Background: an optimization exercise with open tools, aiming at small area and a short achievable clock period. Do not read the settings as production practice.
At most, simulation tests tie the RTL to the original design; equivalence was not proved.
The series may have gaps, and a smaller design here may also do less where the tests do not look.
No functional check of the RTL was part of runs 2 and 6 to 9.

Fig. 1: run 1, the metal 3 layer
Drawn at 1.5 px/micron.
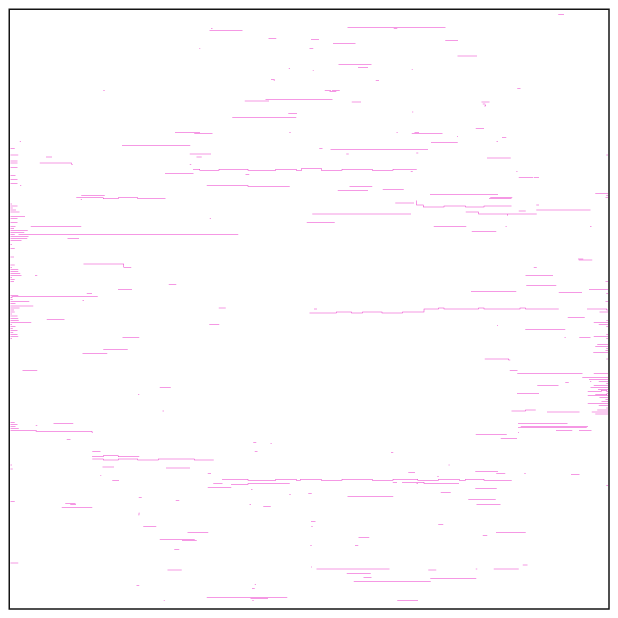
Fig. 2: run 1, layout detail
Region (187, 107) to (212, 132) microns. Cells in grey, sequential cells in the stronger grey; small squares are vias.
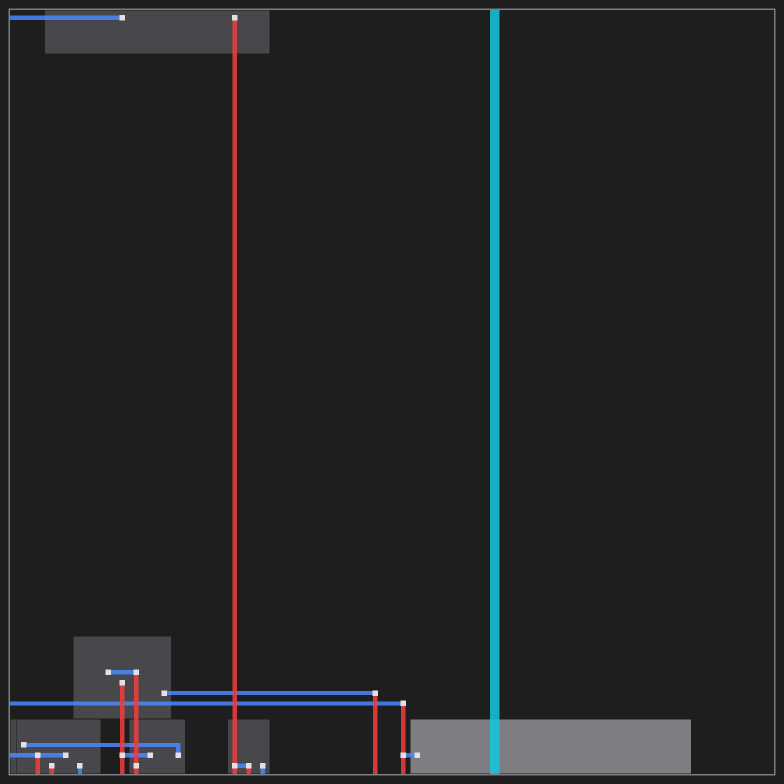
Fig. 3: run 1, logic cells by family
Drawn at 1.5 px/micron.
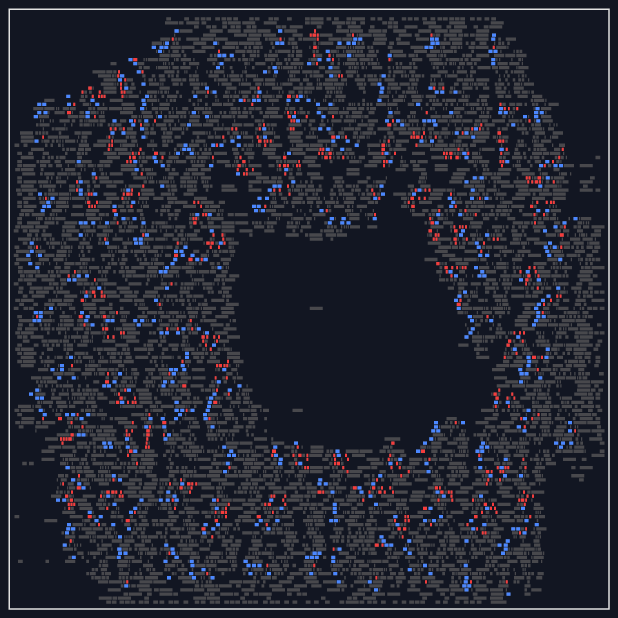
--- flow/run.sh ---
#!/bin/bash
# synth_recipe.tcl (not shown) runs the flow's synth.tcl, then flattens the netlist and writes it again
# the make line also repeats each setting of config.mk as NAME=value (left out here)
make -C /OpenROAD-flow-scripts/flow DESIGN_CONFIG=/design/flow/config.mk WORK_HOME=/design/flow/orfs CLKGATE_MAP_FILE= SYNTH_SCRIPT=/design/flow/synth_recipe.tcl finish
--- flow/config.mk ---
export PLATFORM = sky130hd
export DESIGN_NAME = fir_transpose_nom
export DESIGN_NICKNAME = fir_transpose_nom
export VERILOG_FILES = /design/flow/design.v
export SDC_FILE = /design/flow/constraint.sdc
export NUM_CORES = 4
export LEC_CHECK = 0
export CAP_MARGIN = 20
export CORE_MARGIN = 2
export CORE_UTILIZATION = 40
export SLEW_MARGIN = 20
--- flow/constraint.sdc ---
create_clock -name core_clock -period 6.0 [get_ports {clk}]
set_input_delay 1.2000 -clock core_clock [delete_from_list [all_inputs] [get_ports {clk}]]
set_output_delay 1.2000 -clock core_clock [all_outputs]
set_load 0.01 [all_outputs]
--- flow/design.v ---
module mult #(
    parameter DATA_WIDTH      = 6,
    parameter TAP_COEFF_WIDTH = 6
)(
    input  signed [DATA_WIDTH-1:0]      in,
    output signed [DATA_WIDTH-1:0]      out,
    input  signed [TAP_COEFF_WIDTH-1:0] tap_coeff
);
logic signed [TAP_COEFF_WIDTH + DATA_WIDTH - 2 : 0] mult_out;  
assign mult_out = ($signed(in) * $signed(tap_coeff));
assign out = $signed(mult_out[TAP_COEFF_WIDTH + DATA_WIDTH - 2 : TAP_COEFF_WIDTH - 1]);
endmodule
module add_sat #(
    parameter DATA_WIDTH = 6,
    parameter NUM_TAPS   = 2
)(
    input         [NUM_TAPS-1:0][DATA_WIDTH-1:0] in,
    output signed [DATA_WIDTH-1:0] out
);
localparam PAD_WIDTH = $clog2(NUM_TAPS);
logic signed [PAD_WIDTH+DATA_WIDTH-1:0] sum;
logic signed [DATA_WIDTH-1:0] sum_sat;
always @(*) begin
	sum = '0;
	for (integer i=0; i<NUM_TAPS; i+=1) begin
		sum += $signed(in[i]);
	end  
end  
always @(*) begin
	if      (sum >= $signed(  'b1 << (DATA_WIDTH-1)))  sum_sat = $signed(~('b1 << (DATA_WIDTH-1)));
	else if (sum <  $signed(-('b1 << (DATA_WIDTH-1)))) sum_sat = $signed(  'b1 << (DATA_WIDTH-1) );
	else                                               sum_sat = $signed(sum[DATA_WIDTH-1:0]);
end  
assign out = sum_sat;
endmodule
module fir_transpose_nom #(
    parameter DATA_WIDTH      = 5,
    parameter TAP_COEFF_WIDTH = 5,
    parameter NUM_TAPS        = 50
)(
    input                               clk,
    input                               rst,
    input  signed [DATA_WIDTH-1:0]      in,
    output signed [DATA_WIDTH-1:0]      out,
    input  [NUM_TAPS*TAP_COEFF_WIDTH-1:0] tap_coeffs
);
logic signed [DATA_WIDTH-1:0] in_flopped;
logic [NUM_TAPS-1:0][DATA_WIDTH-1:0] part_flopped;  
logic [NUM_TAPS-1:0][DATA_WIDTH-1:0] mult_out;
logic [NUM_TAPS-2:0][DATA_WIDTH-1:0] add_sat_out;
logic [NUM_TAPS-1:0][TAP_COEFF_WIDTH-1:0] tap_coeffs_flopped;
always @ (posedge clk or posedge rst) begin
    if (rst) begin
        in_flopped  <= '0;
        for (integer i=0; i<NUM_TAPS; i+=1) begin
            tap_coeffs_flopped[i] <= '0;
            part_flopped[i]       <= '0;
        end  
    end  
    else begin
        in_flopped                     <= in;
        tap_coeffs_flopped[NUM_TAPS-1] <= tap_coeffs[TAP_COEFF_WIDTH*(NUM_TAPS-1) +: TAP_COEFF_WIDTH];
        part_flopped[NUM_TAPS-1]       <= mult_out[NUM_TAPS-1];
        for (integer i=0; i<NUM_TAPS-1; i+=1) begin
            tap_coeffs_flopped[i] <= tap_coeffs[TAP_COEFF_WIDTH*i +: TAP_COEFF_WIDTH];
            part_flopped[i]       <= add_sat_out[i];
        end  
    end  
end  
assign out = part_flopped[0];
genvar i;
for (i=0; i<NUM_TAPS; i=i+1) begin: mult
    mult #(
        .DATA_WIDTH(DATA_WIDTH),
        .TAP_COEFF_WIDTH(TAP_COEFF_WIDTH)
    ) mult (
        .in(in_flopped),
        .out(mult_out[i]),
        .tap_coeff(tap_coeffs_flopped[i])
    );
end  
for (i=0; i<NUM_TAPS-1; i=i+1) begin: add_sat
    wire [2*DATA_WIDTH-1:0] adder_in;
    assign adder_in[DATA_WIDTH +: DATA_WIDTH] = mult_out[i];
    assign adder_in[0 +: DATA_WIDTH]          = part_flopped[i+1];
    add_sat #(
        .DATA_WIDTH(DATA_WIDTH),
        .NUM_TAPS(2)
    ) add_sat (
        .in(adder_in),
        .out(add_sat_out[i])
    );
end  
endmodule
==> summary.txt, run 1 <==
Outcome
  • Status: complete, no violations

Floorplanning
  • Starting Density: 40.4%
  • Die Wd: 399 microns
  • Site Rows: 144
  • IO Count: 262
  • Die area: 159000 sq um
  • Core Area: 154000 sq um
  • Die height: 399 microns

Synth
  • Synth Area in XOR/XNOR: 8.44%
  • Complex-gate fraction of the synthesized area: 8.43%
  • Netlist cell types: 33
  • Cell Area, Synth: 62400 sq um
  • Synthesized-area fraction occupied by adder cells: 40.6%
  • Area leader, netlist: fa_1
  • Fraction of synthesis flops using an asynchronous set or reset pin: 100%
  • Register area share after synthesis: 20.3%
  • Post-Synth Simple-Gate Area: 14.2%
  • #FFs+latches synth: 505
  • Mux cell area share after synthesis: 0%
  • Cells after synthesis: 6328
  • Yosys warning count: 2
  • Post-synth EDFFs: 0
  • Synth area leaders: fa_1 26%, dfrtp_1 20%, ha_1 15%
  • Post-Syn Nets: 8129
  • Top cell type's share of synthesized area: 25.6%
  • Syn avg cell area: 9.86 sq um
  • Largest family of logic cells by synthesized area: adder cells

STA
  • RSZ-0062 raised after global routing: no
  • Final Skew: 0.0364 ns
  • Final Hold Viols: 0
  • Post-layout minimum cycle time: 5.41 ns
  • Fin crit share: 90.1%
  • Slew Limit Fails: 0
  • Fmax: 185 MHz
  • Final setup vio count: 0
  • Setup_tns: 0 ns
  • Slew @ Worst Pin: 0.899 ns
  • Fin Hold WS: 0.637 ns

Final layout
  • Area grow syn2layout: 12.8%
  • Post-Layout Inst Area: 70300 sq um
  • Net count, final: 8386
  • Fin cells: 8686
  • Fillers: 14600
  • Register Area: 12700 sq um
  • Most frequent cells in the layout: 1190 x inv_1, 799 x fa_1, 745 x ha_1
  • Fraction of layout cells with a size suffix above 1: 3.42%
  • Commonest non-fill, non-tap cell in the layout: inv_1
  • Area of the multi-input gates: 44700 sq um

Worst setup path
  • Crit-path cells: buf_4, nor2b_1, fa_1, inv_1, fa_1, inv_1, fa_1, ha_1, nand4_1, o21ai_0, xor2_1, ha_1, nor2b_1, o21a_1, or3_1, a22oi_1, o21ai_0
  • CP peak stage delay: 0.75 ns
  • Critical path's slowest cell: dfrtp_4
  • CP Capture Type: flip-flop
  • Worst Path Required: 6.56 ns
  • Crit-path most repeated cell: fa_1
  • Largest fanout on the critical path: 21
  • CP Launch Type: flip-flop
  • Worst Path Arrival: 5.97 ns
  • Crit path max-delay family: adder cells
  • Crit Path Category: flip-flop to flip-flop
  • Worst Path Buf+Inv: 3

Drt
  • ANT nets after route: 0
  • # DRC: 0
  • Vias/cell: 4.81
  • Met2 routed WL: 65.6 mm
  • WL met1: 59.4 mm
  • Total Routed Length: 132 mm
  • Vias: 41800
  • Highest routed layer: met5

GRT
  • Initial antenna violation count: 7
  • Grt ovf: 0
  • Vias in the first global route: 45700
  • Largest net degree at the start of global routing: 138
  • First-pass GRT wire length: 226 mm

CTS
  • Root Driver: clkbuf_16
  • Total CTS buffers: 72
  • CTS clk-pin slew, worst paths: 0.06 ns
  • PostCTS Resize Cnt: 0
  • Post-CTS Setup Repair Bufs: 0
  • Hold bufs inserted after CTS: 0
  • Clock latency at the later pin of the worst-skew pair: 0.68 ns
  • H-tree Lvls: 3
  • Sink Count: 505
  • Deepest clock path buffer count: 3

Placement
  • Placed inst area: 67700 sq um
  • RePlAce Congestion: 0.813
  • DP HPWL: 105 mm

Run
  • Number of max-cap violations: 0
-- Fig. 1 (at the start) --
longest straight run: 146 microns
nets with wire on the layer: 209
main direction: horizontal

-- Fig. 2 (at the start) --
legend:
  cyan:
    layer: met4
  red:
    layer: met2
  blue:
    layer: met1
cells with their middle in the window: 6
sequential cells in the window: 1
netlist names of flops here include: part_flopped (1)

-- Fig. 3 (at the start) --
legend:
  blue:
    family: XOR/XNOR gates
    cells: 601
    where: all over the die
  red:
    family: inverting AOI/OAI gates
    cells: 572
    where: all over the die

[run 1: flip-flops by register name, indices dropped and copies added (netlist names)]
| register | count |
|---|---|
| part_flopped | 250 |
| tap_coeffs_flopped | 250 |
| in_flopped | 5 |
[run 1: cell families (layout without fill, tap and decap cells)]
kind of cell    after synthesis  in the layout
fa+ha+maj                  1544           1544
simple gates               1507           1507
buf+inv                    1331           1642
compound gates              840            840
xor+xnor                    601            601
flops                       505            505
other cells                   0              3
[run 1: layer usage]
layer  up-vias  GRT usage, %
met5         -             0
met4         4          4.61
met2       440          30.7
met3       148          2.45
met1     20800          22.8
li1      20400             -
[run 1: worst paths after layout]
check / cells after the start / start / to / slack [ns]
min reg2reg: 3 / part_flopped[230] / part_flopped[225] / 0.64
max: 17 / in_flopped[1] / part_flopped[0] / 0.59
max reg2reg: 17 / in_flopped[1] / part_flopped[0] / 0.59
min in group asynchronous: 2 / rst / tap_coeffs_flopped[159] / 1.00
min: 3 / part_flopped[230] / part_flopped[225] / 0.64
max in group asynchronous: 3 / rst / in_flopped[0] / 3.59
[run 1: final cells by class]
type                            instances  share of cell area, %
Antenna cell                            3                 0.0107
Inverter                             1191                   6.36
Clock buffer                           99                   2.97
Tap cell                             2044                   3.64
Multi-Input combinational cell       4492                   63.5
Clock inverter                         29                  0.722
Sequential cell                       505                   18.0
Timing Repair Buffer                  323                   4.77
[run 1: Yosys cell counts, types with 29 or more instances]
cell type	number
o211ai_1	30
nor2b_1	193
clkbuf_1	127
a22oi_1	46
fa_1	799
ha_1	745
and4_1	35
or3_1	46
xnor2_1	505
nand4_1	75
inv_1	1191
o21a_1	46
a41o_1	35
a21oi_2	29
nand2_1	242
a21o_1	187
a21oi_1	282
xor2_1	96
o21ai_0	183
and2_1	743
nor2_1	30
nand2b_1	102
dfrtp_1	505
[run 1: tightest hold or removal path, cell delays in order, from the launching register on]
cell	delay [ns]
dfrtp_1	0.33
ha_1	0.12
inv_1	0.04
o21ai_1	0.11
[run 1: metrics by stage]
step	util [%]	setup slack (ns)
floorplan	-	-2.05
global placement	43.9	0.672
detailed placement	43.9	0.562
CTS	45.6	0.580
global route	45.6	0.222
finish	45.6	0.592
==> run 2, diff against run 1 <==
--- a/flow/design.v
+++ b/flow/design.v
@@ -44,45 +44,38 @@
     output signed [DATA_WIDTH-1:0]      out,
     input  [NUM_TAPS*TAP_COEFF_WIDTH-1:0] tap_coeffs
 );
-logic signed [DATA_WIDTH-1:0] in_flopped;
-logic [NUM_TAPS-1:0][DATA_WIDTH-1:0] part_flopped;  
+logic [NUM_TAPS-1:0][DATA_WIDTH-1:0] part_next;  
 logic [NUM_TAPS-1:0][DATA_WIDTH-1:0] mult_out;
 logic [NUM_TAPS-2:0][DATA_WIDTH-1:0] add_sat_out;
-logic [NUM_TAPS-1:0][TAP_COEFF_WIDTH-1:0] tap_coeffs_flopped;
+logic [DATA_WIDTH-1:0]               out_q;
 always @ (posedge clk or posedge rst) begin
     if (rst) begin
-        in_flopped  <= '0;
-        for (integer i=0; i<NUM_TAPS; i+=1) begin
-            tap_coeffs_flopped[i] <= '0;
-            part_flopped[i]       <= '0;
-        end  
-    end  
+        out_q     <= '0;
+        part_next <= '0;
+    end
     else begin
-        in_flopped                     <= in;
-        tap_coeffs_flopped[NUM_TAPS-1] <= tap_coeffs[TAP_COEFF_WIDTH*(NUM_TAPS-1) +: TAP_COEFF_WIDTH];
-        part_flopped[NUM_TAPS-1]       <= mult_out[NUM_TAPS-1];
-        for (integer i=0; i<NUM_TAPS-1; i+=1) begin
-            tap_coeffs_flopped[i] <= tap_coeffs[TAP_COEFF_WIDTH*i +: TAP_COEFF_WIDTH];
-            part_flopped[i]       <= add_sat_out[i];
-        end  
-    end  
-end  
-assign out = part_flopped[0];
+        out_q                 <= part_next[0];
+        part_next[NUM_TAPS-1] <= mult_out[NUM_TAPS-1];
+        for (integer i=0; i<NUM_TAPS-1; i+=1)
+            part_next[i] <= add_sat_out[i];
+    end
+end
+assign out = out_q;
 genvar i;
 for (i=0; i<NUM_TAPS; i=i+1) begin: mult
     mult #(
         .DATA_WIDTH(DATA_WIDTH),
         .TAP_COEFF_WIDTH(TAP_COEFF_WIDTH)
     ) mult (
-        .in(in_flopped),
+        .in(in),
         .out(mult_out[i]),
-        .tap_coeff(tap_coeffs_flopped[i])
+        .tap_coeff(tap_coeffs[TAP_COEFF_WIDTH*i +: TAP_COEFF_WIDTH])
     );
-end  
+end
 for (i=0; i<NUM_TAPS-1; i=i+1) begin: add_sat
     wire [2*DATA_WIDTH-1:0] adder_in;
     assign adder_in[DATA_WIDTH +: DATA_WIDTH] = mult_out[i];
-    assign adder_in[0 +: DATA_WIDTH]          = part_flopped[i+1];
+    assign adder_in[0 +: DATA_WIDTH]          = part_next[i+1];
     add_sat #(
         .DATA_WIDTH(DATA_WIDTH),
         .NUM_TAPS(2)
@@ -90,5 +83,5 @@
         .in(adder_in),
         .out(add_sat_out[i])
     );
-end  
+end
 endmodule
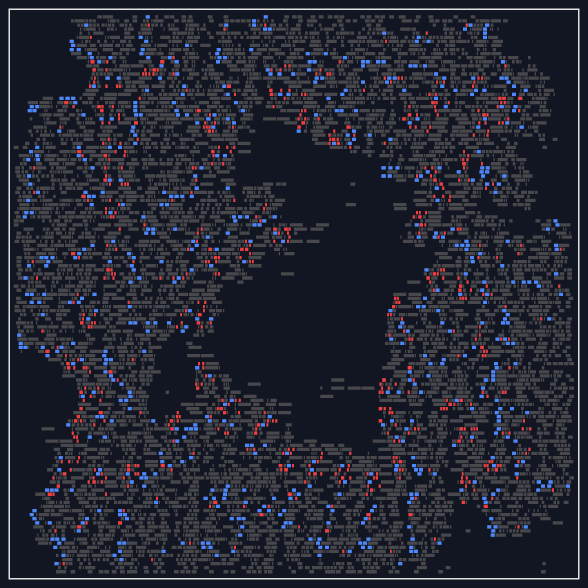
Fig. 4. Logic cells by family (run 2).
Drawn at 1.5 px/micron.
legend:
  red:
    family: inverting AOI/OAI gates
    cells: 580
    where: all over the die
  blue:
    family: XOR/XNOR gates
    cells: 599
    where: all over the die

==> run 2 against run 1 <==
  * Cell area down 5.8%
  * Clock skew down 0.023 ns
  * Highest routed layer unchanged
  * Still clean on timing, DRC and antenna
  * Die area down 9.9%
  * Global-route usage up 0.67 points
  * Clock-buffer cell count down 46
==> summary.txt, run 2 <==
Synth
  • Post-Syn Nets: 7887
  • Syn avg cell area: 9.22 sq um
  • Cells after synthesis: 6086
  • Top cell type's share of synthesized area: 28.5%
  • Complex-gate fraction of the synthesized area: 9.30%
  • Largest family of logic cells by synthesized area: adder cells
  • Post-Synth Simple-Gate Area: 15.9%
  • Commonest cells post-synth: 1195 x inv_1, 799 x fa_1, 745 x ha_1, 743 x and2_1, 501 x xnor2_1
  • Post-synth EDFFs: 0
  • Cell with the most instances after synthesis: inv_1
  • Synthesized-area fraction occupied by adder cells: 45.1%
  • Area leader, netlist: fa_1
  • Synth Area in XOR/XNOR: 9.35%
  • Fraction of synthesis flops using an asynchronous set or reset pin: 100%
  • Synth area leaders: fa_1 28%, ha_1 17%, dfrtp_1 11%
  • #FFs+latches synth: 255
  • Yosys warning count: 2
  • Cell Area, Synth: 56100 sq um
  • Netlist cell types: 32
  • Register area share after synthesis: 11.4%
  • Mux cell area share after synthesis: 0%
  • Main synth FF type: dfrtp_1

Final layout
  • Area grow syn2layout: 18.0%
  • Largest register FFs: 250
  • Most frequent cells in the layout: 1194 x inv_1, 799 x fa_1, 745 x ha_1
  • Largest register by flop count: part_next
  • Register Area: 6380 sq um
  • Net count, final: 8571
  • Largest regs: part_next: 250 flops, out_q: 5 flops
  • Area of the multi-input gates: 44700 sq um
  • Fraction of layout cells with a size suffix above 1: 9.41%
  • Commonest non-fill, non-tap cell in the layout: inv_1
  • Fillers: 13300
  • Fin util: 47.5%

GRT
  • Initial antenna violation count: 25
  • Total global-route track usage: 18.3%
  • Vias in the first global route: 44600
  • Largest net degree at the start of global routing: 124
  • First-pass GRT wire length: 215 mm
  • Grt ovf: 0

CTS
  • Sink Count: 255
  • PostCTS Resize Cnt: 0
  • Hold bufs inserted after CTS: 0
  • Total CTS buffers: 37
  • CTS tree: built
  • CTS clk-pin slew, worst paths: 0.06 ns
  • Post-CTS Setup Repair Bufs: 0
  • H-tree Lvls: 2
  • Deepest clock path buffer count: 3
  • Clock latency at the later pin of the worst-skew pair: 0.56 ns
  • Root Driver: clkbuf_16

Worst setup path
  • Worst Path Arrival: 6.06 ns
  • Crit Path Category: primary input to flip-flop
  • Largest fanout on the critical path: 6
  • Worst Path Required: 6.43 ns
  • CP Capture Type: flip-flop
  • CP Launch Type: primary input

Outcome
  • Status: complete, no violations

STA
  • Fin Hold WS: 0.347 ns
  • Worst relative slew slack: 45.1%
  • Fin crit share: 93.8%
  • Fmax: 178 MHz
  • Slew @ Worst Pin: 0.824 ns
  • Worst setup margin: 0.371 ns
  • Post-layout minimum cycle time: 5.63 ns
  • Final Hold Viols: 0
  • RSZ-0062 raised after global routing: no
  • Final Skew: 0.0132 ns
  • Final setup vio count: 0
  • Slew Limit Fails: 0

Drt
  • Routed wire per std cell: 14.4 microns
  • # DRC: 0
  • Vias/cell: 4.75
  • DR iter-0 viols: 1198
  • Pre-antenna DRT Iters: 5
  • ANT nets after route: 0

Floorplanning
  • IO Count: 262
  • Core Area: 139000 sq um
  • Die Wd: 379 microns
  • Starting Density: 40.3%
  • Die area: 143000 sq um
  • Die height: 379 microns
  • Site Rows: 137

Placement
  • RePlAce Congestion: 0.837
  • DP HPWL: 107 mm
  • Place WS: -0.169 ns
  • I/O Buffers: 261

Run
  • Number of max-cap violations: 0

Hold path
  • Hold WC Path Type: flip-flop to flip-flop
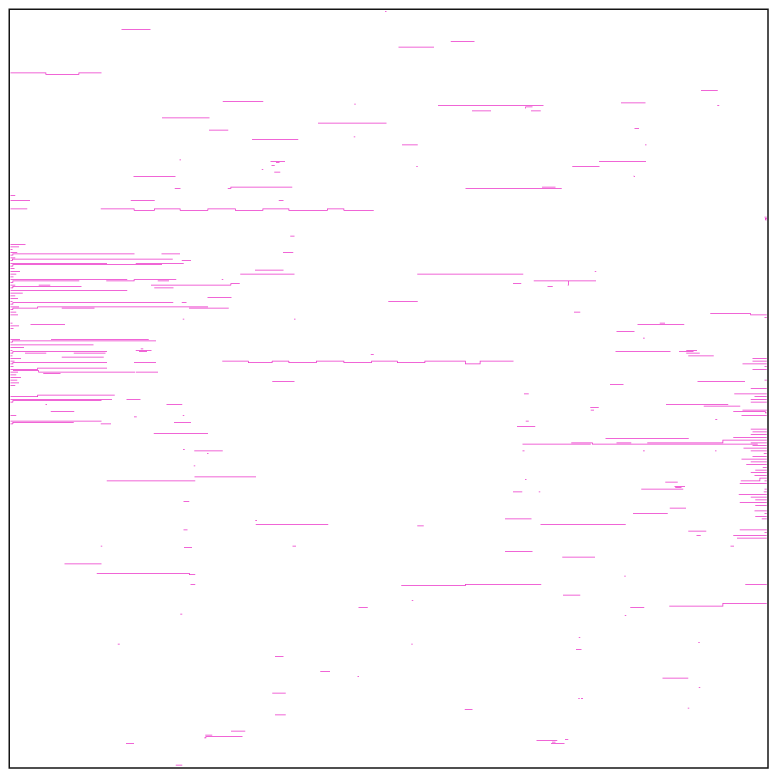
Fig. 5. The metal 3 layer (run 2).
Drawn at 2 px/micron.
longest straight run: 85.1 microns
share of all routed wire: 3.3%
main direction: horizontal
wire length on this layer: 4110 microns
Total Routed Length: 125 mm
global routing usage on met3: 2.51%
Vias: 41200

-- run 2: final cells by class --
type / instances / area share (%)
Inverter: 1195 / 6.78
Multi-Input combinational cell: 4496 / 67.5
Clock inverter: 14 / 0.346
Sequential cell: 255 / 9.63
Timing Repair Buffer: 785 / 10.5
Tap cell: 1876 / 3.54
Clock buffer: 53 / 1.70
Antenna cell: 7 / 0.0264
-- run 2: per-layer routing --
metal / routed length (microns) / vias up / global-route usage, %
met5: 221 / - / 0
met1: 56600 / 20200 / 23.7
li1: - / 20500 / -
met2: 62400 / 364 / 32.6
met4: 1720 / 34 / 2.91
met3: 4110 / 136 / 2.51
-- run 2: path summary, 6_finish.rpt --
check	startpoint	to	slack, ns	cells after the start
worst max register to register	part_next[80]	part_next[75]	3.94	8
worst max-delay path	tap_coeffs[108]	part_next[105]	0.37	18
max in group asynchronous	rst	part_next[233]	3.91	3
worst min-delay path	part_next[3]	out_q[3]	0.35	0
worst min register to register	part_next[3]	out_q[3]	0.35	0
min in group asynchronous	rst	part_next[134]	1.00	2
-- run 2: kinds of logic (layout without fill, tap and decap cells) --
family                   after synthesis  count (layout)
buffers and inverters               1335            2047
flip-flops                           255             255
adder cells (fa/ha/maj)             1544            1544
AND/OR/NAND/NOR                     1513            1513
other                                  0               7
AO/OA/AOI/OAI                        840             840
XOR/XNOR                             599             599
-- run 2: worst max-delay path: stages --
cell	delay, ns
clkdlybuf4s50_1	0.51
and2_1	0.23
fa_1	0.53
inv_1	0.06
fa_1	0.51
inv_1	0.06
fa_1	0.49
ha_1	0.34
nand4_1	0.10
o21ai_0	0.40
a21o_1	0.18
a21oi_1	0.07
xnor2_1	0.13
buf_4	0.14
ha_1	0.28
or3_1	0.40
a22oi_1	0.32
o21ai_0	0.12
-- run 2: per-stage QoR --
step / setup TNS (ns) / instances / area [sq um]
6_report: 0 / 8681 / 66200
5_1_grt: 0 / 8676 / 66200
4_1_cts: 0 / 8674 / 66200
3_5_place_dp: -2.51 / 8607 / 64900
3_3_place_gp: -0.488 / 8607 / 64900
2_1_floorplan: -0.521 / 6086 / 56100
Fig. 6: run 2, sequential cells grouped by signal name
Drawn at 1.5 px/micron. Other cells in grey.
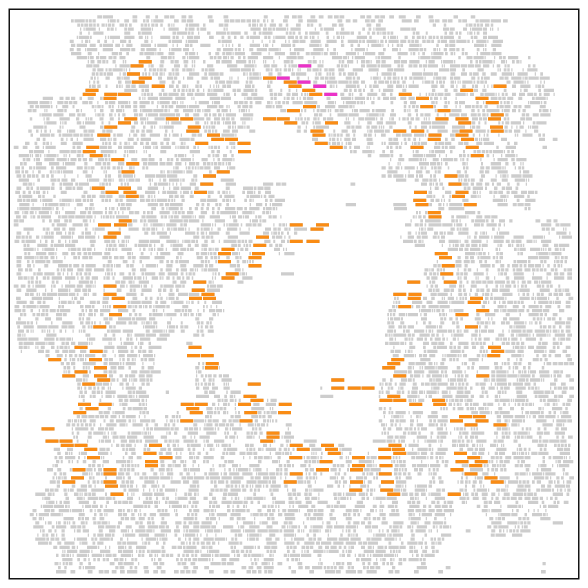

==> run 3, diff against run 2 <==
==> flow/design.v (replaced) <==
module mult (
    input  [4:0] x,
    input  [4:0] c,
    input  [4:0] s,
    output [5:0] t
);
    wire p0 = (x[0] & c[0]);
    wire p1 = (x[0] & c[1]);
    wire p2 = (x[1] & c[0]);
    wire p3 = (x[0] & c[2]);
    wire p4 = (x[1] & c[1]);
    wire p5 = (x[2] & c[0]);
    wire p6 = (x[0] & c[3]);
    wire p7 = (x[1] & c[2]);
    wire p8 = (x[2] & c[1]);
    wire p9 = (x[3] & c[0]);
    wire p10 = (x[1] & c[3]);
    wire p11 = (x[2] & c[2]);
    wire p12 = (x[3] & c[1]);
    wire p13 = ~(x[4] & c[0]);
    wire p14 = ~(x[0] & c[4]);
    wire p15 = s[0];
    wire p16 = (x[2] & c[3]);
    wire p17 = (x[3] & c[2]);
    wire p18 = ~(x[4] & c[1]);
    wire p19 = ~(x[1] & c[4]);
    wire p20 = s[1];
    wire p21 = (x[3] & c[3]);
    wire p22 = ~(x[4] & c[2]);
    wire p23 = ~(x[2] & c[4]);
    wire p24 = s[2];
    wire p25 = ~(x[4] & c[3]);
    wire p26 = ~(x[3] & c[4]);
    wire p27 = s[3];
    wire p28 = (x[4] & c[4]);
    wire p29 = ~s[4];
    wire s30 = p3 ^ p4 ^ p5;
    wire c31 = (p3 & p4) | (p3 & p5) | (p4 & p5);
    wire s32 = p6 ^ p7 ^ p8;
    wire c33 = (p6 & p7) | (p6 & p8) | (p7 & p8);
    wire s34 = p10 ^ p11 ^ p12;
    wire c35 = (p10 & p11) | (p10 & p12) | (p11 & p12);
    wire s36 = p13 ^ p14 ^ p15;
    wire c37 = (p13 & p14) | (p13 & p15) | (p14 & p15);
    wire s38 = p16 ^ p17 ^ p18;
    wire c39 = (p16 & p17) | (p16 & p18) | (p17 & p18);
    wire s40 = p19 ^ p20 ^ 1'b1;
    wire c41 = (p19 & p20) | (p19 & 1'b1) | (p20 & 1'b1);
    wire s42 = p21 ^ p22 ^ p23;
    wire c43 = (p21 & p22) | (p21 & p23) | (p22 & p23);
    wire s44 = p25 ^ p26 ^ p27;
    wire c45 = (p25 & p26) | (p25 & p27) | (p26 & p27);
    wire s46 = p28 ^ p29 ^ 1'b1;
    wire c47 = (p28 & p29) | (p28 & 1'b1) | (p29 & 1'b1);
    wire s48 = c31 ^ s32 ^ p9;
    wire c49 = (c31 & s32) | (c31 & p9) | (s32 & p9);
    wire s50 = c33 ^ s34 ^ s36;
    wire c51 = (c33 & s34) | (c33 & s36) | (s34 & s36);
    wire s52 = c35 ^ c37 ^ s38;
    wire c53 = (c35 & c37) | (c35 & s38) | (c37 & s38);
    wire s54 = c39 ^ c41 ^ s42;
    wire c55 = (c39 & c41) | (c39 & s42) | (c41 & s42);
    wire s56 = c51 ^ s52 ^ s40;
    wire c57 = (c51 & s52) | (c51 & s40) | (s52 & s40);
    wire s58 = c53 ^ s54 ^ p24;
    wire c59 = (c53 & s54) | (c53 & p24) | (s54 & p24);
    wire s60 = c55 ^ c43 ^ s44;
    wire c61 = (c55 & c43) | (c55 & s44) | (c43 & s44);
    wire s62 = c61 ^ c45 ^ s46;
    wire c63 = (c61 & c45) | (c61 & s46) | (c45 & s46);
    wire c64 = p1 & p2;
    wire c65 = s30 & c64;
    wire c66 = s48 & c65;
    wire [5:0] ra = {c63, s62, c59, c57, s56, c49};
    wire [5:0] rb = {c47, 1'b0, s60, s58, 1'b0, s50};
    assign t = ra + rb + {5'b0, c66};
endmodule
module add_sat (
    input  [5:0] t,      
    input        flip,   
    output [4:0] out
);
    wire t5 = t[5] ^ flip;
    wire ovf = t5 ^ t[4];
    assign out = ovf ? {t5, {4{~t5}}} : t[4:0];
endmodule
module fir_transpose_nom #(
    parameter DATA_WIDTH      = 5,
    parameter TAP_COEFF_WIDTH = 5,
    parameter NUM_TAPS        = 50
)(
    input                               clk,
    input                               rst,
    input  signed [DATA_WIDTH-1:0]      in,
    output signed [DATA_WIDTH-1:0]      out,
    input  [NUM_TAPS*TAP_COEFF_WIDTH-1:0] tap_coeffs
);
logic [NUM_TAPS-1:0][4:0] part_next;
logic [NUM_TAPS-1:0][4:0] tap_out;
logic [4:0]               out_q;
wire                      x_min = in[4] & ~|in[3:0];
always @ (posedge clk or posedge rst) begin
    if (rst) begin
        out_q     <= '0;
        part_next <= '0;
    end
    else begin
        out_q     <= part_next[0];
        part_next <= tap_out;
    end
end
assign out = out_q;
genvar i;
for (i=0; i<NUM_TAPS; i=i+1) begin: tap
    wire [4:0] c = tap_coeffs[5*i +: 5];
    wire [4:0] s = (i == NUM_TAPS-1) ? 5'b0 : part_next[(i+1)%NUM_TAPS];
    wire [5:0] t;
    mult mult (.x(in), .c(c), .s(s), .t(t));
    add_sat add_sat (.t(t), .flip(x_min & c[4] & ~|c[3:0]), .out(tap_out[i]));
end
endmodule
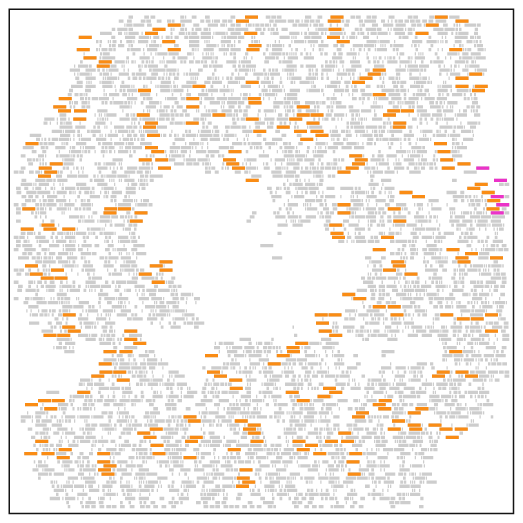
Fig. 7. Sequential cells grouped by signal name (run 3).
Drawn at 1.5 px/micron. Other cells in grey.
legend:
  magenta:
    netlist_name: out_q
    sequential_cells: 5
  orange:
    netlist_name: part_next
    sequential_cells: 250
    where: all over the die

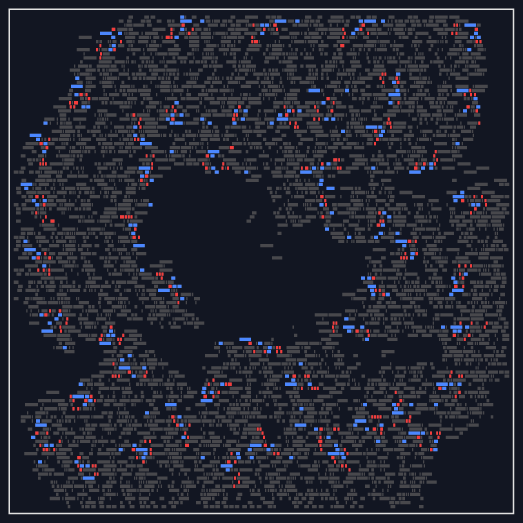
Fig. 8. Logic cells by family (run 3).
Drawn at 1.5 px/micron.
legend:
  blue:
    family: XOR/XNOR gates
    cells: 254
    where: all over the die
  red:
    family: inverting AOI/OAI gates
    cells: 334
    where: all over the die
fin cells: 6332
fraction of area in multi-input gates: 66.3%
commonest non-fill, non-tap cell in the layout: inv_1

==> run 3 against run 2 <==
  * Still clean on timing, DRC and antenna
  * Hold slack got worse by 0.0028 ns
  * Utilization decreased by 1.8 points
  * Via count decreased by 25%
  * Clock-buffer cell count increased by 5
  * Cell area decreased by 25%
  * Cell count decreased by 27%
  * Register-to-register slack got worse by 1.3 ns
  * Wire length decreased by 15%
  * Highest routed layer unchanged
==> summary.txt, run 3 <==
Synth
  • Post-synth EDFFs: 0
  • Post-Syn Nets: 5944
  • Area leader, netlist: fa_1
  • #FFs+latches synth: 255
  • Netlist cell types: 41
  • Cell with the most instances after synthesis: inv_1
  • Cell Area, Synth: 43900 sq um
  • Main synth FF type: dfrtp_1
  • Yosys warning count: 1
  • Register area share after synthesis: 14.5%
  • Commonest cells post-synth: 1050 x inv_1, 797 x fa_1, 684 x and2_1, 499 x nand2_1, 255 x dfrtp_1
  • Synth area leaders: fa_1 36%, dfrtp_1 15%, and2_1 9.8%
  • Syn avg cell area: 9.46 sq um
  • Fraction of synthesis flops using an asynchronous set or reset pin: 100%
  • Top cell type's share of synthesized area: 36.4%
  • Cells after synthesis: 4639

STA
  • Final setup vio count: 0
  • Worst relative slew slack: 24.3%
  • Final Skew: 0.0226 ns
  • Slew @ Worst Pin: 1.14 ns
  • Final Hold Viols: 0
  • RSZ-0062 raised after global routing: no
  • Post-layout minimum cycle time: 4.75 ns
  • Setup_tns: 0 ns
  • Fmax: 211 MHz
  • Slew Limit Fails: 0
  • Fin crit share: 79.2%

Drt
  • DR iter-0 viols: 1148
  • # DRC: 0
  • Pre-antenna DRT Iters: 6
  • Routed wire per std cell: 16.7 microns
  • WL met1: 48.1 mm
  • Vias/cell: 4.85
  • Total Routed Length: 106 mm
  • DR WL met3: 4.60 mm
  • ANT nets after route: 0
  • Vias: 30700
  • Met2 routed WL: 50.6 mm
  • Highest routed layer: met5

Final layout
  • Largest regs: part_next: 250 flops, out_q: 5 flops
  • Area grow syn2layout: 13.4%
  • Largest register FFs: 250
  • Most frequent cells in the layout: 1049 x inv_1, 797 x fa_1, 683 x and2_1
  • Fraction of layout cells with a size suffix above 1: 5.42%
  • Largest register by flop count: part_next
  • Fin util: 45.7%
  • Net count, final: 6177
  • Post-Layout Inst Area: 49800 sq um

Placement
  • I/O Buffers: 261
  • DP HPWL: 80.6 mm
  • RePlAce Congestion: 0.830
  • Placed inst area: 48400 sq um

CTS
  • Total CTS buffers: 41
  • Hold bufs inserted after CTS: 0
  • CTS tree: built
  • H-tree Lvls: 2
  • Deepest clock path buffer count: 3
  • CTS clk-pin slew, worst paths: 0.05 ns
  • PostCTS Resize Cnt: 0
  • Root Driver: clkbuf_16
  • Post-CTS Setup Repair Bufs: 0
  • Sink Count: 255
  • Clock latency at the later pin of the worst-skew pair: 0.61 ns

GRT
  • Grt ovf: 0
  • Initial antenna violation count: 24
  • First-pass GRT wire length: 177 mm
  • Vias in the first global route: 33200
  • Total global-route track usage: 19.8%
  • Largest net degree at the start of global routing: 102

Worst setup path
  • Crit Path Category: primary input to flip-flop
  • CP Launch Type: primary input
  • Worst Path Buf+Inv: 3
  • Largest fanout on the critical path: 59
  • CP peak stage delay: 0.50 ns
  • Crit path max-delay family: adder cells
  • CP Capture Type: flip-flop
  • Crit-path cells: clkbuf_8, buf_4, nand2_1, fa_1, fa_1, inv_1, fa_1, ha_1, and4b_1, o21ai_0, xnor3_1, or2_4, a21oi_1
  • Critical path's slowest cell: fa_1
  • Worst Path Arrival: 5.26 ns
  • Worst Path Required: 6.51 ns
  • Crit-path most repeated cell: fa_1

Floorplanning
  • Die area: 112000 sq um
  • Site Rows: 121
  • IO Count: 262
  • Core Area: 109000 sq um
  • Die Wd: 335 microns
  • Starting Density: 40.3%
  • Die height: 335 microns

Run
  • Number of max-cap violations: 0

Hold path
  • Hold WC Path Type: flip-flop to flip-flop

Outcome
  • Status: complete, no violations
==> run 3: changes by cell type after synthesis, moves of 102 or more <==
cell	before	now
a21o_1	181	9
a21oi_1	289	141
xnor2_1	501	111
inv_1	1195	1050
ha_1	745	251
nand2b_1	102	0
nand2_1	238	499
nor2b_1	195	0
o21ai_0	189	62
==> run 3: per-layer routing <==
metal	GRT usage, %	up-vias
met5	0	-
met4	5.21	22
met3	2.93	127
met2	32.7	454
met1	27.1	15600
li1	-	14500
==> run 3: kinds of logic (layout without fill, tap and decap cells) <==
kind of cell | after synthesis | after routing | synth area share (%)
AO/OA/AOI/OAI | 343 | 343 | 4.47
other | 0 | 14 | 0
adder cells (fa/ha/maj) | 1069 | 1069 | 44.0
flip-flops | 255 | 255 | 14.5
buffers and inverters | 1189 | 1454 | 10.3
AND/OR/NAND/NOR | 1529 | 1529 | 20.1
XOR/XNOR | 254 | 254 | 6.53
==> run 3: final cells by class <==
type	instances	area (sq um)
Sequential cell	255	6380
Tap cell	1414	1770
Clock buffer	58	1230
Multi-Input combinational cell	3195	33000
Clock inverter	17	93.8
Timing Repair Buffer	329	3320
Fill cell	10400	59100
Antenna cell	14	35.0
Inverter	1050	3950
==> run 3: worst reg2reg max path: stages, from the launching register on <==
cell and delay, ns:
dfrtp_1 0.40, fa_1 0.58, inv_1 0.08, fa_1 0.49, fa_1 0.41, nand4b_1 0.19, a21boi_0 0.20, xnor3_1 0.47
or2_2 0.33, a21oi_1 0.16
==> run 3: final timing paths <==
check	startpoint	to	slack [ns]	depth (start not counted)
max reg2reg	part_next[220]	part_next[215]	2.63	9
max in group asynchronous	rst	part_next[161]	3.89	3
min reg2reg	part_next[2]	out_q[2]	0.34	0
max	in[3]	part_next[26]	1.25	13
min in group asynchronous	rst	part_next[57]	1.05	2
min	part_next[2]	out_q[2]	0.34	0
==> run 3: metrics by stage <==
stage / instances / hold WS [ns] / setup WS, ns
floorplan: 4639 / 0.331 / 0.838
global route: 6329 / 0.357 / 1.05
detailed placement: 6243 / 0.338 / 0.646
CTS: 6318 / 0.349 / 1.28
global placement: 6243 / 0.336 / 0.727
finish: 6332 / 0.344 / 1.25
==> run 4, diff against run 3 <==
--- a/flow/config.mk
+++ b/flow/config.mk
@@ -7,5 +7,6 @@
 export LEC_CHECK = 0
 export CAP_MARGIN = 20
 export CORE_MARGIN = 2
-export CORE_UTILIZATION = 40
+export CORE_UTILIZATION = 55
+export SETUP_SLACK_MARGIN = 3.0
 export SLEW_MARGIN = 20
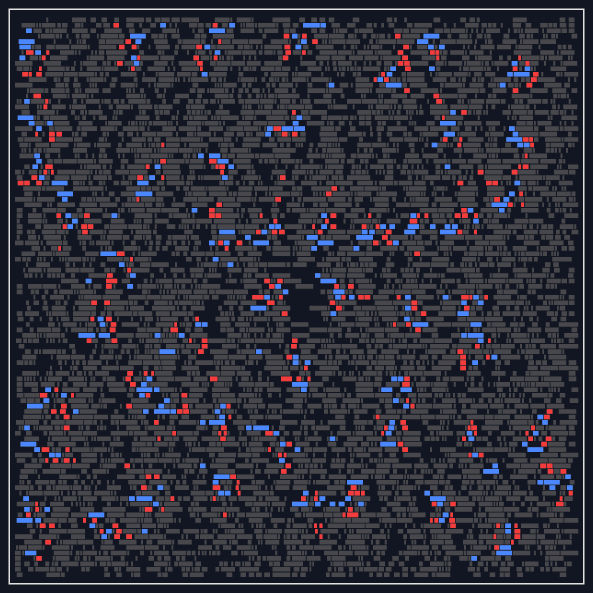
Fig. 9. Logic cells by family (run 4).
Drawn at 2 px/micron.
legend:
  blue:
    family: XOR/XNOR gates
    cells: 254
    where: all over the die
  red:
    family: inverting AOI/OAI gates
    cells: 334
    where: all over the die
fraction of area in multi-input gates: 65.1%
fin cells: 6170

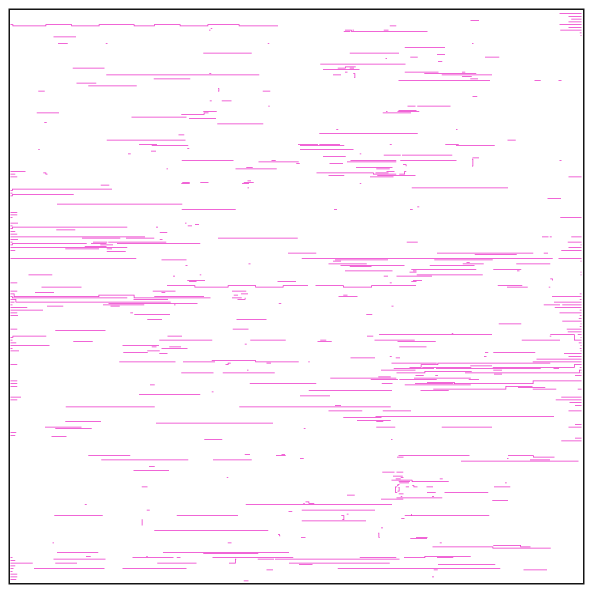
Fig. 10. The metal 3 layer (run 4).
Drawn at 2 px/micron.
nets with wire on the layer: 325
main direction: horizontal
wire length on this layer: 7010 microns
Total Routed Length: 124 mm
Vias: 32900
global routing usage on met3: 5.07%

==> run 4 against run 3 <==
  * Clock skew rose by 0.0081 ns
  * Critical path type unchanged
  * Critical endpoint is now part_next[178]
  * Critical path depth is 2 higher
  * Still clean on timing, DRC and antenna
==> summary.txt, run 4 <==
Outcome
  • Status: complete, no violations

STA
  • Worst relative slew slack: 27.6%
  • Final Hold Viols: 0
  • Slew Limit Fails: 0
  • Setup_tns: 0 ns
  • Fin crit share: 70.5%
  • Worst setup margin: 1.77 ns
  • Final setup vio count: 0
  • Fmax: 236 MHz
  • Post-layout minimum cycle time: 4.23 ns
  • Fin Hold WS: 0.349 ns
  • Final Skew: 0.0307 ns
  • Slew @ Worst Pin: 1.09 ns
  • RSZ-0062 raised after global routing: yes

Run
  • Number of max-cap violations: 0

Final layout
  • Commonest non-fill, non-tap cell in the layout: inv_1
  • Largest register FFs: 250
  • Fraction of layout cells with a size suffix above 1: 22.2%
  • Largest regs: part_next: 250 flops, out_q: 5 flops
  • Post-Layout Inst Area: 54800 sq um
  • Area grow syn2layout: 25.0%
  • Net count, final: 6379
  • Most frequent cells in the layout: 972 x inv_1, 679 x fa_1, 582 x and2_1
  • Largest register by flop count: part_next

Worst setup path
  • RR Startpoint: part_next[245]
  • Worst Path Required: 6.50 ns
  • Crit Path Category: primary input to flip-flop
  • CP Launch Type: primary input
  • CP Capture Type: flip-flop
  • Largest fanout on the critical path: 5
  • Worst Path Arrival: 4.73 ns
  • Worst r2r path cells: 10
  • Critical Path Start: in[4]

CTS
  • Clock latency at the later pin of the worst-skew pair: 0.58 ns
  • Hold bufs inserted after CTS: 0
  • CTS clk-pin slew, worst paths: 0.06 ns
  • Root Driver: clkbuf_16
  • Sink Count: 255
  • Total CTS buffers: 37
  • H-tree Lvls: 2
  • CTS tree: built
  • Deepest clock path buffer count: 3

Hold path
  • Hold path start: part_next[0]
  • Hold WC Path Type: flip-flop to flip-flop
  • Hold Path Depth: 0

Drt
  • Pre-antenna DRT Iters: 5
  • ANT nets after route: 0
  • Vias/cell: 5.34
  • DR iter-0 viols: 1478
  • # DRC: 0
  • Routed wire per std cell: 20.1 microns

Placement
  • Place WS: 0.687 ns
  • Placed inst area: 48700 sq um
  • I/O Buffers: 261
  • RePlAce Congestion: 0.842
  • DP HPWL: 77.1 mm
  • Dpl cells: 5857

Synth
  • Yosys warning count: 1
  • Commonest cells post-synth: 1050 x inv_1, 797 x fa_1, 684 x and2_1, 499 x nand2_1, 255 x dfrtp_1
  • Main synth FF type: dfrtp_1
  • Fraction of synthesis flops using an asynchronous set or reset pin: 100%
  • Register area share after synthesis: 14.5%
  • Netlist cell types: 41
  • #FFs+latches synth: 255
  • Post-Syn Nets: 5944
  • Post-synth EDFFs: 0
  • Cells after synthesis: 4639
  • Syn avg cell area: 9.46 sq um
  • Top cell type's share of synthesized area: 36.4%
  • Synth area leaders: fa_1 36%, dfrtp_1 15%, and2_1 9.8%
  • Cell Area, Synth: 43900 sq um
  • Cell with the most instances after synthesis: inv_1
  • Area leader, netlist: fa_1

Floorplanning
  • Core Area: 79000 sq um
  • Die height: 286 microns
  • Die Wd: 286 microns
  • IO Count: 262
  • Die area: 82000 sq um
  • Starting Density: 55.5%
  • Site Rows: 103

GRT
  • Initial antenna violation count: 32
  • Largest net degree at the start of global routing: 118
  • Vias in the first global route: 35100
  • First-pass GRT wire length: 193 mm
  • Total global-route track usage: 30.6%
  • Grt ovf: 0
[run 4: cell types whose count changed in the layout (fill, tap and decap cells not counted), moves of 95 or more]
cell and change:
and2_4 +97, clkdlybuf4s50_1 -231, and2_1 -101, fa_2 +118, buf_4 +96, fa_1 -118, dlygate4sd2_1 +189, a21oi_1 -95
ha_1 -98
[run 4: cells by family after synthesis]
logic type / after synthesis / synth area share, %
buffers and inverters: 1189 / 10.3
adders and majority gates: 1069 / 44.0
xor gates and xnor gates: 254 / 6.53
AOI/OAI and AO/OA: 343 / 4.47
and+or+nand+nor: 1529 / 20.1
DFF: 255 / 14.5
[run 4: final cells by class]
cell class                      count  area [sq um]
Timing Repair Buffer              534          6100
Sequential cell                   255          6380
Antenna cell                       20          50.0
Inverter                         1050          3950
Clock inverter                     13           254
Multi-Input combinational cell   3196         35700
Clock buffer                       52          1060
Fill cell                        6250         24200
Tap cell                         1050          1310
[run 4: through the flow]
stage | util [%]
after floorplan | -
after global placement | 61.6
after detailed placement | 61.6
after CTS | 66.7
after global routing | 69.4
final | 69.4
[run 4: routing by layer]
layer	track usage (%)	wire (microns)	vias up
met5	0.0581	123	-
met4	8.00	3780	18
met3	5.07	7010	206
met2	51.8	61100	817
met1	40.8	52100	17000
li1	-	-	14900
[run 4: worst paths after layout]
check,to,slack (ns)
min in group asynchronous,part_next[15],1.07
hold / removal,out_q[0],0.35
setup reg to reg,part_next[243],2.88
max in group asynchronous,part_next[238],3.75
hold reg to reg,out_q[0],0.35
setup / recovery,part_next[178],1.77
[run 4: timing repair]
action | 4_1_cts | 5_1_grt
gates cloned | 37 | 14
pin swaps | 195 | 300
setup endpoints to repair | 250 | 250
gates resized for setup | 489 | 444
setup buffers | 112 | 65
[run 4: critical path: stages]
cell,delay [ns]
clkbuf_16,0.15
buf_16,0.17
clkbuf_16,0.17
buf_12,0.13
and2_4,0.13
fa_1,0.46
fa_1,0.51
inv_1,0.05
fa_1,0.48
ha_4,0.30
nand4b_1,0.11
a21boi_1,0.18
xnor3_1,0.26
or2_4,0.28
a21oi_2,0.12
==> run 5, diff against run 4 <==
--- a/flow/config.mk
+++ b/flow/config.mk
@@ -7,6 +7,6 @@
 export LEC_CHECK = 0
 export CAP_MARGIN = 20
 export CORE_MARGIN = 2
-export CORE_UTILIZATION = 55
-export SETUP_SLACK_MARGIN = 3.0
+export CORE_UTILIZATION = 60
+export SETUP_SLACK_MARGIN = 2.5
 export SLEW_MARGIN = 20
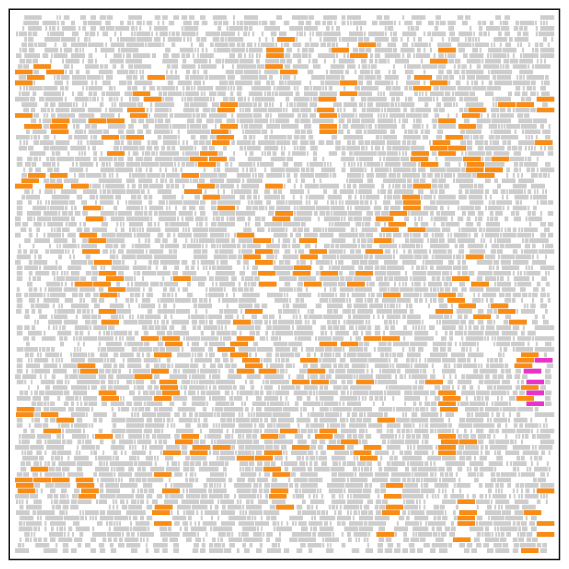
Fig. 11. Sequential cells grouped by signal name (run 5).
Drawn at 2 px/micron. Other cells in grey.
legend:
  orange:
    netlist_name: part_next
    sequential_cells: 250
    where: all over the die
  magenta:
    netlist_name: out_q
    sequential_cells: 5
Register Area: 6380 sq um
fin util: 76.0%
sequential share of cell area: 11.5%

==> run 5 against run 4 <==
  * Still clean on timing, DRC and antenna
  * Critical path depth down 1
  * First-iteration DRC count grew 36%
  * Global-route usage is 3.5 points higher
  * Clock-buffer cell count decreased by 7
  * Critical endpoint is now part_next[85]
  * Register-to-register slack worse by 0.09 ns
  * Synthesized cell count is the same
==> summary.txt, run 5 <==
Synth
  • Cells after synthesis: 4639
  • Netlist cell types: 41
  • Yosys warning count: 1
  • Post-Synth Simple-Gate Area: 20.1%
  • Top cell type's share of synthesized area: 36.4%
  • Commonest cells post-synth: 1050 x inv_1, 797 x fa_1, 684 x and2_1, 499 x nand2_1, 255 x dfrtp_1
  • Cell Area, Synth: 43900 sq um
  • Synth area leaders: fa_1 36%, dfrtp_1 15%, and2_1 9.8%
  • Main synth FF type: dfrtp_1
  • Cell with the most instances after synthesis: inv_1
  • Syn avg cell area: 9.46 sq um
  • Fraction of synthesis flops using an asynchronous set or reset pin: 100%
  • #FFs+latches synth: 255
  • Mux cell area share after synthesis: 0%

STA
  • Fin crit share: 68.9%
  • Worst setup margin: 1.87 ns
  • Setup_tns: 0 ns
  • RSZ-0062 raised after global routing: yes
  • Final Skew: 0.0264 ns
  • Worst relative slew slack: 34.1%
  • Slew @ Worst Pin: 0.988 ns
  • Slew Limit Fails: 0

Floorplanning
  • IO Count: 262
  • Starting Density: 60.3%
  • Die area: 75300 sq um
  • Die Wd: 274 microns
  • Die height: 274 microns

Placement
  • DP HPWL: 76.2 mm
  • Place WS: 0.817 ns

Final layout
  • Area grow syn2layout: 26.0%
  • Commonest non-fill, non-tap cell in the layout: inv_1
  • Area of the multi-input gates: 35900 sq um
  • Largest regs: part_next: 250 flops, out_q: 5 flops
  • Fillers: 5139
  • Net count, final: 6381
  • Fin cells: 6078

Worst setup path
  • Largest fanout on the critical path: 6
  • CP Capture Type: flip-flop
  • Crit Path Category: primary input to flip-flop
  • Crit path max-delay family: adder cells
  • Crit-path most repeated cell: fa_1
  • Worst Path Buf+Inv: 4
  • Critical path's slowest cell: fa_2

CTS
  • H-tree Lvls: 2
  • Deepest clock path buffer count: 3
  • Clock latency at the later pin of the worst-skew pair: 0.56 ns

Drt
  • Met2 routed WL: 63.0 mm
  • Vias: 33700
  • Highest routed layer: met5
  • WL met1: 52.0 mm
  • ANT nets after route: 0
  • Pre-antenna DRT Iters: 5
  • # DRC: 0
  • Vias/cell: 5.55

GRT
  • Vias in the first global route: 35400
  • Total global-route track usage: 34.0%
  • Largest net degree at the start of global routing: 101

Outcome
  • Status: complete, no violations

Run
  • Number of max-cap violations: 0
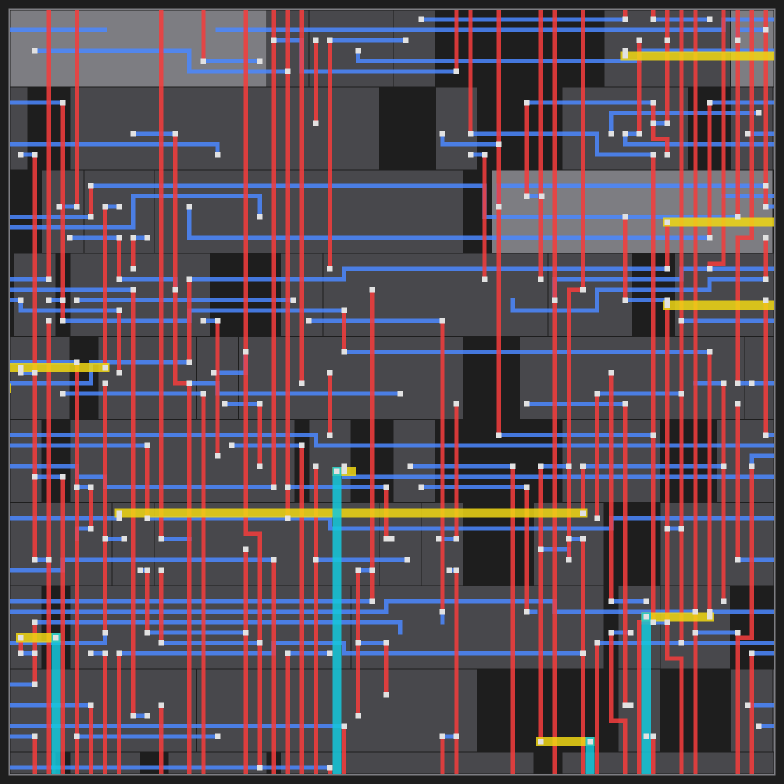
Fig. 12. Layout detail (run 5).
Region (125, 70) to (150, 95) microns. Cells in grey, sequential cells in the stronger grey; small squares are vias.
legend:
  red:
    layer: met2
  blue:
    layer: met1
  cyan:
    layer: met4
  yellow:
    layer: met3
most frequent: inv_1 (12), and2_1 (5), fa_1 (5)
sequential cells in the window: 2
netlist names of flops here include: part_next (2)
cells with their middle in the window: 41

-- run 5: worst register-to-register path: cells and delay by family (launching register included) --
kind	cells	cell delay [ns]
xor+xnor	1	0.15
compound gates	2	0.39
buf+inv	2	0.16
fa+ha+maj	5	1.97
flops	1	0.41
-- run 5: layout make-up --
type	instances	share of cell area [%]
clock inverter	15	0.385
tap	959	2.17
sequential	255	11.5
inverter	1050	7.14
timing repair buffer	538	12.0
antenna	21	0.0951
clock buffer	45	1.78
multi-input combinational	3195	64.9
-- run 5: path summary, 6_finish.rpt --
path	from	to	slack, ns	cells past startpoint
hold / removal	part_next[0]	out_q[0]	0.35	0
hold reg to reg	part_next[0]	out_q[0]	0.35	0
setup reg to reg	part_next[215]	part_next[212]	2.79	10
min in group asynchronous	rst	part_next[19]	1.06	2
setup / recovery	in[4]	part_next[85]	1.87	14
max in group asynchronous	rst	part_next[137]	3.73	3
-- run 5: cell families after synthesis --
family                     after synthesis
and+or+nand+nor                       1529
adders and majority gates             1069
buffers and inverters                 1189
AOI/OAI and AO/OA                      343
xor gates and xnor gates               254
DFF                                    255
-- run 5: what timing repair did --
action,CTS,global route
hold buffers,0,0
gates resized for setup,667,394
pin swaps,234,266
gates cloned,56,15
setup buffers,129,38
setup endpoints to repair,250,250
endpoints found under the hold margin,0,0
-- run 5: routing by layer --
layer  vias to the layer above  global-route usage (%)
met5                         -                       0
met4                        14                    10.2
met3                       277                    5.14
met2                      1047                    57.7
met1                     17400                    45.5
li1                      14900                       -
-- run 5: metrics by stage --
step                instance area [sq um]  util (%)  hold WS [ns]
floorplan                           45300         -         0.331
global placement                    48500      66.7         0.333
detailed placement                  48500      66.7         0.340
CTS                                 53500      73.6         0.349
global route                        55200      76.0         0.355
finish                              55300      76.0         0.348
Fig. 13: run 5, logic cells by family
Drawn at 2 px/micron.
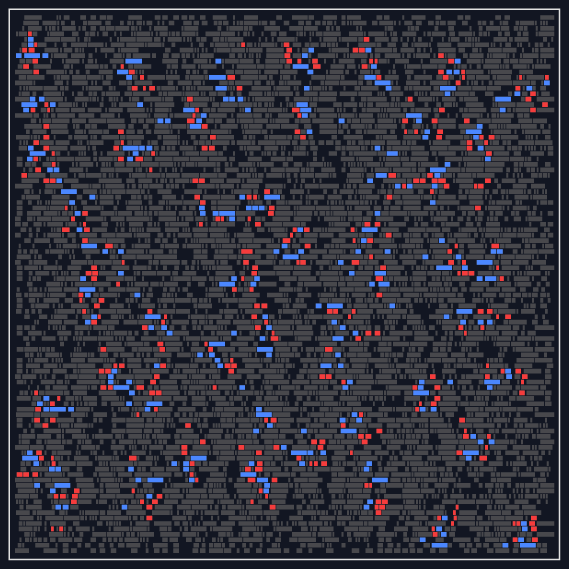

==> run 6, diff against run 5 <==
--- a/flow/design.v
+++ b/flow/design.v
@@ -95,27 +95,30 @@
     output signed [DATA_WIDTH-1:0]      out,
     input  [NUM_TAPS*TAP_COEFF_WIDTH-1:0] tap_coeffs
 );
-logic [NUM_TAPS-1:0][4:0] part_next;
+logic [4:0]               in_flopped;
+logic [NUM_TAPS-1:0][4:0] tap_coeffs_flopped;
+logic [NUM_TAPS-1:0][4:0] part_flopped;
 logic [NUM_TAPS-1:0][4:0] tap_out;
-logic [4:0]               out_q;
-wire                      x_min = in[4] & ~|in[3:0];
+wire                      x_min = in_flopped[4] & ~|in_flopped[3:0];
 always @ (posedge clk or posedge rst) begin
     if (rst) begin
-        out_q     <= '0;
-        part_next <= '0;
+        in_flopped   <= '0;
+        part_flopped <= '0;
     end
     else begin
-        out_q     <= part_next[0];
-        part_next <= tap_out;
+        in_flopped   <= in;
+        part_flopped <= tap_out;
     end
 end
-assign out = out_q;
+always @ (posedge clk)
+    tap_coeffs_flopped <= tap_coeffs;
+assign out = part_flopped[0];
 genvar i;
 for (i=0; i<NUM_TAPS; i=i+1) begin: tap
-    wire [4:0] c = tap_coeffs[5*i +: 5];
-    wire [4:0] s = (i == NUM_TAPS-1) ? 5'b0 : part_next[(i+1)%NUM_TAPS];
+    wire [4:0] c = tap_coeffs_flopped[i];
+    wire [4:0] s = (i == NUM_TAPS-1) ? 5'b0 : part_flopped[(i+1)%NUM_TAPS];
     wire [5:0] t;
-    mult mult (.x(in), .c(c), .s(s), .t(t));
+    mult mult (.x(in_flopped), .c(c), .s(s), .t(t));
     add_sat add_sat (.t(t), .flip(x_min & c[4] & ~|c[3:0]), .out(tap_out[i]));
 end
 endmodule
--- a/flow/config.mk
+++ b/flow/config.mk
@@ -7,6 +7,5 @@
 export LEC_CHECK = 0
 export CAP_MARGIN = 20
 export CORE_MARGIN = 2
-export CORE_UTILIZATION = 60
-export SETUP_SLACK_MARGIN = 2.5
+export CORE_UTILIZATION = 40
 export SLEW_MARGIN = 20
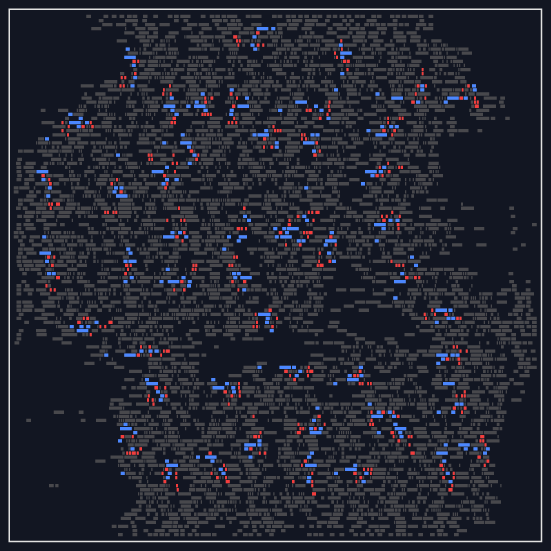
Fig. 14. Logic cells by family (run 6).
Drawn at 1.5 px/micron.
legend:
  blue:
    family: XOR/XNOR gates
    cells: 251
    where: all over the die
  red:
    family: inverting AOI/OAI gates
    cells: 344
    where: all over the die
fin cells: 6801
fraction of area in multi-input gates: 59.2%

==> run 6 against run 5 <==
  * Still clean
  * Register-to-register slack worse by 1.5 ns
  * Flip-flop and latch count up 250
  * Utilization down 30 points
  * Die area up 66%
  * Critical path depth down 2
  * Non-clock buffer count down 240
  * Global-route usage down 15 points
  * Area after synthesis up 12%
  * First-iteration DRC count down 34%
  * Sequential share of layout area up 8.9 points
  * Critical path type is now flip-flop to flip-flop
  * Largest cell class unchanged
==> summary.txt, run 6 <==
Outcome
  • Status: complete, no violations

Drt
  • ANT nets after route: 0
  • Vias/cell: 4.79
  • DR iter-0 viols: 1334

Worst setup path
  • CP Capture Type: flip-flop
  • Critical path's slowest cell: dfrtp_4
  • CP Launch Type: flip-flop
  • Crit-path cells: buf_12, and2_1, fa_1, fa_1, inv_1, fa_1, ha_1, nand4b_1, a21boi_0, xnor3_1, or2_4, a21oi_1
  • CP peak stage delay: 0.85 ns
  • Critical Path Start: in_flopped[2]

Floorplanning
  • Starting Density: 40.3%
  • Die area: 125000 sq um
  • Core Area: 122000 sq um
  • Die Wd: 354 microns

Final layout
  • Commonest non-fill, non-tap cell in the layout: inv_1
  • Post-Layout Inst Area: 55700 sq um
  • Area grow syn2layout: 13.9%
  • Net count, final: 6422

Synth
  • #FFs+latches synth: 505
  • Syn avg cell area: 10.0 sq um
  • Synth area leaders: fa_1 33%, dfrtp_1 13%, dfxtp_1 10%
  • Post-Syn Nets: 6198
  • Netlist cell types: 43
  • Cells after synthesis: 4893

GRT
  • Total global-route track usage: 19.2%
  • First-pass GRT wire length: 191 mm
  • Largest net degree at the start of global routing: 155

CTS
  • Root Driver: clkbuf_16
  • Hold bufs inserted after CTS: 0
  • Deepest clock path buffer count: 3
  • Total CTS buffers: 68

Placement
  • RePlAce Congestion: 0.831
  • Placed inst area: 53500 sq um
  • DP HPWL: 83.7 mm
  • Place WS: 1.35 ns

STA
  • Slew Limit Fails: 0
  • Fmax: 214 MHz
  • Post-layout minimum cycle time: 4.68 ns
  • RSZ-0062 raised after global routing: no
  • Worst relative slew slack: 34.3%
  • Final setup vio count: 0
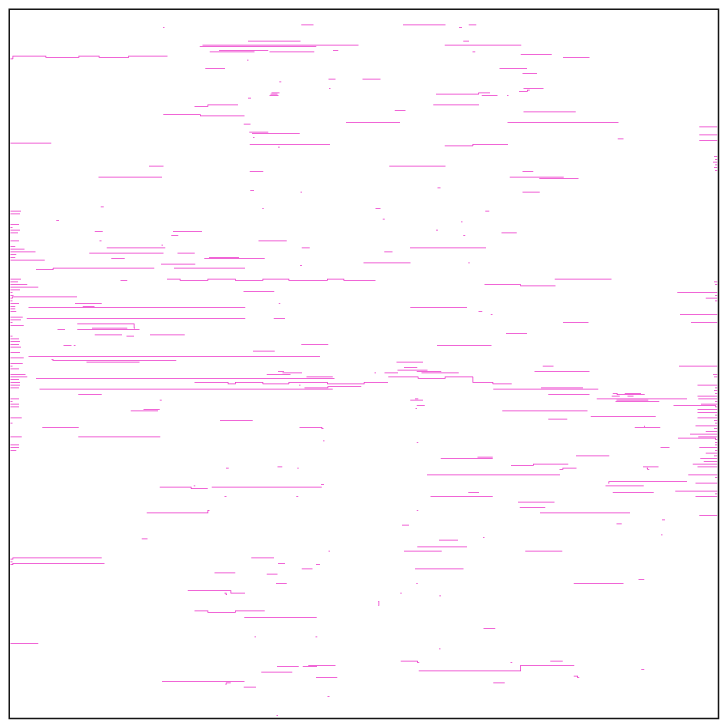
Fig. 15. The metal 3 layer (run 6).
Drawn at 2 px/micron.
share of all routed wire: 4.5%
wire length on this layer: 5040 microns
main direction: horizontal
longest straight run: 149 microns
nets with wire on the layer: 239

[run 6: changes by cell type in the layout (fill, tap and decap cells not counted), sizes merged, moves of 12 or more]
| cell | before | now |
|---|---|---|
| dfxtp | 0 | 250 |
| clkdlybuf4s50 | 18 | 261 |
| buf | 257 | 37 |
| dlygate4sd2 | 182 | 0 |
| a21oi | 152 | 173 |
| clkbuf | 82 | 99 |
| dlymetal6s2s | 17 | 0 |
| diode | 21 | 5 |
| clkdlybuf4s15 | 14 | 0 |
| bufbuf | 13 | 0 |
| maj3 | 21 | 8 |
| o21ai | 83 | 71 |
[run 6: per-stage QoR]
| stage | std cells |
|---|---|
| after floorplan | 4893 |
| after global placement | 6672 |
| after detailed placement | 6672 |
| after CTS | 6796 |
| after global routing | 6798 |
| final | 6801 |
[run 6: worst min-delay path by stage]
stage | startpoint | end | depth (start not counted)
floorplan | tap_coeffs_flopped[16] | part_flopped[15] | 3
detailed placement | tap_coeffs_flopped[11] | part_flopped[10] | 3
global placement | tap_coeffs_flopped[66] | part_flopped[65] | 3
global route | tap_coeffs_flopped[6] | part_flopped[5] | 3
CTS | tap_coeffs_flopped[106] | part_flopped[105] | 3
finish | tap_coeffs_flopped[61] | part_flopped[60] | 3
[run 6: layout make-up]
cell class                 instances  area (sq um)  area share [%]
antenna                            5          12.5          0.0224
clock buffer                      99          2060            3.69
clock inverter                    25           209           0.375
inverter                        1046          3930            7.05
multi-input combinational       3198         33000            59.2
sequential                       505         11400            20.5
tap                             1625          2030            3.65
timing repair buffer             298          3080            5.52
[run 6: critical path, delay by kind of cell (launching register included)]
family,cells,cell delay (ns)
AOI/OAI and AO/OA,2,0.37
xor gates and xnor gates,1,0.46
adders and majority gates,4,1.79
buffers and inverters,2,0.47
DFF,1,0.85
and+or+nand+nor,3,0.60
[run 6: kinds of logic (layout without fill, tap and decap cells)]
family | count (synthesis) | count (layout) | synth area share, %
AOI/OAI and AO/OA | 348 | 348 | 4.09
DFF | 505 | 505 | 23.3
adders and majority gates | 1056 | 1056 | 39.2
buffers and inverters | 1190 | 1468 | 9.32
other | 0 | 5 | 0
and+or+nand+nor | 1543 | 1543 | 18.3
xor gates and xnor gates | 251 | 251 | 5.87
[run 6: per-layer routing]
metal	vias to the layer above	wire length, microns
li1	15200	-
met1	16700	51600
met2	525	53800
met3	140	5040
met4	0	2690
met5	-	0
Fig. 16: run 6, layout detail
Region (164, 94) to (189, 119) microns. Cells in grey, sequential cells in the stronger grey; small squares are vias.
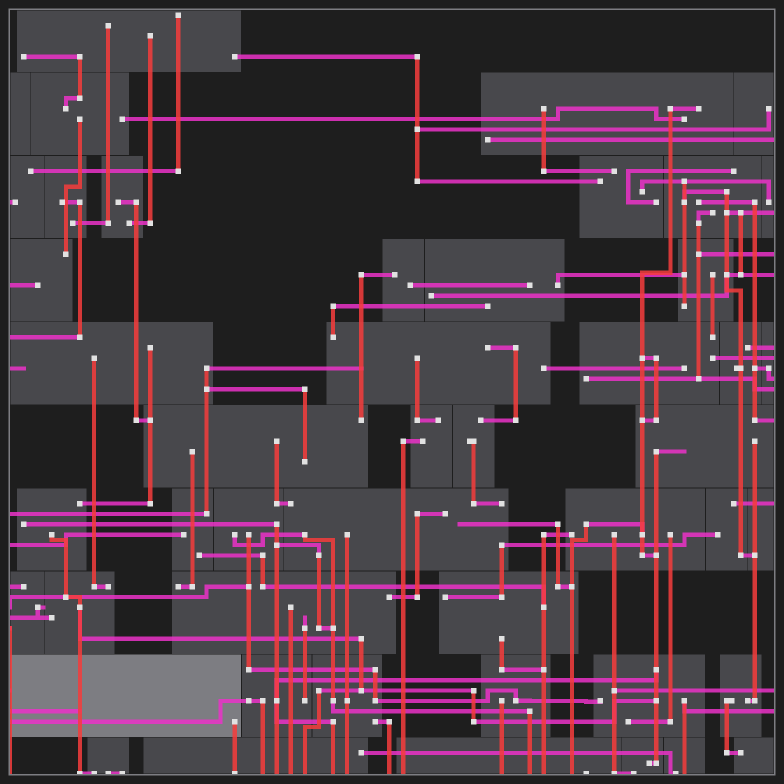

--- run 7 (changed files replaced; the others as in run 6) ---
removed: flow/run.sh
==> flow/design.v <==
module mult (
    input  [6:0] x1,    
    input  [6:0] x3,
    input  [5:0] nx,    
    input  [4:0] c,
    input  [4:0] s,
    output [5:0] t
);
    wire sa0 = c[1:0] == 2'd1;
    wire sa1 = c[1:0] == 2'd2;
    wire sa2 = c[1:0] == 2'd3;
    wire sb3 = c[3:2] == 2'd1;
    wire sb4 = c[3:2] == 2'd2;
    wire sb5 = c[3:2] == 2'd3;
    wire A6 = (sa0 & x1[2]) | (sa1 & x1[1]) | (sa2 & x3[2]);
    wire A7 = (sa0 & x1[3]) | (sa1 & x1[2]) | (sa2 & x3[3]);
    wire A8 = (sa0 & x1[4]) | (sa1 & x1[3]) | (sa2 & x3[4]);
    wire A9 = (sa0 & x1[5]) | (sa1 & x1[4]) | (sa2 & x3[5]);
    wire A10 = (sa0 & x1[6]) | (sa1 & x1[5]) | (sa2 & x3[6]);
    wire B11 = (sb3 & x1[0]) | (sb4 & 1'b0) | (sb5 & x3[0]);
    wire B12 = (sb3 & x1[1]) | (sb4 & x1[0]) | (sb5 & x3[1]);
    wire B13 = (sb3 & x1[2]) | (sb4 & x1[1]) | (sb5 & x3[2]);
    wire B14 = (sb3 & x1[3]) | (sb4 & x1[2]) | (sb5 & x3[3]);
    wire B15 = (sb3 & x1[4]) | (sb4 & x1[3]) | (sb5 & x3[4]);
    wire B16 = (sb3 & x1[5]) | (sb4 & x1[4]) | (sb5 & x3[5]);
    wire B17 = (sb3 & x1[6]) | (sb4 & x1[5]) | (sb5 & x3[6]);
    wire D18 = c[4] & nx[0];
    wire D19 = c[4] & nx[1];
    wire D20 = c[4] & nx[2];
    wire D21 = c[4] & nx[3];
    wire D22 = c[4] & nx[4];
    wire D23 = c[4] & nx[5];
    wire ci24 = (A7 & B12) | ((A7 | B12) & A6 & B11);
    wire A25 = ~A10;
    wire B26 = ~B17;
    wire D27 = ~D23;
    wire s28 = A8 ^ B13 ^ D18;
    wire c29 = (A8 & B13) | (A8 & D18) | (B13 & D18);
    wire s30 = A9 ^ B14 ^ D19;
    wire c31 = (A9 & B14) | (A9 & D19) | (B14 & D19);
    wire s32 = A25 ^ B15 ^ D20;
    wire c33 = (A25 & B15) | (A25 & D20) | (B15 & D20);
    wire s34 = B16 ^ D21 ^ s[3];
    wire c35 = (B16 & D21) | (B16 & s[3]) | (D21 & s[3]);
    wire s36 = B26 ^ D22 ^ ~s[4];
    wire c37 = (B26 & D22) | (B26 & ~s[4]) | (D22 & ~s[4]);
    wire s38 = s28 ^ s[0] ^ ci24;
    wire c39 = (s28 & s[0]) | (s28 & ci24) | (s[0] & ci24);
    wire s40 = c29 ^ s30 ^ s[1];
    wire c41 = (c29 & s30) | (c29 & s[1]) | (s30 & s[1]);
    wire s42 = c31 ^ s32 ^ s[2];
    wire c43 = (c31 & s32) | (c31 & s[2]) | (s32 & s[2]);
    wire s44 = c33 ^ s34 ^ 1'b1;
    wire c45 = (c33 & s34) | (c33 & 1'b1) | (s34 & 1'b1);
    wire s46 = c35 ^ s36 ^ 1'b1;
    wire c47 = (c35 & s36) | (c35 & 1'b1) | (s36 & 1'b1);
    wire s48 = c37 ^ D27 ^ 1'b1;
    wire c49 = (c37 & D27) | (c37 & 1'b1) | (D27 & 1'b1);
    wire s50 = c41 ^ s42 ^ 1'b1;
    wire c51 = (c41 & s42) | (c41 & 1'b1) | (s42 & 1'b1);
    wire s52 = c51 ^ c43 ^ s44;
    wire c53 = (c51 & c43) | (c51 & s44) | (c43 & s44);
    wire s54 = c53 ^ c45 ^ s46;
    wire c55 = (c53 & c45) | (c53 & s46) | (c45 & s46);
    wire s56 = c55 ^ c47 ^ s48;
    wire c57 = (c55 & c47) | (c55 & s48) | (c47 & s48);
    wire g58 = s38 & 1'b0;
    wire g59 = c39 & s40;
    wire g60 = s50 & 1'b0;
    wire g61 = s52 & 1'b0;
    wire g62 = s54 & 1'b0;
    wire g63 = s56 & 1'b0;
    wire p64 = s38 ^ 1'b0;
    wire p65 = c39 ^ s40;
    wire p66 = s50 ^ 1'b0;
    wire p67 = s52 ^ 1'b0;
    wire p68 = s54 ^ 1'b0;
    wire p69 = s56 ^ 1'b0;
    wire G70 = g59 | (p65 & g58);
    wire P71 = p65 & p64;
    wire G72 = g61 | (p67 & g60);
    wire P73 = p67 & p66;
    wire G74 = g63 | (p69 & g62);
    wire P75 = p69 & p68;
    wire G76 = g60 | (p66 & G70);
    wire P77 = p66 & P71;
    wire G78 = G72 | (P73 & G70);
    wire P79 = P73 & P71;
    wire G80 = g62 | (p68 & G78);
    wire P81 = p68 & P79;
    wire G82 = G74 | (P75 & G78);
    wire P83 = P75 & P79;
    wire y84 = p65 ^ g58;
    wire y85 = p66 ^ G70;
    wire y86 = p67 ^ G76;
    wire y87 = p68 ^ G78;
    wire y88 = p69 ^ G80;
    assign t = {y88, y87, y86, y85, y84, p64};
endmodule
module add_sat (
    input  [4:0] a,
    input  [4:0] b,
    output [4:0] out
);
    wire [5:0] t = {a[4], a} + {b[4], b};
    assign out = (t[5] ^ t[4]) ? {t[5], {4{~t[5]}}} : t[4:0];
endmodule
module fir_transpose_nom #(
    parameter DATA_WIDTH      = 5,
    parameter TAP_COEFF_WIDTH = 5,
    parameter NUM_TAPS        = 50
)(
    input                               clk,
    input                               rst,
    input  signed [DATA_WIDTH-1:0]      in,
    output signed [DATA_WIDTH-1:0]      out,
    input  [NUM_TAPS*TAP_COEFF_WIDTH-1:0] tap_coeffs
);
logic [NUM_TAPS-1:0][4:0] prod_q;
logic [NUM_TAPS-1:0][4:0] prod_d;
logic [NUM_TAPS-1:0][4:0] part_flopped;
logic [NUM_TAPS-1:0][4:0] sum_d;
logic [6:0] x1, x3;
logic [5:0] nx;
always @(*) begin
    case (in)
    5'd0: begin x1 = 7'd0; x3 = 7'd0; nx = 6'd0; end
    5'd1: begin x1 = 7'd1; x3 = 7'd3; nx = 6'd63; end
    5'd2: begin x1 = 7'd2; x3 = 7'd6; nx = 6'd62; end
    5'd3: begin x1 = 7'd3; x3 = 7'd9; nx = 6'd61; end
    5'd4: begin x1 = 7'd4; x3 = 7'd12; nx = 6'd60; end
    5'd5: begin x1 = 7'd5; x3 = 7'd15; nx = 6'd59; end
    5'd6: begin x1 = 7'd6; x3 = 7'd18; nx = 6'd58; end
    5'd7: begin x1 = 7'd7; x3 = 7'd21; nx = 6'd57; end
    5'd8: begin x1 = 7'd8; x3 = 7'd24; nx = 6'd56; end
    5'd9: begin x1 = 7'd9; x3 = 7'd27; nx = 6'd55; end
    5'd10: begin x1 = 7'd10; x3 = 7'd30; nx = 6'd54; end
    5'd11: begin x1 = 7'd11; x3 = 7'd33; nx = 6'd53; end
    5'd12: begin x1 = 7'd12; x3 = 7'd36; nx = 6'd52; end
    5'd13: begin x1 = 7'd13; x3 = 7'd39; nx = 6'd51; end
    5'd14: begin x1 = 7'd14; x3 = 7'd42; nx = 6'd50; end
    5'd15: begin x1 = 7'd15; x3 = 7'd45; nx = 6'd49; end
    5'd16: begin x1 = 7'd112; x3 = 7'd80; nx = 6'd16; end
    5'd17: begin x1 = 7'd113; x3 = 7'd83; nx = 6'd15; end
    5'd18: begin x1 = 7'd114; x3 = 7'd86; nx = 6'd14; end
    5'd19: begin x1 = 7'd115; x3 = 7'd89; nx = 6'd13; end
    5'd20: begin x1 = 7'd116; x3 = 7'd92; nx = 6'd12; end
    5'd21: begin x1 = 7'd117; x3 = 7'd95; nx = 6'd11; end
    5'd22: begin x1 = 7'd118; x3 = 7'd98; nx = 6'd10; end
    5'd23: begin x1 = 7'd119; x3 = 7'd101; nx = 6'd9; end
    5'd24: begin x1 = 7'd120; x3 = 7'd104; nx = 6'd8; end
    5'd25: begin x1 = 7'd121; x3 = 7'd107; nx = 6'd7; end
    5'd26: begin x1 = 7'd122; x3 = 7'd110; nx = 6'd6; end
    5'd27: begin x1 = 7'd123; x3 = 7'd113; nx = 6'd5; end
    5'd28: begin x1 = 7'd124; x3 = 7'd116; nx = 6'd4; end
    5'd29: begin x1 = 7'd125; x3 = 7'd119; nx = 6'd3; end
    5'd30: begin x1 = 7'd126; x3 = 7'd122; nx = 6'd2; end
    5'd31: begin x1 = 7'd127; x3 = 7'd125; nx = 6'd1; end
    endcase
end
always @ (posedge clk or posedge rst) begin
    if (rst) begin
        prod_q       <= '0;
        part_flopped <= '0;
    end
    else begin
        prod_q       <= prod_d;
        part_flopped <= sum_d;
    end
end
assign out = part_flopped[0];
genvar i;
for (i=0; i<NUM_TAPS; i=i+1) begin: tap
    wire [4:0] c = tap_coeffs[5*i +: 5];
    wire [4:0] s = 5'b0;
    wire [5:0] t;
    mult mult (.x1(x1), .x3(x3), .nx(nx), .c(c), .s(s), .t(t));
    assign prod_d[i] = t[4:0];   
    if (i == NUM_TAPS-1) begin: last
        assign sum_d[i] = prod_q[i];
    end else begin: add
        add_sat add_sat (.a(prod_q[i]), .b(part_flopped[(i+1)%NUM_TAPS]), .out(sum_d[i]));
    end
end
endmodule
==> flow/flow/run.sh <==
#!/bin/bash
# The standard layout, with one change: synthesis leaves the adders to ABC
# instead of mapping them onto the library's full/half-adder cells, which are
# slow and which ABC cannot restructure. Registers are untouched.
set -euo pipefail
bash standard.sh ADDER_MAP_FILE= finish > standard_flow.log 2>&1
==> flow/standard.sh <==
#!/bin/bash
# synth_recipe.tcl (not shown) runs the flow's synth.tcl, then flattens the netlist and writes it again
# the make line also repeats each setting of config.mk as NAME=value (left out here)
make -C /OpenROAD-flow-scripts/flow DESIGN_CONFIG=/design/flow/config.mk WORK_HOME=/design/flow/orfs CLKGATE_MAP_FILE= SYNTH_SCRIPT=/design/flow/synth_recipe.tcl "${@:-finish}"
==> flow/config.mk <==
export PLATFORM = sky130hd
export DESIGN_NAME = fir_transpose_nom
export DESIGN_NICKNAME = fir_transpose_nom
export VERILOG_FILES = /design/flow/design.v
export SDC_FILE = /design/flow/constraint.sdc
export NUM_CORES = 4
export LEC_CHECK = 0
export ABC_AREA = 1
export CAP_MARGIN = 20
export CORE_MARGIN = 2
export CORE_UTILIZATION = 45
export SETUP_SLACK_MARGIN = 3.5
export SLEW_MARGIN = 20
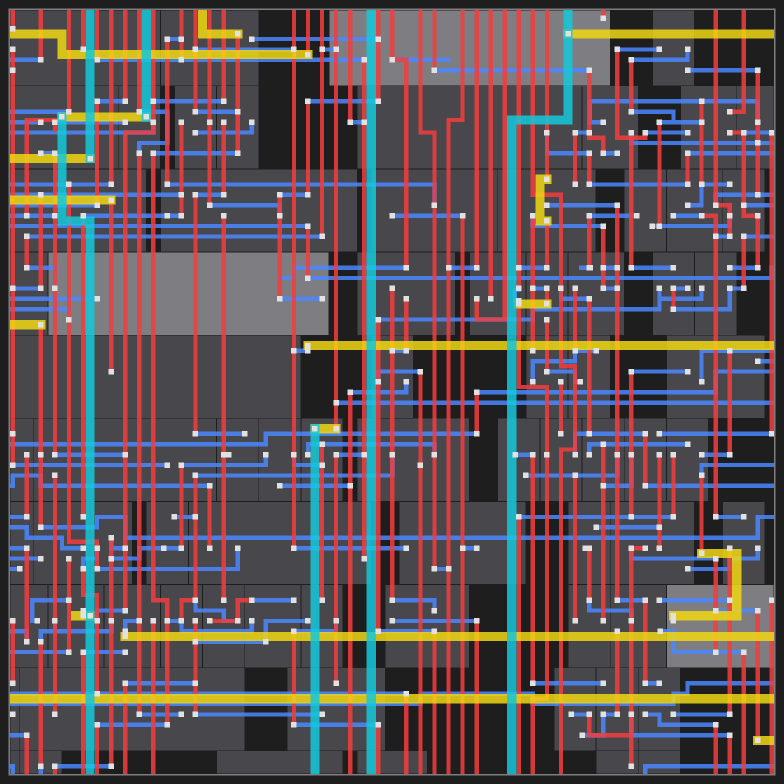
Fig. 17. Layout detail (run 7).
Region (157, 89) to (182, 114) microns. Cells in grey, sequential cells in the stronger grey; small squares are vias.
legend:
  blue:
    layer: met1
  red:
    layer: met2
  cyan:
    layer: met4
  yellow:
    layer: met3
sequential cells in the window: 2
most frequent: nand2_1 (20), inv_1 (8)
netlist names of flops here include: prod_q (2)
cells with their middle in the window: 65

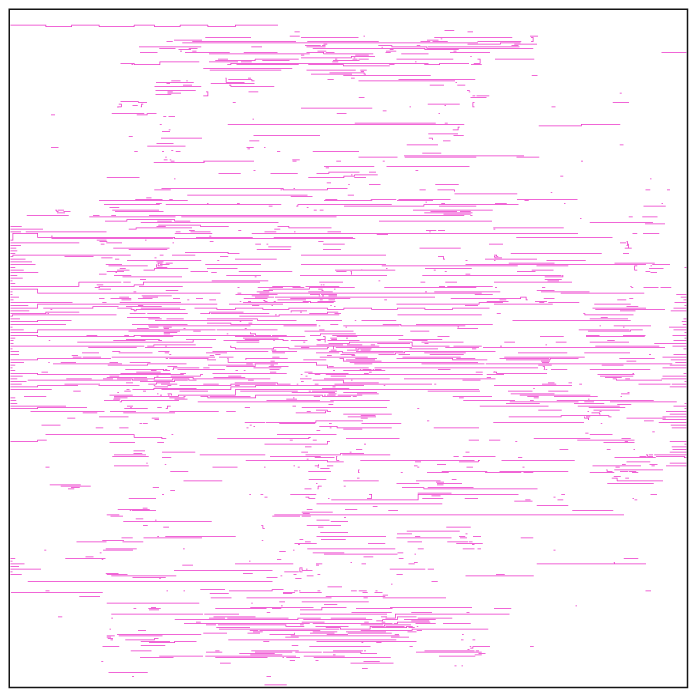
Fig. 18. The metal 3 layer (run 7).
Drawn at 2 px/micron.
longest straight run: 175 microns
main direction: horizontal
global routing usage on met3: 6.18%
Total Routed Length: 209 mm
Vias: 58200

==> run 7 against run 6 <==
  * Fmax increased by 64%
  * Critical path depth increased by 7
  * Flip-flop and latch count decreased by 5
  * Worst setup slack improved by 1.8 ns
  * Synthesized cell count increased by 76%
  * Via count increased by 79%
  * Clock-buffer cell count decreased by 28
  * Clock skew decreased by 0.0097 ns
  * Cell area increased by 25%
  * Critical endpoint is now prod_q[244]
==> summary.txt, run 7 <==
Synth
  • Area leader, netlist: dfrtp_1
  • Synth Area in XOR/XNOR: 10.7%
  • Register area share after synthesis: 24.9%
  • Main synth FF type: dfrtp_1
  • Top cell type's share of synthesized area: 24.9%
  • Syn avg cell area: 5.85 sq um
  • Cells after synthesis: 8610
  • Fraction of synthesis flops using an asynchronous set or reset pin: 100%
  • #FFs+latches synth: 500
  • Commonest cells post-synth: 3270 x nand2_1, 1256 x inv_1, 994 x nand3_1, 578 x nor2_1, 527 x o21ai_0
  • Synth area leaders: dfrtp_1 25%, nand2_1 24%, nand3_1 9.9%
  • Post-Synth Simple-Gate Area: 40.5%
  • Mux cell area share after synthesis: 0%
  • Post-Syn Nets: 8867
  • Yosys warning count: 1
  • Largest family of logic cells by synthesized area: simple AND/OR/NAND/NOR gates
  • Post-synth EDFFs: 0

GRT
  • Grt ovf: 0
  • Initial antenna violation count: 21
  • First-pass GRT wire length: 293 mm
  • Largest net degree at the start of global routing: 156
  • Total global-route track usage: 32.9%

CTS
  • CTS clk-pin slew, worst paths: 0.06 ns
  • Root Driver: clkbuf_16
  • CTS tree: built
  • Total CTS buffers: 58
  • H-tree Lvls: 2
  • Clock latency at the later pin of the worst-skew pair: 0.65 ns
  • Deepest clock path buffer count: 3
  • Sink Count: 500

Hold path
  • Worst Hold Endpoint: part_flopped[246]
  • Hold path start: prod_q[246]
  • Hold Path Depth: 0
  • Hold WC Path Type: flip-flop to flip-flop

Worst setup path
  • Crit path max-delay family: simple AND/OR/NAND/NOR gates
  • Worst r2r path cells: 6
  • RR Startpoint: part_flopped[131]
  • Register-to-register setup slack: 3.58 ns
  • Worst Path Arrival: 3.43 ns
  • RR Endpoint: part_flopped[128]
  • CP Capture Type: flip-flop
  • Largest fanout on the critical path: 7
  • Crit-path cells: buf_16, buf_16, nand2_8, a21oi_4, buf_12, nand2_8, buf_12, buf_8, nand3_1, nand3b_1, nand3_1, nand2_4, nor2_1, nand2_2, nand2_1, nand2_2, nand2_2, nor2_1, nor2_1
  • CP peak stage delay: 0.18 ns
  • Worst Path Required: 6.58 ns

Drt
  • DR iter-0 viols: 4774
  • Pre-antenna DRT Iters: 7
  • Vias/cell: 5.45
  • ANT nets after route: 0

Floorplanning
  • Die height: 338 microns
  • Die area: 115000 sq um
  • Core Area: 111000 sq um
  • Starting Density: 45.4%
  • Site Rows: 122
  • Die Wd: 338 microns

STA
  • Fmax: 351 MHz
  • Final Hold Viols: 0
  • Setup_tns: 0 ns
  • Final setup vio count: 0
  • Worst relative slew slack: 30.2%
  • Slew Limit Fails: 0
  • Final Skew: 0.0133 ns
  • Fin crit share: 47.5%
  • Post-layout minimum cycle time: 2.85 ns
  • Slew @ Worst Pin: 1.05 ns

Placement
  • DP HPWL: 116 mm
  • RePlAce Congestion: 0.883
  • I/O Buffers: 261
  • Placed inst area: 55400 sq um

Final layout
  • Net count, final: 9391
  • Most frequent cells in the layout: 2680 x nand2_1, 1182 x inv_1, 596 x nand3_1
  • Largest regs: part_flopped: 250 flops, prod_q: 250 flops
  • Post-Layout Inst Area: 69900 sq um
  • Fraction of layout cells with a size suffix above 1: 21.8%
  • Commonest non-fill, non-tap cell in the layout: nand2_1
  • Area grow syn2layout: 38.9%

Run
  • Number of max-cap violations: 0

Outcome
  • Status: complete, no violations
==> run 7: cell types whose count changed after synthesis, sizes merged, moves of 266 or more <==
cell / change
nand2: +2770
nand3: +948
fa: -797
and2: -689
nor2: +530
o21ai: +459
xnor2: +266
==> run 7: metrics by stage <==
stage	util, %	std cells	hold WS, ns	worst slack (ns)
floorplan	-	8610	0.331	-1.98
global placement	50.0	10200	0.333	1.10
detailed placement	50.0	10200	0.336	1.03
CTS	57.3	10500	0.350	3.31
global route	63.1	10700	0.354	3.07
finish	63.1	10700	0.348	3.15
==> run 7: timing repair <==
item	4_1_cts	5_1_grt
pin swaps	215	350
gates cloned	57	26
hold buffers	0	0
setup buffers	144	121
setup endpoints to repair	255	225
resized for setup	860	1235
==> run 7: worst max-delay path by stage <==
stage,depth (start not counted),endpoint,start,slack [ns]
2_1_floorplan,1,part_flopped[0],rst,-1.98
3_3_place_gp,14,prod_q[4],in[1],1.10
3_5_place_dp,14,prod_q[4],in[1],1.03
4_1_cts,18,prod_q[229],in[1],3.31
5_1_grt,20,prod_q[114],in[2],3.07
6_report,19,prod_q[244],in[2],3.15
==> run 7: final cells by class <==
type                       count  area [sq um]
sequential                   500         12500
timing repair inverter         5          48.8
clock buffer                  71          1610
timing repair buffer         647          8580
clock inverter                36           524
inverter                    1264          4870
multi-input combinational   6658         39900
tap                         1488          1860
antenna                       13          32.5
fill                       10000         40900
==> run 7: cells by family after synthesis <==
| kind of cell | Yosys count |
|---|---|
| adders and majority gates | 95 |
| AOI/OAI and AO/OA | 951 |
| xor gates and xnor gates | 615 |
| and+or+nand+nor | 4990 |
| DFF | 500 |
| buffers and inverters | 1459 |
==> run 7: layer usage <==
| layer | up-vias | wire length (microns) | track usage (%) |
|---|---|---|---|
| li1 | 28200 | - | - |
| met1 | 26900 | 82000 | 42.4 |
| met2 | 2386 | 91000 | 52.9 |
| met3 | 716 | 20900 | 6.18 |
| met4 | 16 | 14700 | 15.6 |
| met5 | - | 103 | 0 |
==> run 8, diff against run 7 <==
--- a/flow/design.v
+++ b/flow/design.v
@@ -98,12 +98,13 @@
     assign t = {y88, y87, y86, y85, y84, p64};
 endmodule
 module add_sat (
-    input  [4:0] a,
-    input  [4:0] b,
+    input  [5:0] t,      
+    input        flip,   
     output [4:0] out
 );
-    wire [5:0] t = {a[4], a} + {b[4], b};
-    assign out = (t[5] ^ t[4]) ? {t[5], {4{~t[5]}}} : t[4:0];
+    wire t5 = t[5] ^ flip;
+    wire ovf = t5 ^ t[4];
+    assign out = ovf ? {t5, {4{~t5}}} : t[4:0];
 endmodule
 module fir_transpose_nom #(
     parameter DATA_WIDTH      = 5,
@@ -116,10 +117,10 @@
     output signed [DATA_WIDTH-1:0]      out,
     input  [NUM_TAPS*TAP_COEFF_WIDTH-1:0] tap_coeffs
 );
-logic [NUM_TAPS-1:0][4:0] prod_q;
-logic [NUM_TAPS-1:0][4:0] prod_d;
-logic [NUM_TAPS-1:0][4:0] part_flopped;
-logic [NUM_TAPS-1:0][4:0] sum_d;
+logic [NUM_TAPS-1:0][4:0] part_next;
+logic [NUM_TAPS-1:0][4:0] tap_out;
+logic [4:0]               out_q;
+wire                      x_min = in[4] & ~|in[3:0];
 logic [6:0] x1, x3;
 logic [5:0] nx;
 always @(*) begin
@@ -160,26 +161,21 @@
 end
 always @ (posedge clk or posedge rst) begin
     if (rst) begin
-        prod_q       <= '0;
-        part_flopped <= '0;
+        out_q     <= '0;
+        part_next <= '0;
     end
     else begin
-        prod_q       <= prod_d;
-        part_flopped <= sum_d;
+        out_q     <= part_next[0];
+        part_next <= tap_out;
     end
 end
-assign out = part_flopped[0];
+assign out = out_q;
 genvar i;
 for (i=0; i<NUM_TAPS; i=i+1) begin: tap
     wire [4:0] c = tap_coeffs[5*i +: 5];
-    wire [4:0] s = 5'b0;
+    wire [4:0] s = (i == NUM_TAPS-1) ? 5'b0 : part_next[(i+1)%NUM_TAPS];
     wire [5:0] t;
     mult mult (.x1(x1), .x3(x3), .nx(nx), .c(c), .s(s), .t(t));
-    assign prod_d[i] = t[4:0];   
-    if (i == NUM_TAPS-1) begin: last
-        assign sum_d[i] = prod_q[i];
-    end else begin: add
-        add_sat add_sat (.a(prod_q[i]), .b(part_flopped[(i+1)%NUM_TAPS]), .out(sum_d[i]));
-    end
+    add_sat add_sat (.t(t), .flip(x_min & c[4] & ~|c[3:0]), .out(tap_out[i]));
 end
 endmodule
--- a/flow/config.mk
+++ b/flow/config.mk
@@ -8,6 +8,5 @@
 export ABC_AREA = 1
 export CAP_MARGIN = 20
 export CORE_MARGIN = 2
-export CORE_UTILIZATION = 45
-export SETUP_SLACK_MARGIN = 3.5
+export CORE_UTILIZATION = 40
 export SLEW_MARGIN = 20
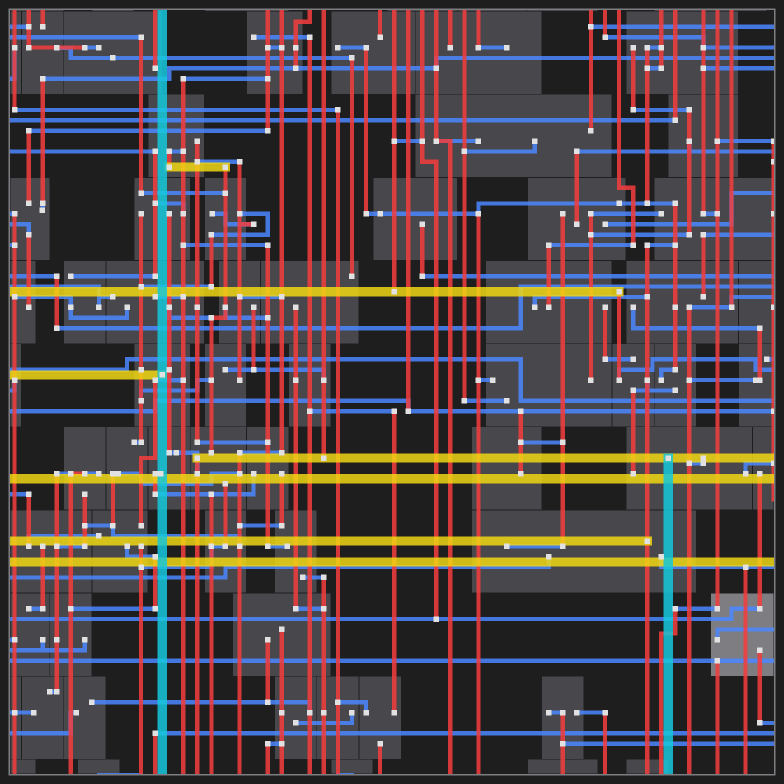
Fig. 19. Layout detail (run 8).
Region (162, 92) to (187, 117) microns. Cells in grey, sequential cells in the stronger grey; small squares are vias.
legend:
  red:
    layer: met2
  cyan:
    layer: met4
  yellow:
    layer: met3
  blue:
    layer: met1
cells with their middle in the window: 52
most frequent: nand2_1 (17), inv_1 (6), nand3_1 (6)
sequential cells in the window: 0

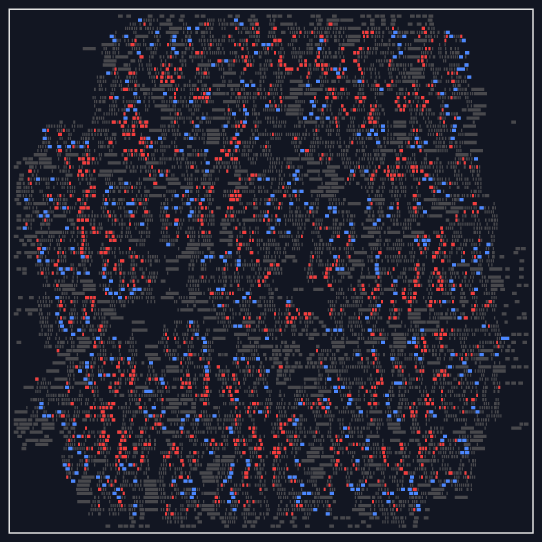
Fig. 20. Logic cells by family (run 8).
Drawn at 1.5 px/micron.
legend:
  blue:
    family: XOR/XNOR gates
    cells: 453
    where: all over the die
  red:
    family: inverting AOI/OAI gates
    cells: 1098
    where: all over the die
commonest non-fill, non-tap cell in the layout: nand2_1
fraction of area in multi-input gates: 65.5%
fin cells: 10800

==> run 8 against run 7 <==
  * Utilization shrank 18 points
  * Via count shrank 3.2%
  * Cell area shrank 24%
  * Still clean on timing, DRC and antenna
  * Clock-buffer cell count shrank 16
  * Register-to-register slack gained 0.30 ns
  * Critical path type unchanged
  * Cell count grew 1.2%
  * Highest routed layer unchanged
  * Die area grew 5.8%
  * Critical endpoint is now part_next[186]
  * Wire length shrank 18%
  * Flip-flop and latch count shrank 245
  * Synthesized cell count grew 5.3%
==> summary.txt, run 8 <==
GRT
  • Largest net degree at the start of global routing: 117
  • Total global-route track usage: 27.5%
  • First-pass GRT wire length: 266 mm

STA
  • Final Hold Viols: 0
  • Fmax: 214 MHz
  • RSZ-0062 raised after global routing: no
  • Final setup vio count: 0
  • Post-layout minimum cycle time: 4.68 ns
  • Setup_tns: 0 ns
  • Slew @ Worst Pin: 1.01 ns
  • Worst setup margin: 1.32 ns
  • Final Skew: 0.0231 ns
  • Worst relative slew slack: 32.9%

Worst setup path
  • Register-to-register setup slack: 3.88 ns
  • CP Capture Type: flip-flop
  • Crit Path Category: primary input to flip-flop
  • Worst Path Required: 6.48 ns
  • Critical Path Start: in[2]
  • Critical path's slowest cell: inv_4
  • Crit-path most repeated cell: nand2_1
  • CP peak stage delay: 0.56 ns
  • CP Launch Type: primary input

CTS
  • Total CTS buffers: 41
  • Post-CTS Setup Repair Bufs: 0
  • CTS clk-pin slew, worst paths: 0.05 ns
  • Root Driver: clkbuf_16
  • Sink Count: 255
  • H-tree Lvls: 2
  • Deepest clock path buffer count: 3
  • CTS tree: built
  • PostCTS Resize Cnt: 0

Drt
  • ANT nets after route: 0
  • Routed wire per std cell: 15.9 microns
  • Total Routed Length: 172 mm
  • Vias/cell: 5.22
  • # DRC: 0
  • Pre-antenna DRT Iters: 5

Synth
  • Register area share after synthesis: 13.5%
  • Yosys warning count: 1
  • #FFs+latches synth: 255
  • Commonest cells post-synth: 3553 x nand2_1, 1355 x inv_1, 853 x nand3_1, 748 x nor2_1, 310 x xor2_1
  • Synth area leaders: nand2_1 28%, dfrtp_1 13%, inv_1 11%
  • Main synth FF type: dfrtp_1
  • Post-Syn Nets: 9320
  • Post-synth EDFFs: 0
  • Top cell type's share of synthesized area: 28.2%
  • Cell with the most instances after synthesis: nand2_1

Placement
  • RePlAce Congestion: 0.896
  • I/O Buffers: 261
  • DP HPWL: 124 mm

Floorplanning
  • Core Area: 118000 sq um
  • Die Wd: 348 microns
  • Site Rows: 126

Final layout
  • Fraction of layout cells with a size suffix above 1: 4.24%
  • Fin util: 44.9%
  • Net count, final: 9483
  • Most frequent cells in the layout: 3551 x nand2_1, 1353 x inv_1, 853 x nand3_1

Outcome
  • Status: complete, no violations

Hold path
  • Hold path start: part_next[0]
run 8: cell types whose count changed in the layout (fill, tap and decap cells not counted), moves of 125 or more:
cell,delta
nand3_2,-243
nand2_2,-455
inv_1,+171
nand3_1,+257
nand3_4,-125
dfrtp_1,-245
xnor2_1,-189
nor2_1,+314
nand2_1,+871
run 8: worst paths after layout:
kind / end / cells after the start
setup / recovery: part_next[186] / 27
hold / removal: out_q[0] / 0
setup reg to reg: part_next[57] / 14
hold reg to reg: out_q[0] / 0
max in group asynchronous: part_next[142] / 3
min in group asynchronous: part_next[98] / 2
run 8: area by class of cell:
cell class | count | area, sq um
antenna | 18 | 45.0
clock inverter | 13 | 201
sequential | 255 | 6380
clock buffer | 55 | 1210
fill | 12600 | 64800
tap | 1536 | 1920
timing repair buffer | 317 | 3170
multi-input combinational | 7204 | 34700
inverter | 1407 | 5310
run 8: kinds of logic (layout without fill, tap and decap cells):
logic type / count (synthesis) / in the layout / synth area share, %
AND/OR/NAND/NOR: 5633 / 5633 / 50.1
buffers and inverters: 1604 / 1792 / 13.4
AO/OA/AOI/OAI: 1113 / 1113 / 14.5
XOR/XNOR: 453 / 453 / 8.46
flip-flops: 255 / 255 / 13.5
adder cells (fa/ha/maj): 5 / 5 / 0.108
other: 0 / 18 / 0
run 8: critical path, delay by kind of cell:
| family | cells | cell delay (ns) |
|---|---|---|
| AND/OR/NAND/NOR | 21 | 1.98 |
| buffers and inverters | 4 | 1.52 |
| AO/OA/AOI/OAI | 2 | 0.38 |
run 8: per-stage QoR:
step	hold WS [ns]	instance area [sq um]	std cells
5_1_grt	0.351	52900	10800
3_5_place_dp	0.340	51500	10700
2_1_floorplan	0.331	47400	9063
4_1_cts	0.346	52900	10800
6_report	0.345	52900	10800
3_3_place_gp	0.338	51500	10700
run 8: per-layer routing:
metal,routed length [microns],GRT usage (%),up-vias
met4,6490,10.7,24
met2,76300,45.2,1835
met5,131,0,-
met3,13900,4.21,363
li1,-,-,29100
met1,75300,36.0,25100
--- run 9 (changed files replaced; the others as in run 8) ---
==> flow/design.v <==
module mult (
    input  [6:0] x1,    
    input  [6:0] x3,
    input  [5:0] nx,    
    input  [4:0] c,
    input  [4:0] s,
    output [5:0] t
);
    wire sa0 = c[1:0] == 2'd1;
    wire sa1 = c[1:0] == 2'd2;
    wire sa2 = c[1:0] == 2'd3;
    wire sb3 = c[3:2] == 2'd1;
    wire sb4 = c[3:2] == 2'd2;
    wire sb5 = c[3:2] == 2'd3;
    wire A6 = (sa0 & x1[2]) | (sa1 & x1[1]) | (sa2 & x3[2]);
    wire A7 = (sa0 & x1[3]) | (sa1 & x1[2]) | (sa2 & x3[3]);
    wire A8 = (sa0 & x1[4]) | (sa1 & x1[3]) | (sa2 & x3[4]);
    wire A9 = (sa0 & x1[5]) | (sa1 & x1[4]) | (sa2 & x3[5]);
    wire A10 = (sa0 & x1[6]) | (sa1 & x1[5]) | (sa2 & x3[6]);
    wire B11 = (sb3 & x1[0]) | (sb4 & 1'b0) | (sb5 & x3[0]);
    wire B12 = (sb3 & x1[1]) | (sb4 & x1[0]) | (sb5 & x3[1]);
    wire B13 = (sb3 & x1[2]) | (sb4 & x1[1]) | (sb5 & x3[2]);
    wire B14 = (sb3 & x1[3]) | (sb4 & x1[2]) | (sb5 & x3[3]);
    wire B15 = (sb3 & x1[4]) | (sb4 & x1[3]) | (sb5 & x3[4]);
    wire B16 = (sb3 & x1[5]) | (sb4 & x1[4]) | (sb5 & x3[5]);
    wire B17 = (sb3 & x1[6]) | (sb4 & x1[5]) | (sb5 & x3[6]);
    wire D18 = c[4] & nx[0];
    wire D19 = c[4] & nx[1];
    wire D20 = c[4] & nx[2];
    wire D21 = c[4] & nx[3];
    wire D22 = c[4] & nx[4];
    wire D23 = c[4] & nx[5];
    wire ci24 = (A7 & B12) | ((A7 | B12) & A6 & B11);
    wire A25 = ~A10;
    wire B26 = ~B17;
    wire D27 = ~D23;
    wire s28 = A8 ^ B13 ^ D18;
    wire c29 = (A8 & B13) | (A8 & D18) | (B13 & D18);
    wire s30 = A9 ^ B14 ^ D19;
    wire c31 = (A9 & B14) | (A9 & D19) | (B14 & D19);
    wire s32 = A25 ^ B15 ^ D20;
    wire c33 = (A25 & B15) | (A25 & D20) | (B15 & D20);
    wire s34 = B16 ^ D21 ^ s[3];
    wire c35 = (B16 & D21) | (B16 & s[3]) | (D21 & s[3]);
    wire s36 = B26 ^ D22 ^ ~s[4];
    wire c37 = (B26 & D22) | (B26 & ~s[4]) | (D22 & ~s[4]);
    wire s38 = s28 ^ s[0] ^ ci24;
    wire c39 = (s28 & s[0]) | (s28 & ci24) | (s[0] & ci24);
    wire s40 = c29 ^ s30 ^ s[1];
    wire c41 = (c29 & s30) | (c29 & s[1]) | (s30 & s[1]);
    wire s42 = c31 ^ s32 ^ s[2];
    wire c43 = (c31 & s32) | (c31 & s[2]) | (s32 & s[2]);
    wire s44 = c33 ^ s34 ^ 1'b1;
    wire c45 = (c33 & s34) | (c33 & 1'b1) | (s34 & 1'b1);
    wire s46 = c35 ^ s36 ^ 1'b1;
    wire c47 = (c35 & s36) | (c35 & 1'b1) | (s36 & 1'b1);
    wire s48 = c37 ^ D27 ^ 1'b1;
    wire c49 = (c37 & D27) | (c37 & 1'b1) | (D27 & 1'b1);
    wire s50 = c41 ^ s42 ^ 1'b1;
    wire c51 = (c41 & s42) | (c41 & 1'b1) | (s42 & 1'b1);
    wire s52 = c51 ^ c43 ^ s44;
    wire c53 = (c51 & c43) | (c51 & s44) | (c43 & s44);
    wire s54 = c53 ^ c45 ^ s46;
    wire c55 = (c53 & c45) | (c53 & s46) | (c45 & s46);
    wire s56 = c55 ^ c47 ^ s48;
    wire c57 = (c55 & c47) | (c55 & s48) | (c47 & s48);
    wire g58 = s38 & 1'b0;
    wire g59 = c39 & s40;
    wire g60 = s50 & 1'b0;
    wire g61 = s52 & 1'b0;
    wire g62 = s54 & 1'b0;
    wire g63 = s56 & 1'b0;
    wire p64 = s38 ^ 1'b0;
    wire p65 = c39 ^ s40;
    wire p66 = s50 ^ 1'b0;
    wire p67 = s52 ^ 1'b0;
    wire p68 = s54 ^ 1'b0;
    wire p69 = s56 ^ 1'b0;
    wire G70 = g59 | (p65 & g58);
    wire P71 = p65 & p64;
    wire G72 = g61 | (p67 & g60);
    wire P73 = p67 & p66;
    wire G74 = g63 | (p69 & g62);
    wire P75 = p69 & p68;
    wire G76 = g60 | (p66 & G70);
    wire P77 = p66 & P71;
    wire G78 = G72 | (P73 & G70);
    wire P79 = P73 & P71;
    wire G80 = g62 | (p68 & G78);
    wire P81 = p68 & P79;
    wire G82 = G74 | (P75 & G78);
    wire P83 = P75 & P79;
    wire y84 = p65 ^ g58;
    wire y85 = p66 ^ G70;
    wire y86 = p67 ^ G76;
    wire y87 = p68 ^ G78;
    wire y88 = p69 ^ G80;
    assign t = {y88, y87, y86, y85, y84, p64};
endmodule
module add_sat (
    input  [4:0] a,
    input  [4:0] b,
    output [4:0] out
);
    wire [5:0] t = {a[4], a} + {b[4], b};
    assign out = (t[5] ^ t[4]) ? {t[5], {4{~t[5]}}} : t[4:0];
endmodule
module fir_transpose_nom #(
    parameter DATA_WIDTH      = 5,
    parameter TAP_COEFF_WIDTH = 5,
    parameter NUM_TAPS        = 50
)(
    input                               clk,
    input                               rst,
    input  signed [DATA_WIDTH-1:0]      in,
    output signed [DATA_WIDTH-1:0]      out,
    input  [NUM_TAPS*TAP_COEFF_WIDTH-1:0] tap_coeffs
);
logic [NUM_TAPS-1:0][4:0] prod_q;
logic [NUM_TAPS-1:0][4:0] prod_d;
logic [NUM_TAPS-1:0][4:0] part_flopped;
logic [NUM_TAPS-1:0][4:0] sum_d;
always @ (posedge clk or posedge rst) begin
    if (rst) begin
        prod_q       <= '0;
        part_flopped <= '0;
    end
    else begin
        prod_q       <= prod_d;
        part_flopped <= sum_d;
    end
end
assign out = part_flopped[0];
genvar i;
for (i=0; i<NUM_TAPS; i=i+1) begin: tap
    wire [4:0] c = tap_coeffs[5*i +: 5];
    wire [4:0] s = 5'b0;
    wire [5:0] t;
    logic [6:0] c1, c3;
    logic [5:0] nc;
    always @(*) begin
        case (c)
        5'd0: begin c1 = 7'd0; c3 = 7'd0; nc = 6'd0; end
        5'd1: begin c1 = 7'd1; c3 = 7'd3; nc = 6'd63; end
        5'd2: begin c1 = 7'd2; c3 = 7'd6; nc = 6'd62; end
        5'd3: begin c1 = 7'd3; c3 = 7'd9; nc = 6'd61; end
        5'd4: begin c1 = 7'd4; c3 = 7'd12; nc = 6'd60; end
        5'd5: begin c1 = 7'd5; c3 = 7'd15; nc = 6'd59; end
        5'd6: begin c1 = 7'd6; c3 = 7'd18; nc = 6'd58; end
        5'd7: begin c1 = 7'd7; c3 = 7'd21; nc = 6'd57; end
        5'd8: begin c1 = 7'd8; c3 = 7'd24; nc = 6'd56; end
        5'd9: begin c1 = 7'd9; c3 = 7'd27; nc = 6'd55; end
        5'd10: begin c1 = 7'd10; c3 = 7'd30; nc = 6'd54; end
        5'd11: begin c1 = 7'd11; c3 = 7'd33; nc = 6'd53; end
        5'd12: begin c1 = 7'd12; c3 = 7'd36; nc = 6'd52; end
        5'd13: begin c1 = 7'd13; c3 = 7'd39; nc = 6'd51; end
        5'd14: begin c1 = 7'd14; c3 = 7'd42; nc = 6'd50; end
        5'd15: begin c1 = 7'd15; c3 = 7'd45; nc = 6'd49; end
        5'd16: begin c1 = 7'd112; c3 = 7'd80; nc = 6'd16; end
        5'd17: begin c1 = 7'd113; c3 = 7'd83; nc = 6'd15; end
        5'd18: begin c1 = 7'd114; c3 = 7'd86; nc = 6'd14; end
        5'd19: begin c1 = 7'd115; c3 = 7'd89; nc = 6'd13; end
        5'd20: begin c1 = 7'd116; c3 = 7'd92; nc = 6'd12; end
        5'd21: begin c1 = 7'd117; c3 = 7'd95; nc = 6'd11; end
        5'd22: begin c1 = 7'd118; c3 = 7'd98; nc = 6'd10; end
        5'd23: begin c1 = 7'd119; c3 = 7'd101; nc = 6'd9; end
        5'd24: begin c1 = 7'd120; c3 = 7'd104; nc = 6'd8; end
        5'd25: begin c1 = 7'd121; c3 = 7'd107; nc = 6'd7; end
        5'd26: begin c1 = 7'd122; c3 = 7'd110; nc = 6'd6; end
        5'd27: begin c1 = 7'd123; c3 = 7'd113; nc = 6'd5; end
        5'd28: begin c1 = 7'd124; c3 = 7'd116; nc = 6'd4; end
        5'd29: begin c1 = 7'd125; c3 = 7'd119; nc = 6'd3; end
        5'd30: begin c1 = 7'd126; c3 = 7'd122; nc = 6'd2; end
        5'd31: begin c1 = 7'd127; c3 = 7'd125; nc = 6'd1; end
        endcase
    end
    mult mult (.x1(c1), .x3(c3), .nx(nc), .c(in), .s(s), .t(t));
    assign prod_d[i] = t[4:0];   
    if (i == NUM_TAPS-1) begin: last
        assign sum_d[i] = prod_q[i];
    end else begin: add
        add_sat add_sat (.a(prod_q[i]), .b(part_flopped[(i+1)%NUM_TAPS]), .out(sum_d[i]));
    end
end
endmodule
==> flow/flow/run.sh <==
#!/bin/bash
# The standard layout (standard.sh), with two changes to synthesis only:
# adders are left to ABC instead of being mapped onto the library's full- and
# half-adder cells, and ABC maps with flow/abc.script. Registers are untouched.
set -euo pipefail
W=$(pwd)
export FLOW_SYNTH_TCL=$W/synth_recipe.tcl
bash standard.sh SYNTH_SCRIPT=$W/flow/my_synth.tcl ADDER_MAP_FILE= \
  ABC_SCRIPT_OVERRIDE=$W/flow/abc.script finish > standard_flow.log 2>&1
==> flow/flow/abc.script <==
&get -n
&st
&dch -f
&nf -R 1000
&put
topo
stime -c
buffer -c
upsize -c
dnsize -c
==> flow/flow/my_synth.tcl <==
# The standard flow's synthesis script (synth_recipe.tcl in the flow's work folder, sourced
# unchanged), with ABC's mapping script replaced by the file named in
# ABC_SCRIPT_OVERRIDE. Only the combinational mapping changes; registers are
# mapped exactly as in the standard synthesis.
proc abc {args} {
  if { [info exists ::env(ABC_SCRIPT_OVERRIDE)] && $::env(ABC_SCRIPT_OVERRIDE) ne "" } {
    set i [lsearch -exact $args -script]
    if { $i >= 0 } { lset args [expr { $i + 1 }] $::env(ABC_SCRIPT_OVERRIDE) }
  }
  yosys abc {*}$args
}
source $::env(FLOW_SYNTH_TCL)
==> flow/config.mk <==
export PLATFORM = sky130hd
export DESIGN_NAME = fir_transpose_nom
export DESIGN_NICKNAME = fir_transpose_nom
export VERILOG_FILES = /design/flow/design.v
export SDC_FILE = /design/flow/constraint.sdc
export NUM_CORES = 4
export LEC_CHECK = 0
export CAP_MARGIN = 20
export CORE_MARGIN = 2
export CORE_UTILIZATION = 45
export SETUP_SLACK_MARGIN = 3.0
export SLEW_MARGIN = 20
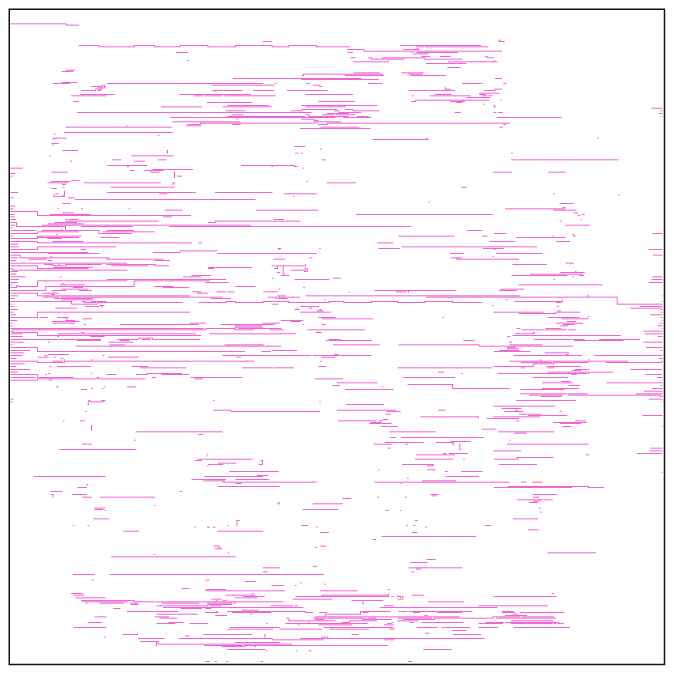
Fig. 21. The metal 3 layer (run 9).
Drawn at 2 px/micron.
longest straight run: 121 microns
share of all routed wire: 8.3%

==> run 9 against run 8 <==
  * Still clean
  * Clock-buffer cell count up 14
  * Die area down 12%
  * First-iteration DRC count down 22%
  * Area after synthesis down 0.95%
  * Largest cell class unchanged
==> summary.txt, run 9 <==
Outcome
  • Status: complete, no violations

Drt
  • Vias/cell: 5.68
  • Vias: 45400
  • Total Routed Length: 162 mm
  • ANT nets after route: 0
  • # DRC: 0
  • Pre-antenna DRT Iters: 8

Synth
  • Register area share after synthesis: 26.7%
  • Post-synth EDFFs: 0
  • Top cell type's share of synthesized area: 26.7%
  • Cell Area, Synth: 46900 sq um
  • #FFs+latches synth: 500
  • Commonest cells post-synth: 1058 x nand2_1, 726 x xnor2_1, 698 x nor2_1, 591 x o21ai_0, 548 x xor2_1
  • Synth area leaders: dfrtp_1 27%, xnor2_1 14%, xor2_1 10%
  • Fraction of synthesis flops using an asynchronous set or reset pin: 100%
  • Cell with the most instances after synthesis: nand2_1
  • Main synth FF type: dfrtp_1
  • Syn avg cell area: 7.54 sq um
  • Yosys warning count: 1

Final layout
  • Most frequent cells in the layout: 1005 x nand2_1, 651 x xnor2_1, 621 x nor2_1
  • Commonest non-fill, non-tap cell in the layout: nand2_1
  • Fin cells: 7995
  • Area grow syn2layout: 29.8%
  • Largest regs: part_flopped: 250 flops, prod_q: 250 flops
  • Fraction of layout cells with a size suffix above 1: 22.4%

STA
  • RSZ-0062 raised after global routing: yes
  • Final Hold Viols: 0
  • Fin crit share: 55.3%
  • Fmax: 301 MHz
  • Post-layout minimum cycle time: 3.32 ns
  • Worst relative slew slack: 36.0%
  • Final Skew: 0.0159 ns

Worst setup path
  • RR Endpoint: part_flopped[1]
  • Crit Path Category: primary input to flip-flop
  • Worst Path Arrival: 3.84 ns
  • Critical Path Start: in[3]
  • RR Startpoint: part_flopped[6]
  • Largest fanout on the critical path: 8
  • Worst r2r path cells: 6
  • CP Capture Type: flip-flop
  • Worst Path Required: 6.52 ns
  • CP Launch Type: primary input
  • Register-to-register setup slack: 3.65 ns

CTS
  • Sink Count: 500
  • Root Driver: clkbuf_16
  • CTS clk-pin slew, worst paths: 0.06 ns
  • CTS tree: built
  • Total CTS buffers: 58
  • H-tree Lvls: 2
  • Deepest clock path buffer count: 3

GRT
  • First-pass GRT wire length: 235 mm
  • Grt ovf: 0
  • Total global-route track usage: 28.0%
  • Vias in the first global route: 41200
  • Initial antenna violation count: 38

Hold path
  • Hold path start: prod_q[248]
  • Hold Path Depth: 0
  • Worst Hold Endpoint: part_flopped[248]
  • Hold WC Path Type: flip-flop to flip-flop

Placement
  • RePlAce Congestion: 0.830
  • DP HPWL: 90.1 mm
  • Dpl cells: 7461
  • I/O Buffers: 261

Floorplanning
  • Die area: 107000 sq um
  • IO Count: 262
  • Die height: 327 microns
  • Core Area: 103000 sq um
  • Starting Density: 45.3%
  • Die Wd: 327 microns

Run
  • Number of max-cap violations: 0
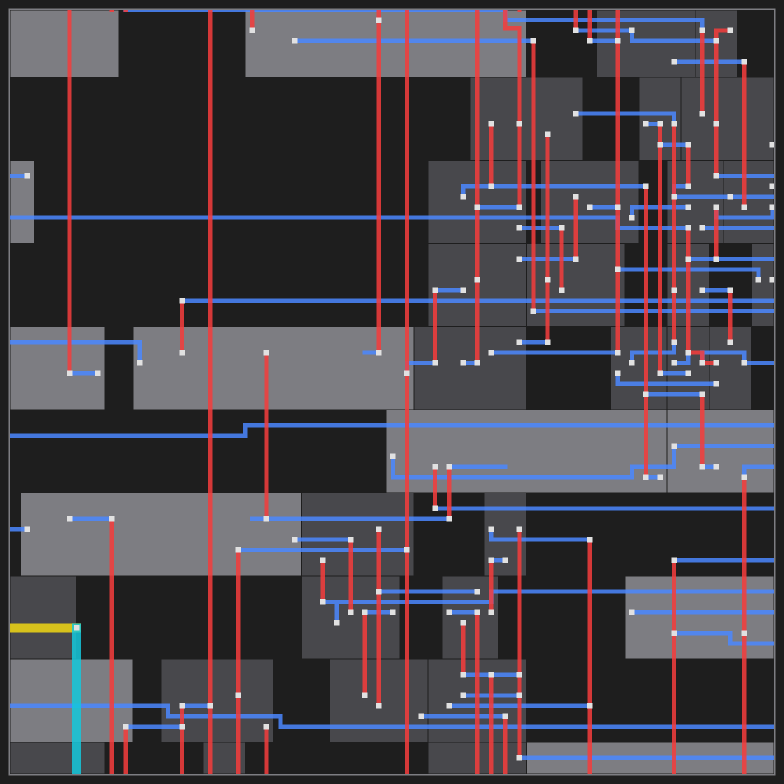
Fig. 22. Layout detail (run 9).
Region (151, 86) to (176, 111) microns. Cells in grey, sequential cells in the stronger grey; small squares are vias.
legend:
  blue:
    layer: met1
  yellow:
    layer: met3
  red:
    layer: met2
  cyan:
    layer: met4
netlist names of flops here include: part_flopped (4), prod_q (1)
most frequent: xnor2_1 (6), dfrtp_1 (5)
cells with their middle in the window: 28
sequential cells in the window: 5

-- run 9: cell types whose count changed in the layout (fill, tap and decap cells not counted), moves of 164 or more --
cell / previous run / this run
nand2_1: 3551 / 1005
inv_1: 1353 / 5
nand3_1: 853 / 57
xnor2_1: 138 / 651
buf_4: 48 / 337
o21ai_0: 304 / 569
clkdlybuf4s50_1: 256 / 7
dfrtp_1: 255 / 500
a22oi_1: 4 / 169
xor2_1: 310 / 474
-- run 9: what timing repair did --
item | CTS | global route
pin swaps | 259 | 574
hold buffers | 0 | 0
setup buffers | 166 | 193
gates cloned | 41 | 10
setup endpoints to repair | 250 | 148
gates resized for setup | 1238 | 688
-- run 9: worst max path at each step --
stage	to	slack, ns	cells after the start
after floorplan	part_flopped[0]	-1.98	1
after global placement	prod_q[63]	1.24	12
after detailed placement	prod_q[78]	1.15	13
after CTS	prod_q[133]	2.83	14
after global routing	prod_q[93]	2.64	14
final	prod_q[98]	2.68	15
-- run 9: critical path: stages --
cell      delay (ns)
buf_12          0.11
nor2b_4         0.14
buf_12          0.15
buf_16          0.16
buf_16          0.16
a222oi_1        0.42
and3_1          0.26
nor2_2          0.07
xor2_2          0.27
and3_4          0.26
nor2_2          0.05
xor2_1          0.18
buf_4           0.16
nor3_4          0.14
nor2_1          0.08
-- run 9: kinds of logic (layout without fill, tap and decap cells) --
logic type	count (synthesis)	after routing	synth area share [%]
buf+inv	460	830	4.20
simple gates	2358	2365	22.0
xor+xnor	1275	1275	23.8
fa+ha+maj	149	149	3.18
flops	500	500	26.7
other cells	0	19	0
compound gates	1432	1432	19.2
mux	45	45	0.960
-- run 9: cell type report --
cell class | count | area, sq um
inverter | 9 | 37.5
sequential | 500 | 12500
tap | 1380 | 1730
multi-input combinational | 5266 | 37100
timing repair buffer | 716 | 7430
clock buffer | 69 | 1560
fill | 9117 | 42600
antenna | 19 | 47.5
clock inverter | 36 | 463
-- run 9: stage by stage --
step	setup WS, ns	util [%]	instance area [sq um]	setup TNS [ns]	hold slack (ns)
2_1_floorplan	-1.98	-	47900	-992.24	0.331
4_1_cts	2.83	54.4	56300	0	0.348
3_3_place_gp	1.24	48.8	50500	0	0.335
5_1_grt	2.64	58.8	60900	0	0.351
3_5_place_dp	1.15	48.8	50500	0	0.337
6_report	2.68	58.8	60900	0	0.345
-- run 9: routing by layer --
| metal | track usage, % | vias up | routed length (microns) |
|---|---|---|---|
| li1 | - | 21700 | - |
| met2 | 44.9 | 1554 | 72700 |
| met5 | 0 | - | 189 |
| met3 | 5.24 | 403 | 13500 |
| met4 | 9.03 | 30 | 6590 |
| met1 | 38.2 | 21700 | 68900 |

port drivers added, routing unchanged:
The flow's constraints put no driver on any port. The routed layouts listed below were extracted and timed again, unchanged, in two steps. Step 1, drivers: a clkbuf_16 drives clk and a buf_2 each remaining input, both assumed. Step 2 times the ports against the registers' clock, not the clock port: input delays grow and output delays shrink by t, the midpoint of the rising clock arrivals with the driver on. Three values: no drivers, after step 1, after step 2; two values: the first two.
run | shift t [ns] | setup slack, ns | worst setup path after step 2 | worst slew at a driven data input, ns | pins driven straight from the clock port
run 1 | 0.744 | 0.592 / 0.592 / 0.592 | register to register | 0.09 | 1
run 2 | 0.626 | 0.371 / 0.421 / -0.205 | input to register | 0.13 | 1
run 3 | 0.659 | 1.250 / 1.278 / 0.619 | input to register | 0.15 | 1
run 4 | 0.633 | 1.769 / 1.681 / 1.048 | input to register | 0.35 | 1
run 5 | 0.617 | 1.868 / 1.422 / 0.806 | input to register | 0.67 | 1
run 6 | 0.727 | 1.318 / 1.318 / 1.318 | register to register | 0.13 | 1
run 7 | 0.719 | 3.152 / 2.967 / 2.248 | input to register | 0.32 | 1
run 8 | 0.684 | 1.324 / 1.233 / 0.548 | input to register | 0.20 | 1
run 9 | 0.712 | 2.681 / 2.608 / 1.896 | input to register | 0.24 | 1
With both steps, setup timing fails in run 2, where it was met with ideal ports. For run 5, which loses most, drivers alone change the setup slack by -0.446 ns; drivers and shift together by -1.062 ns.
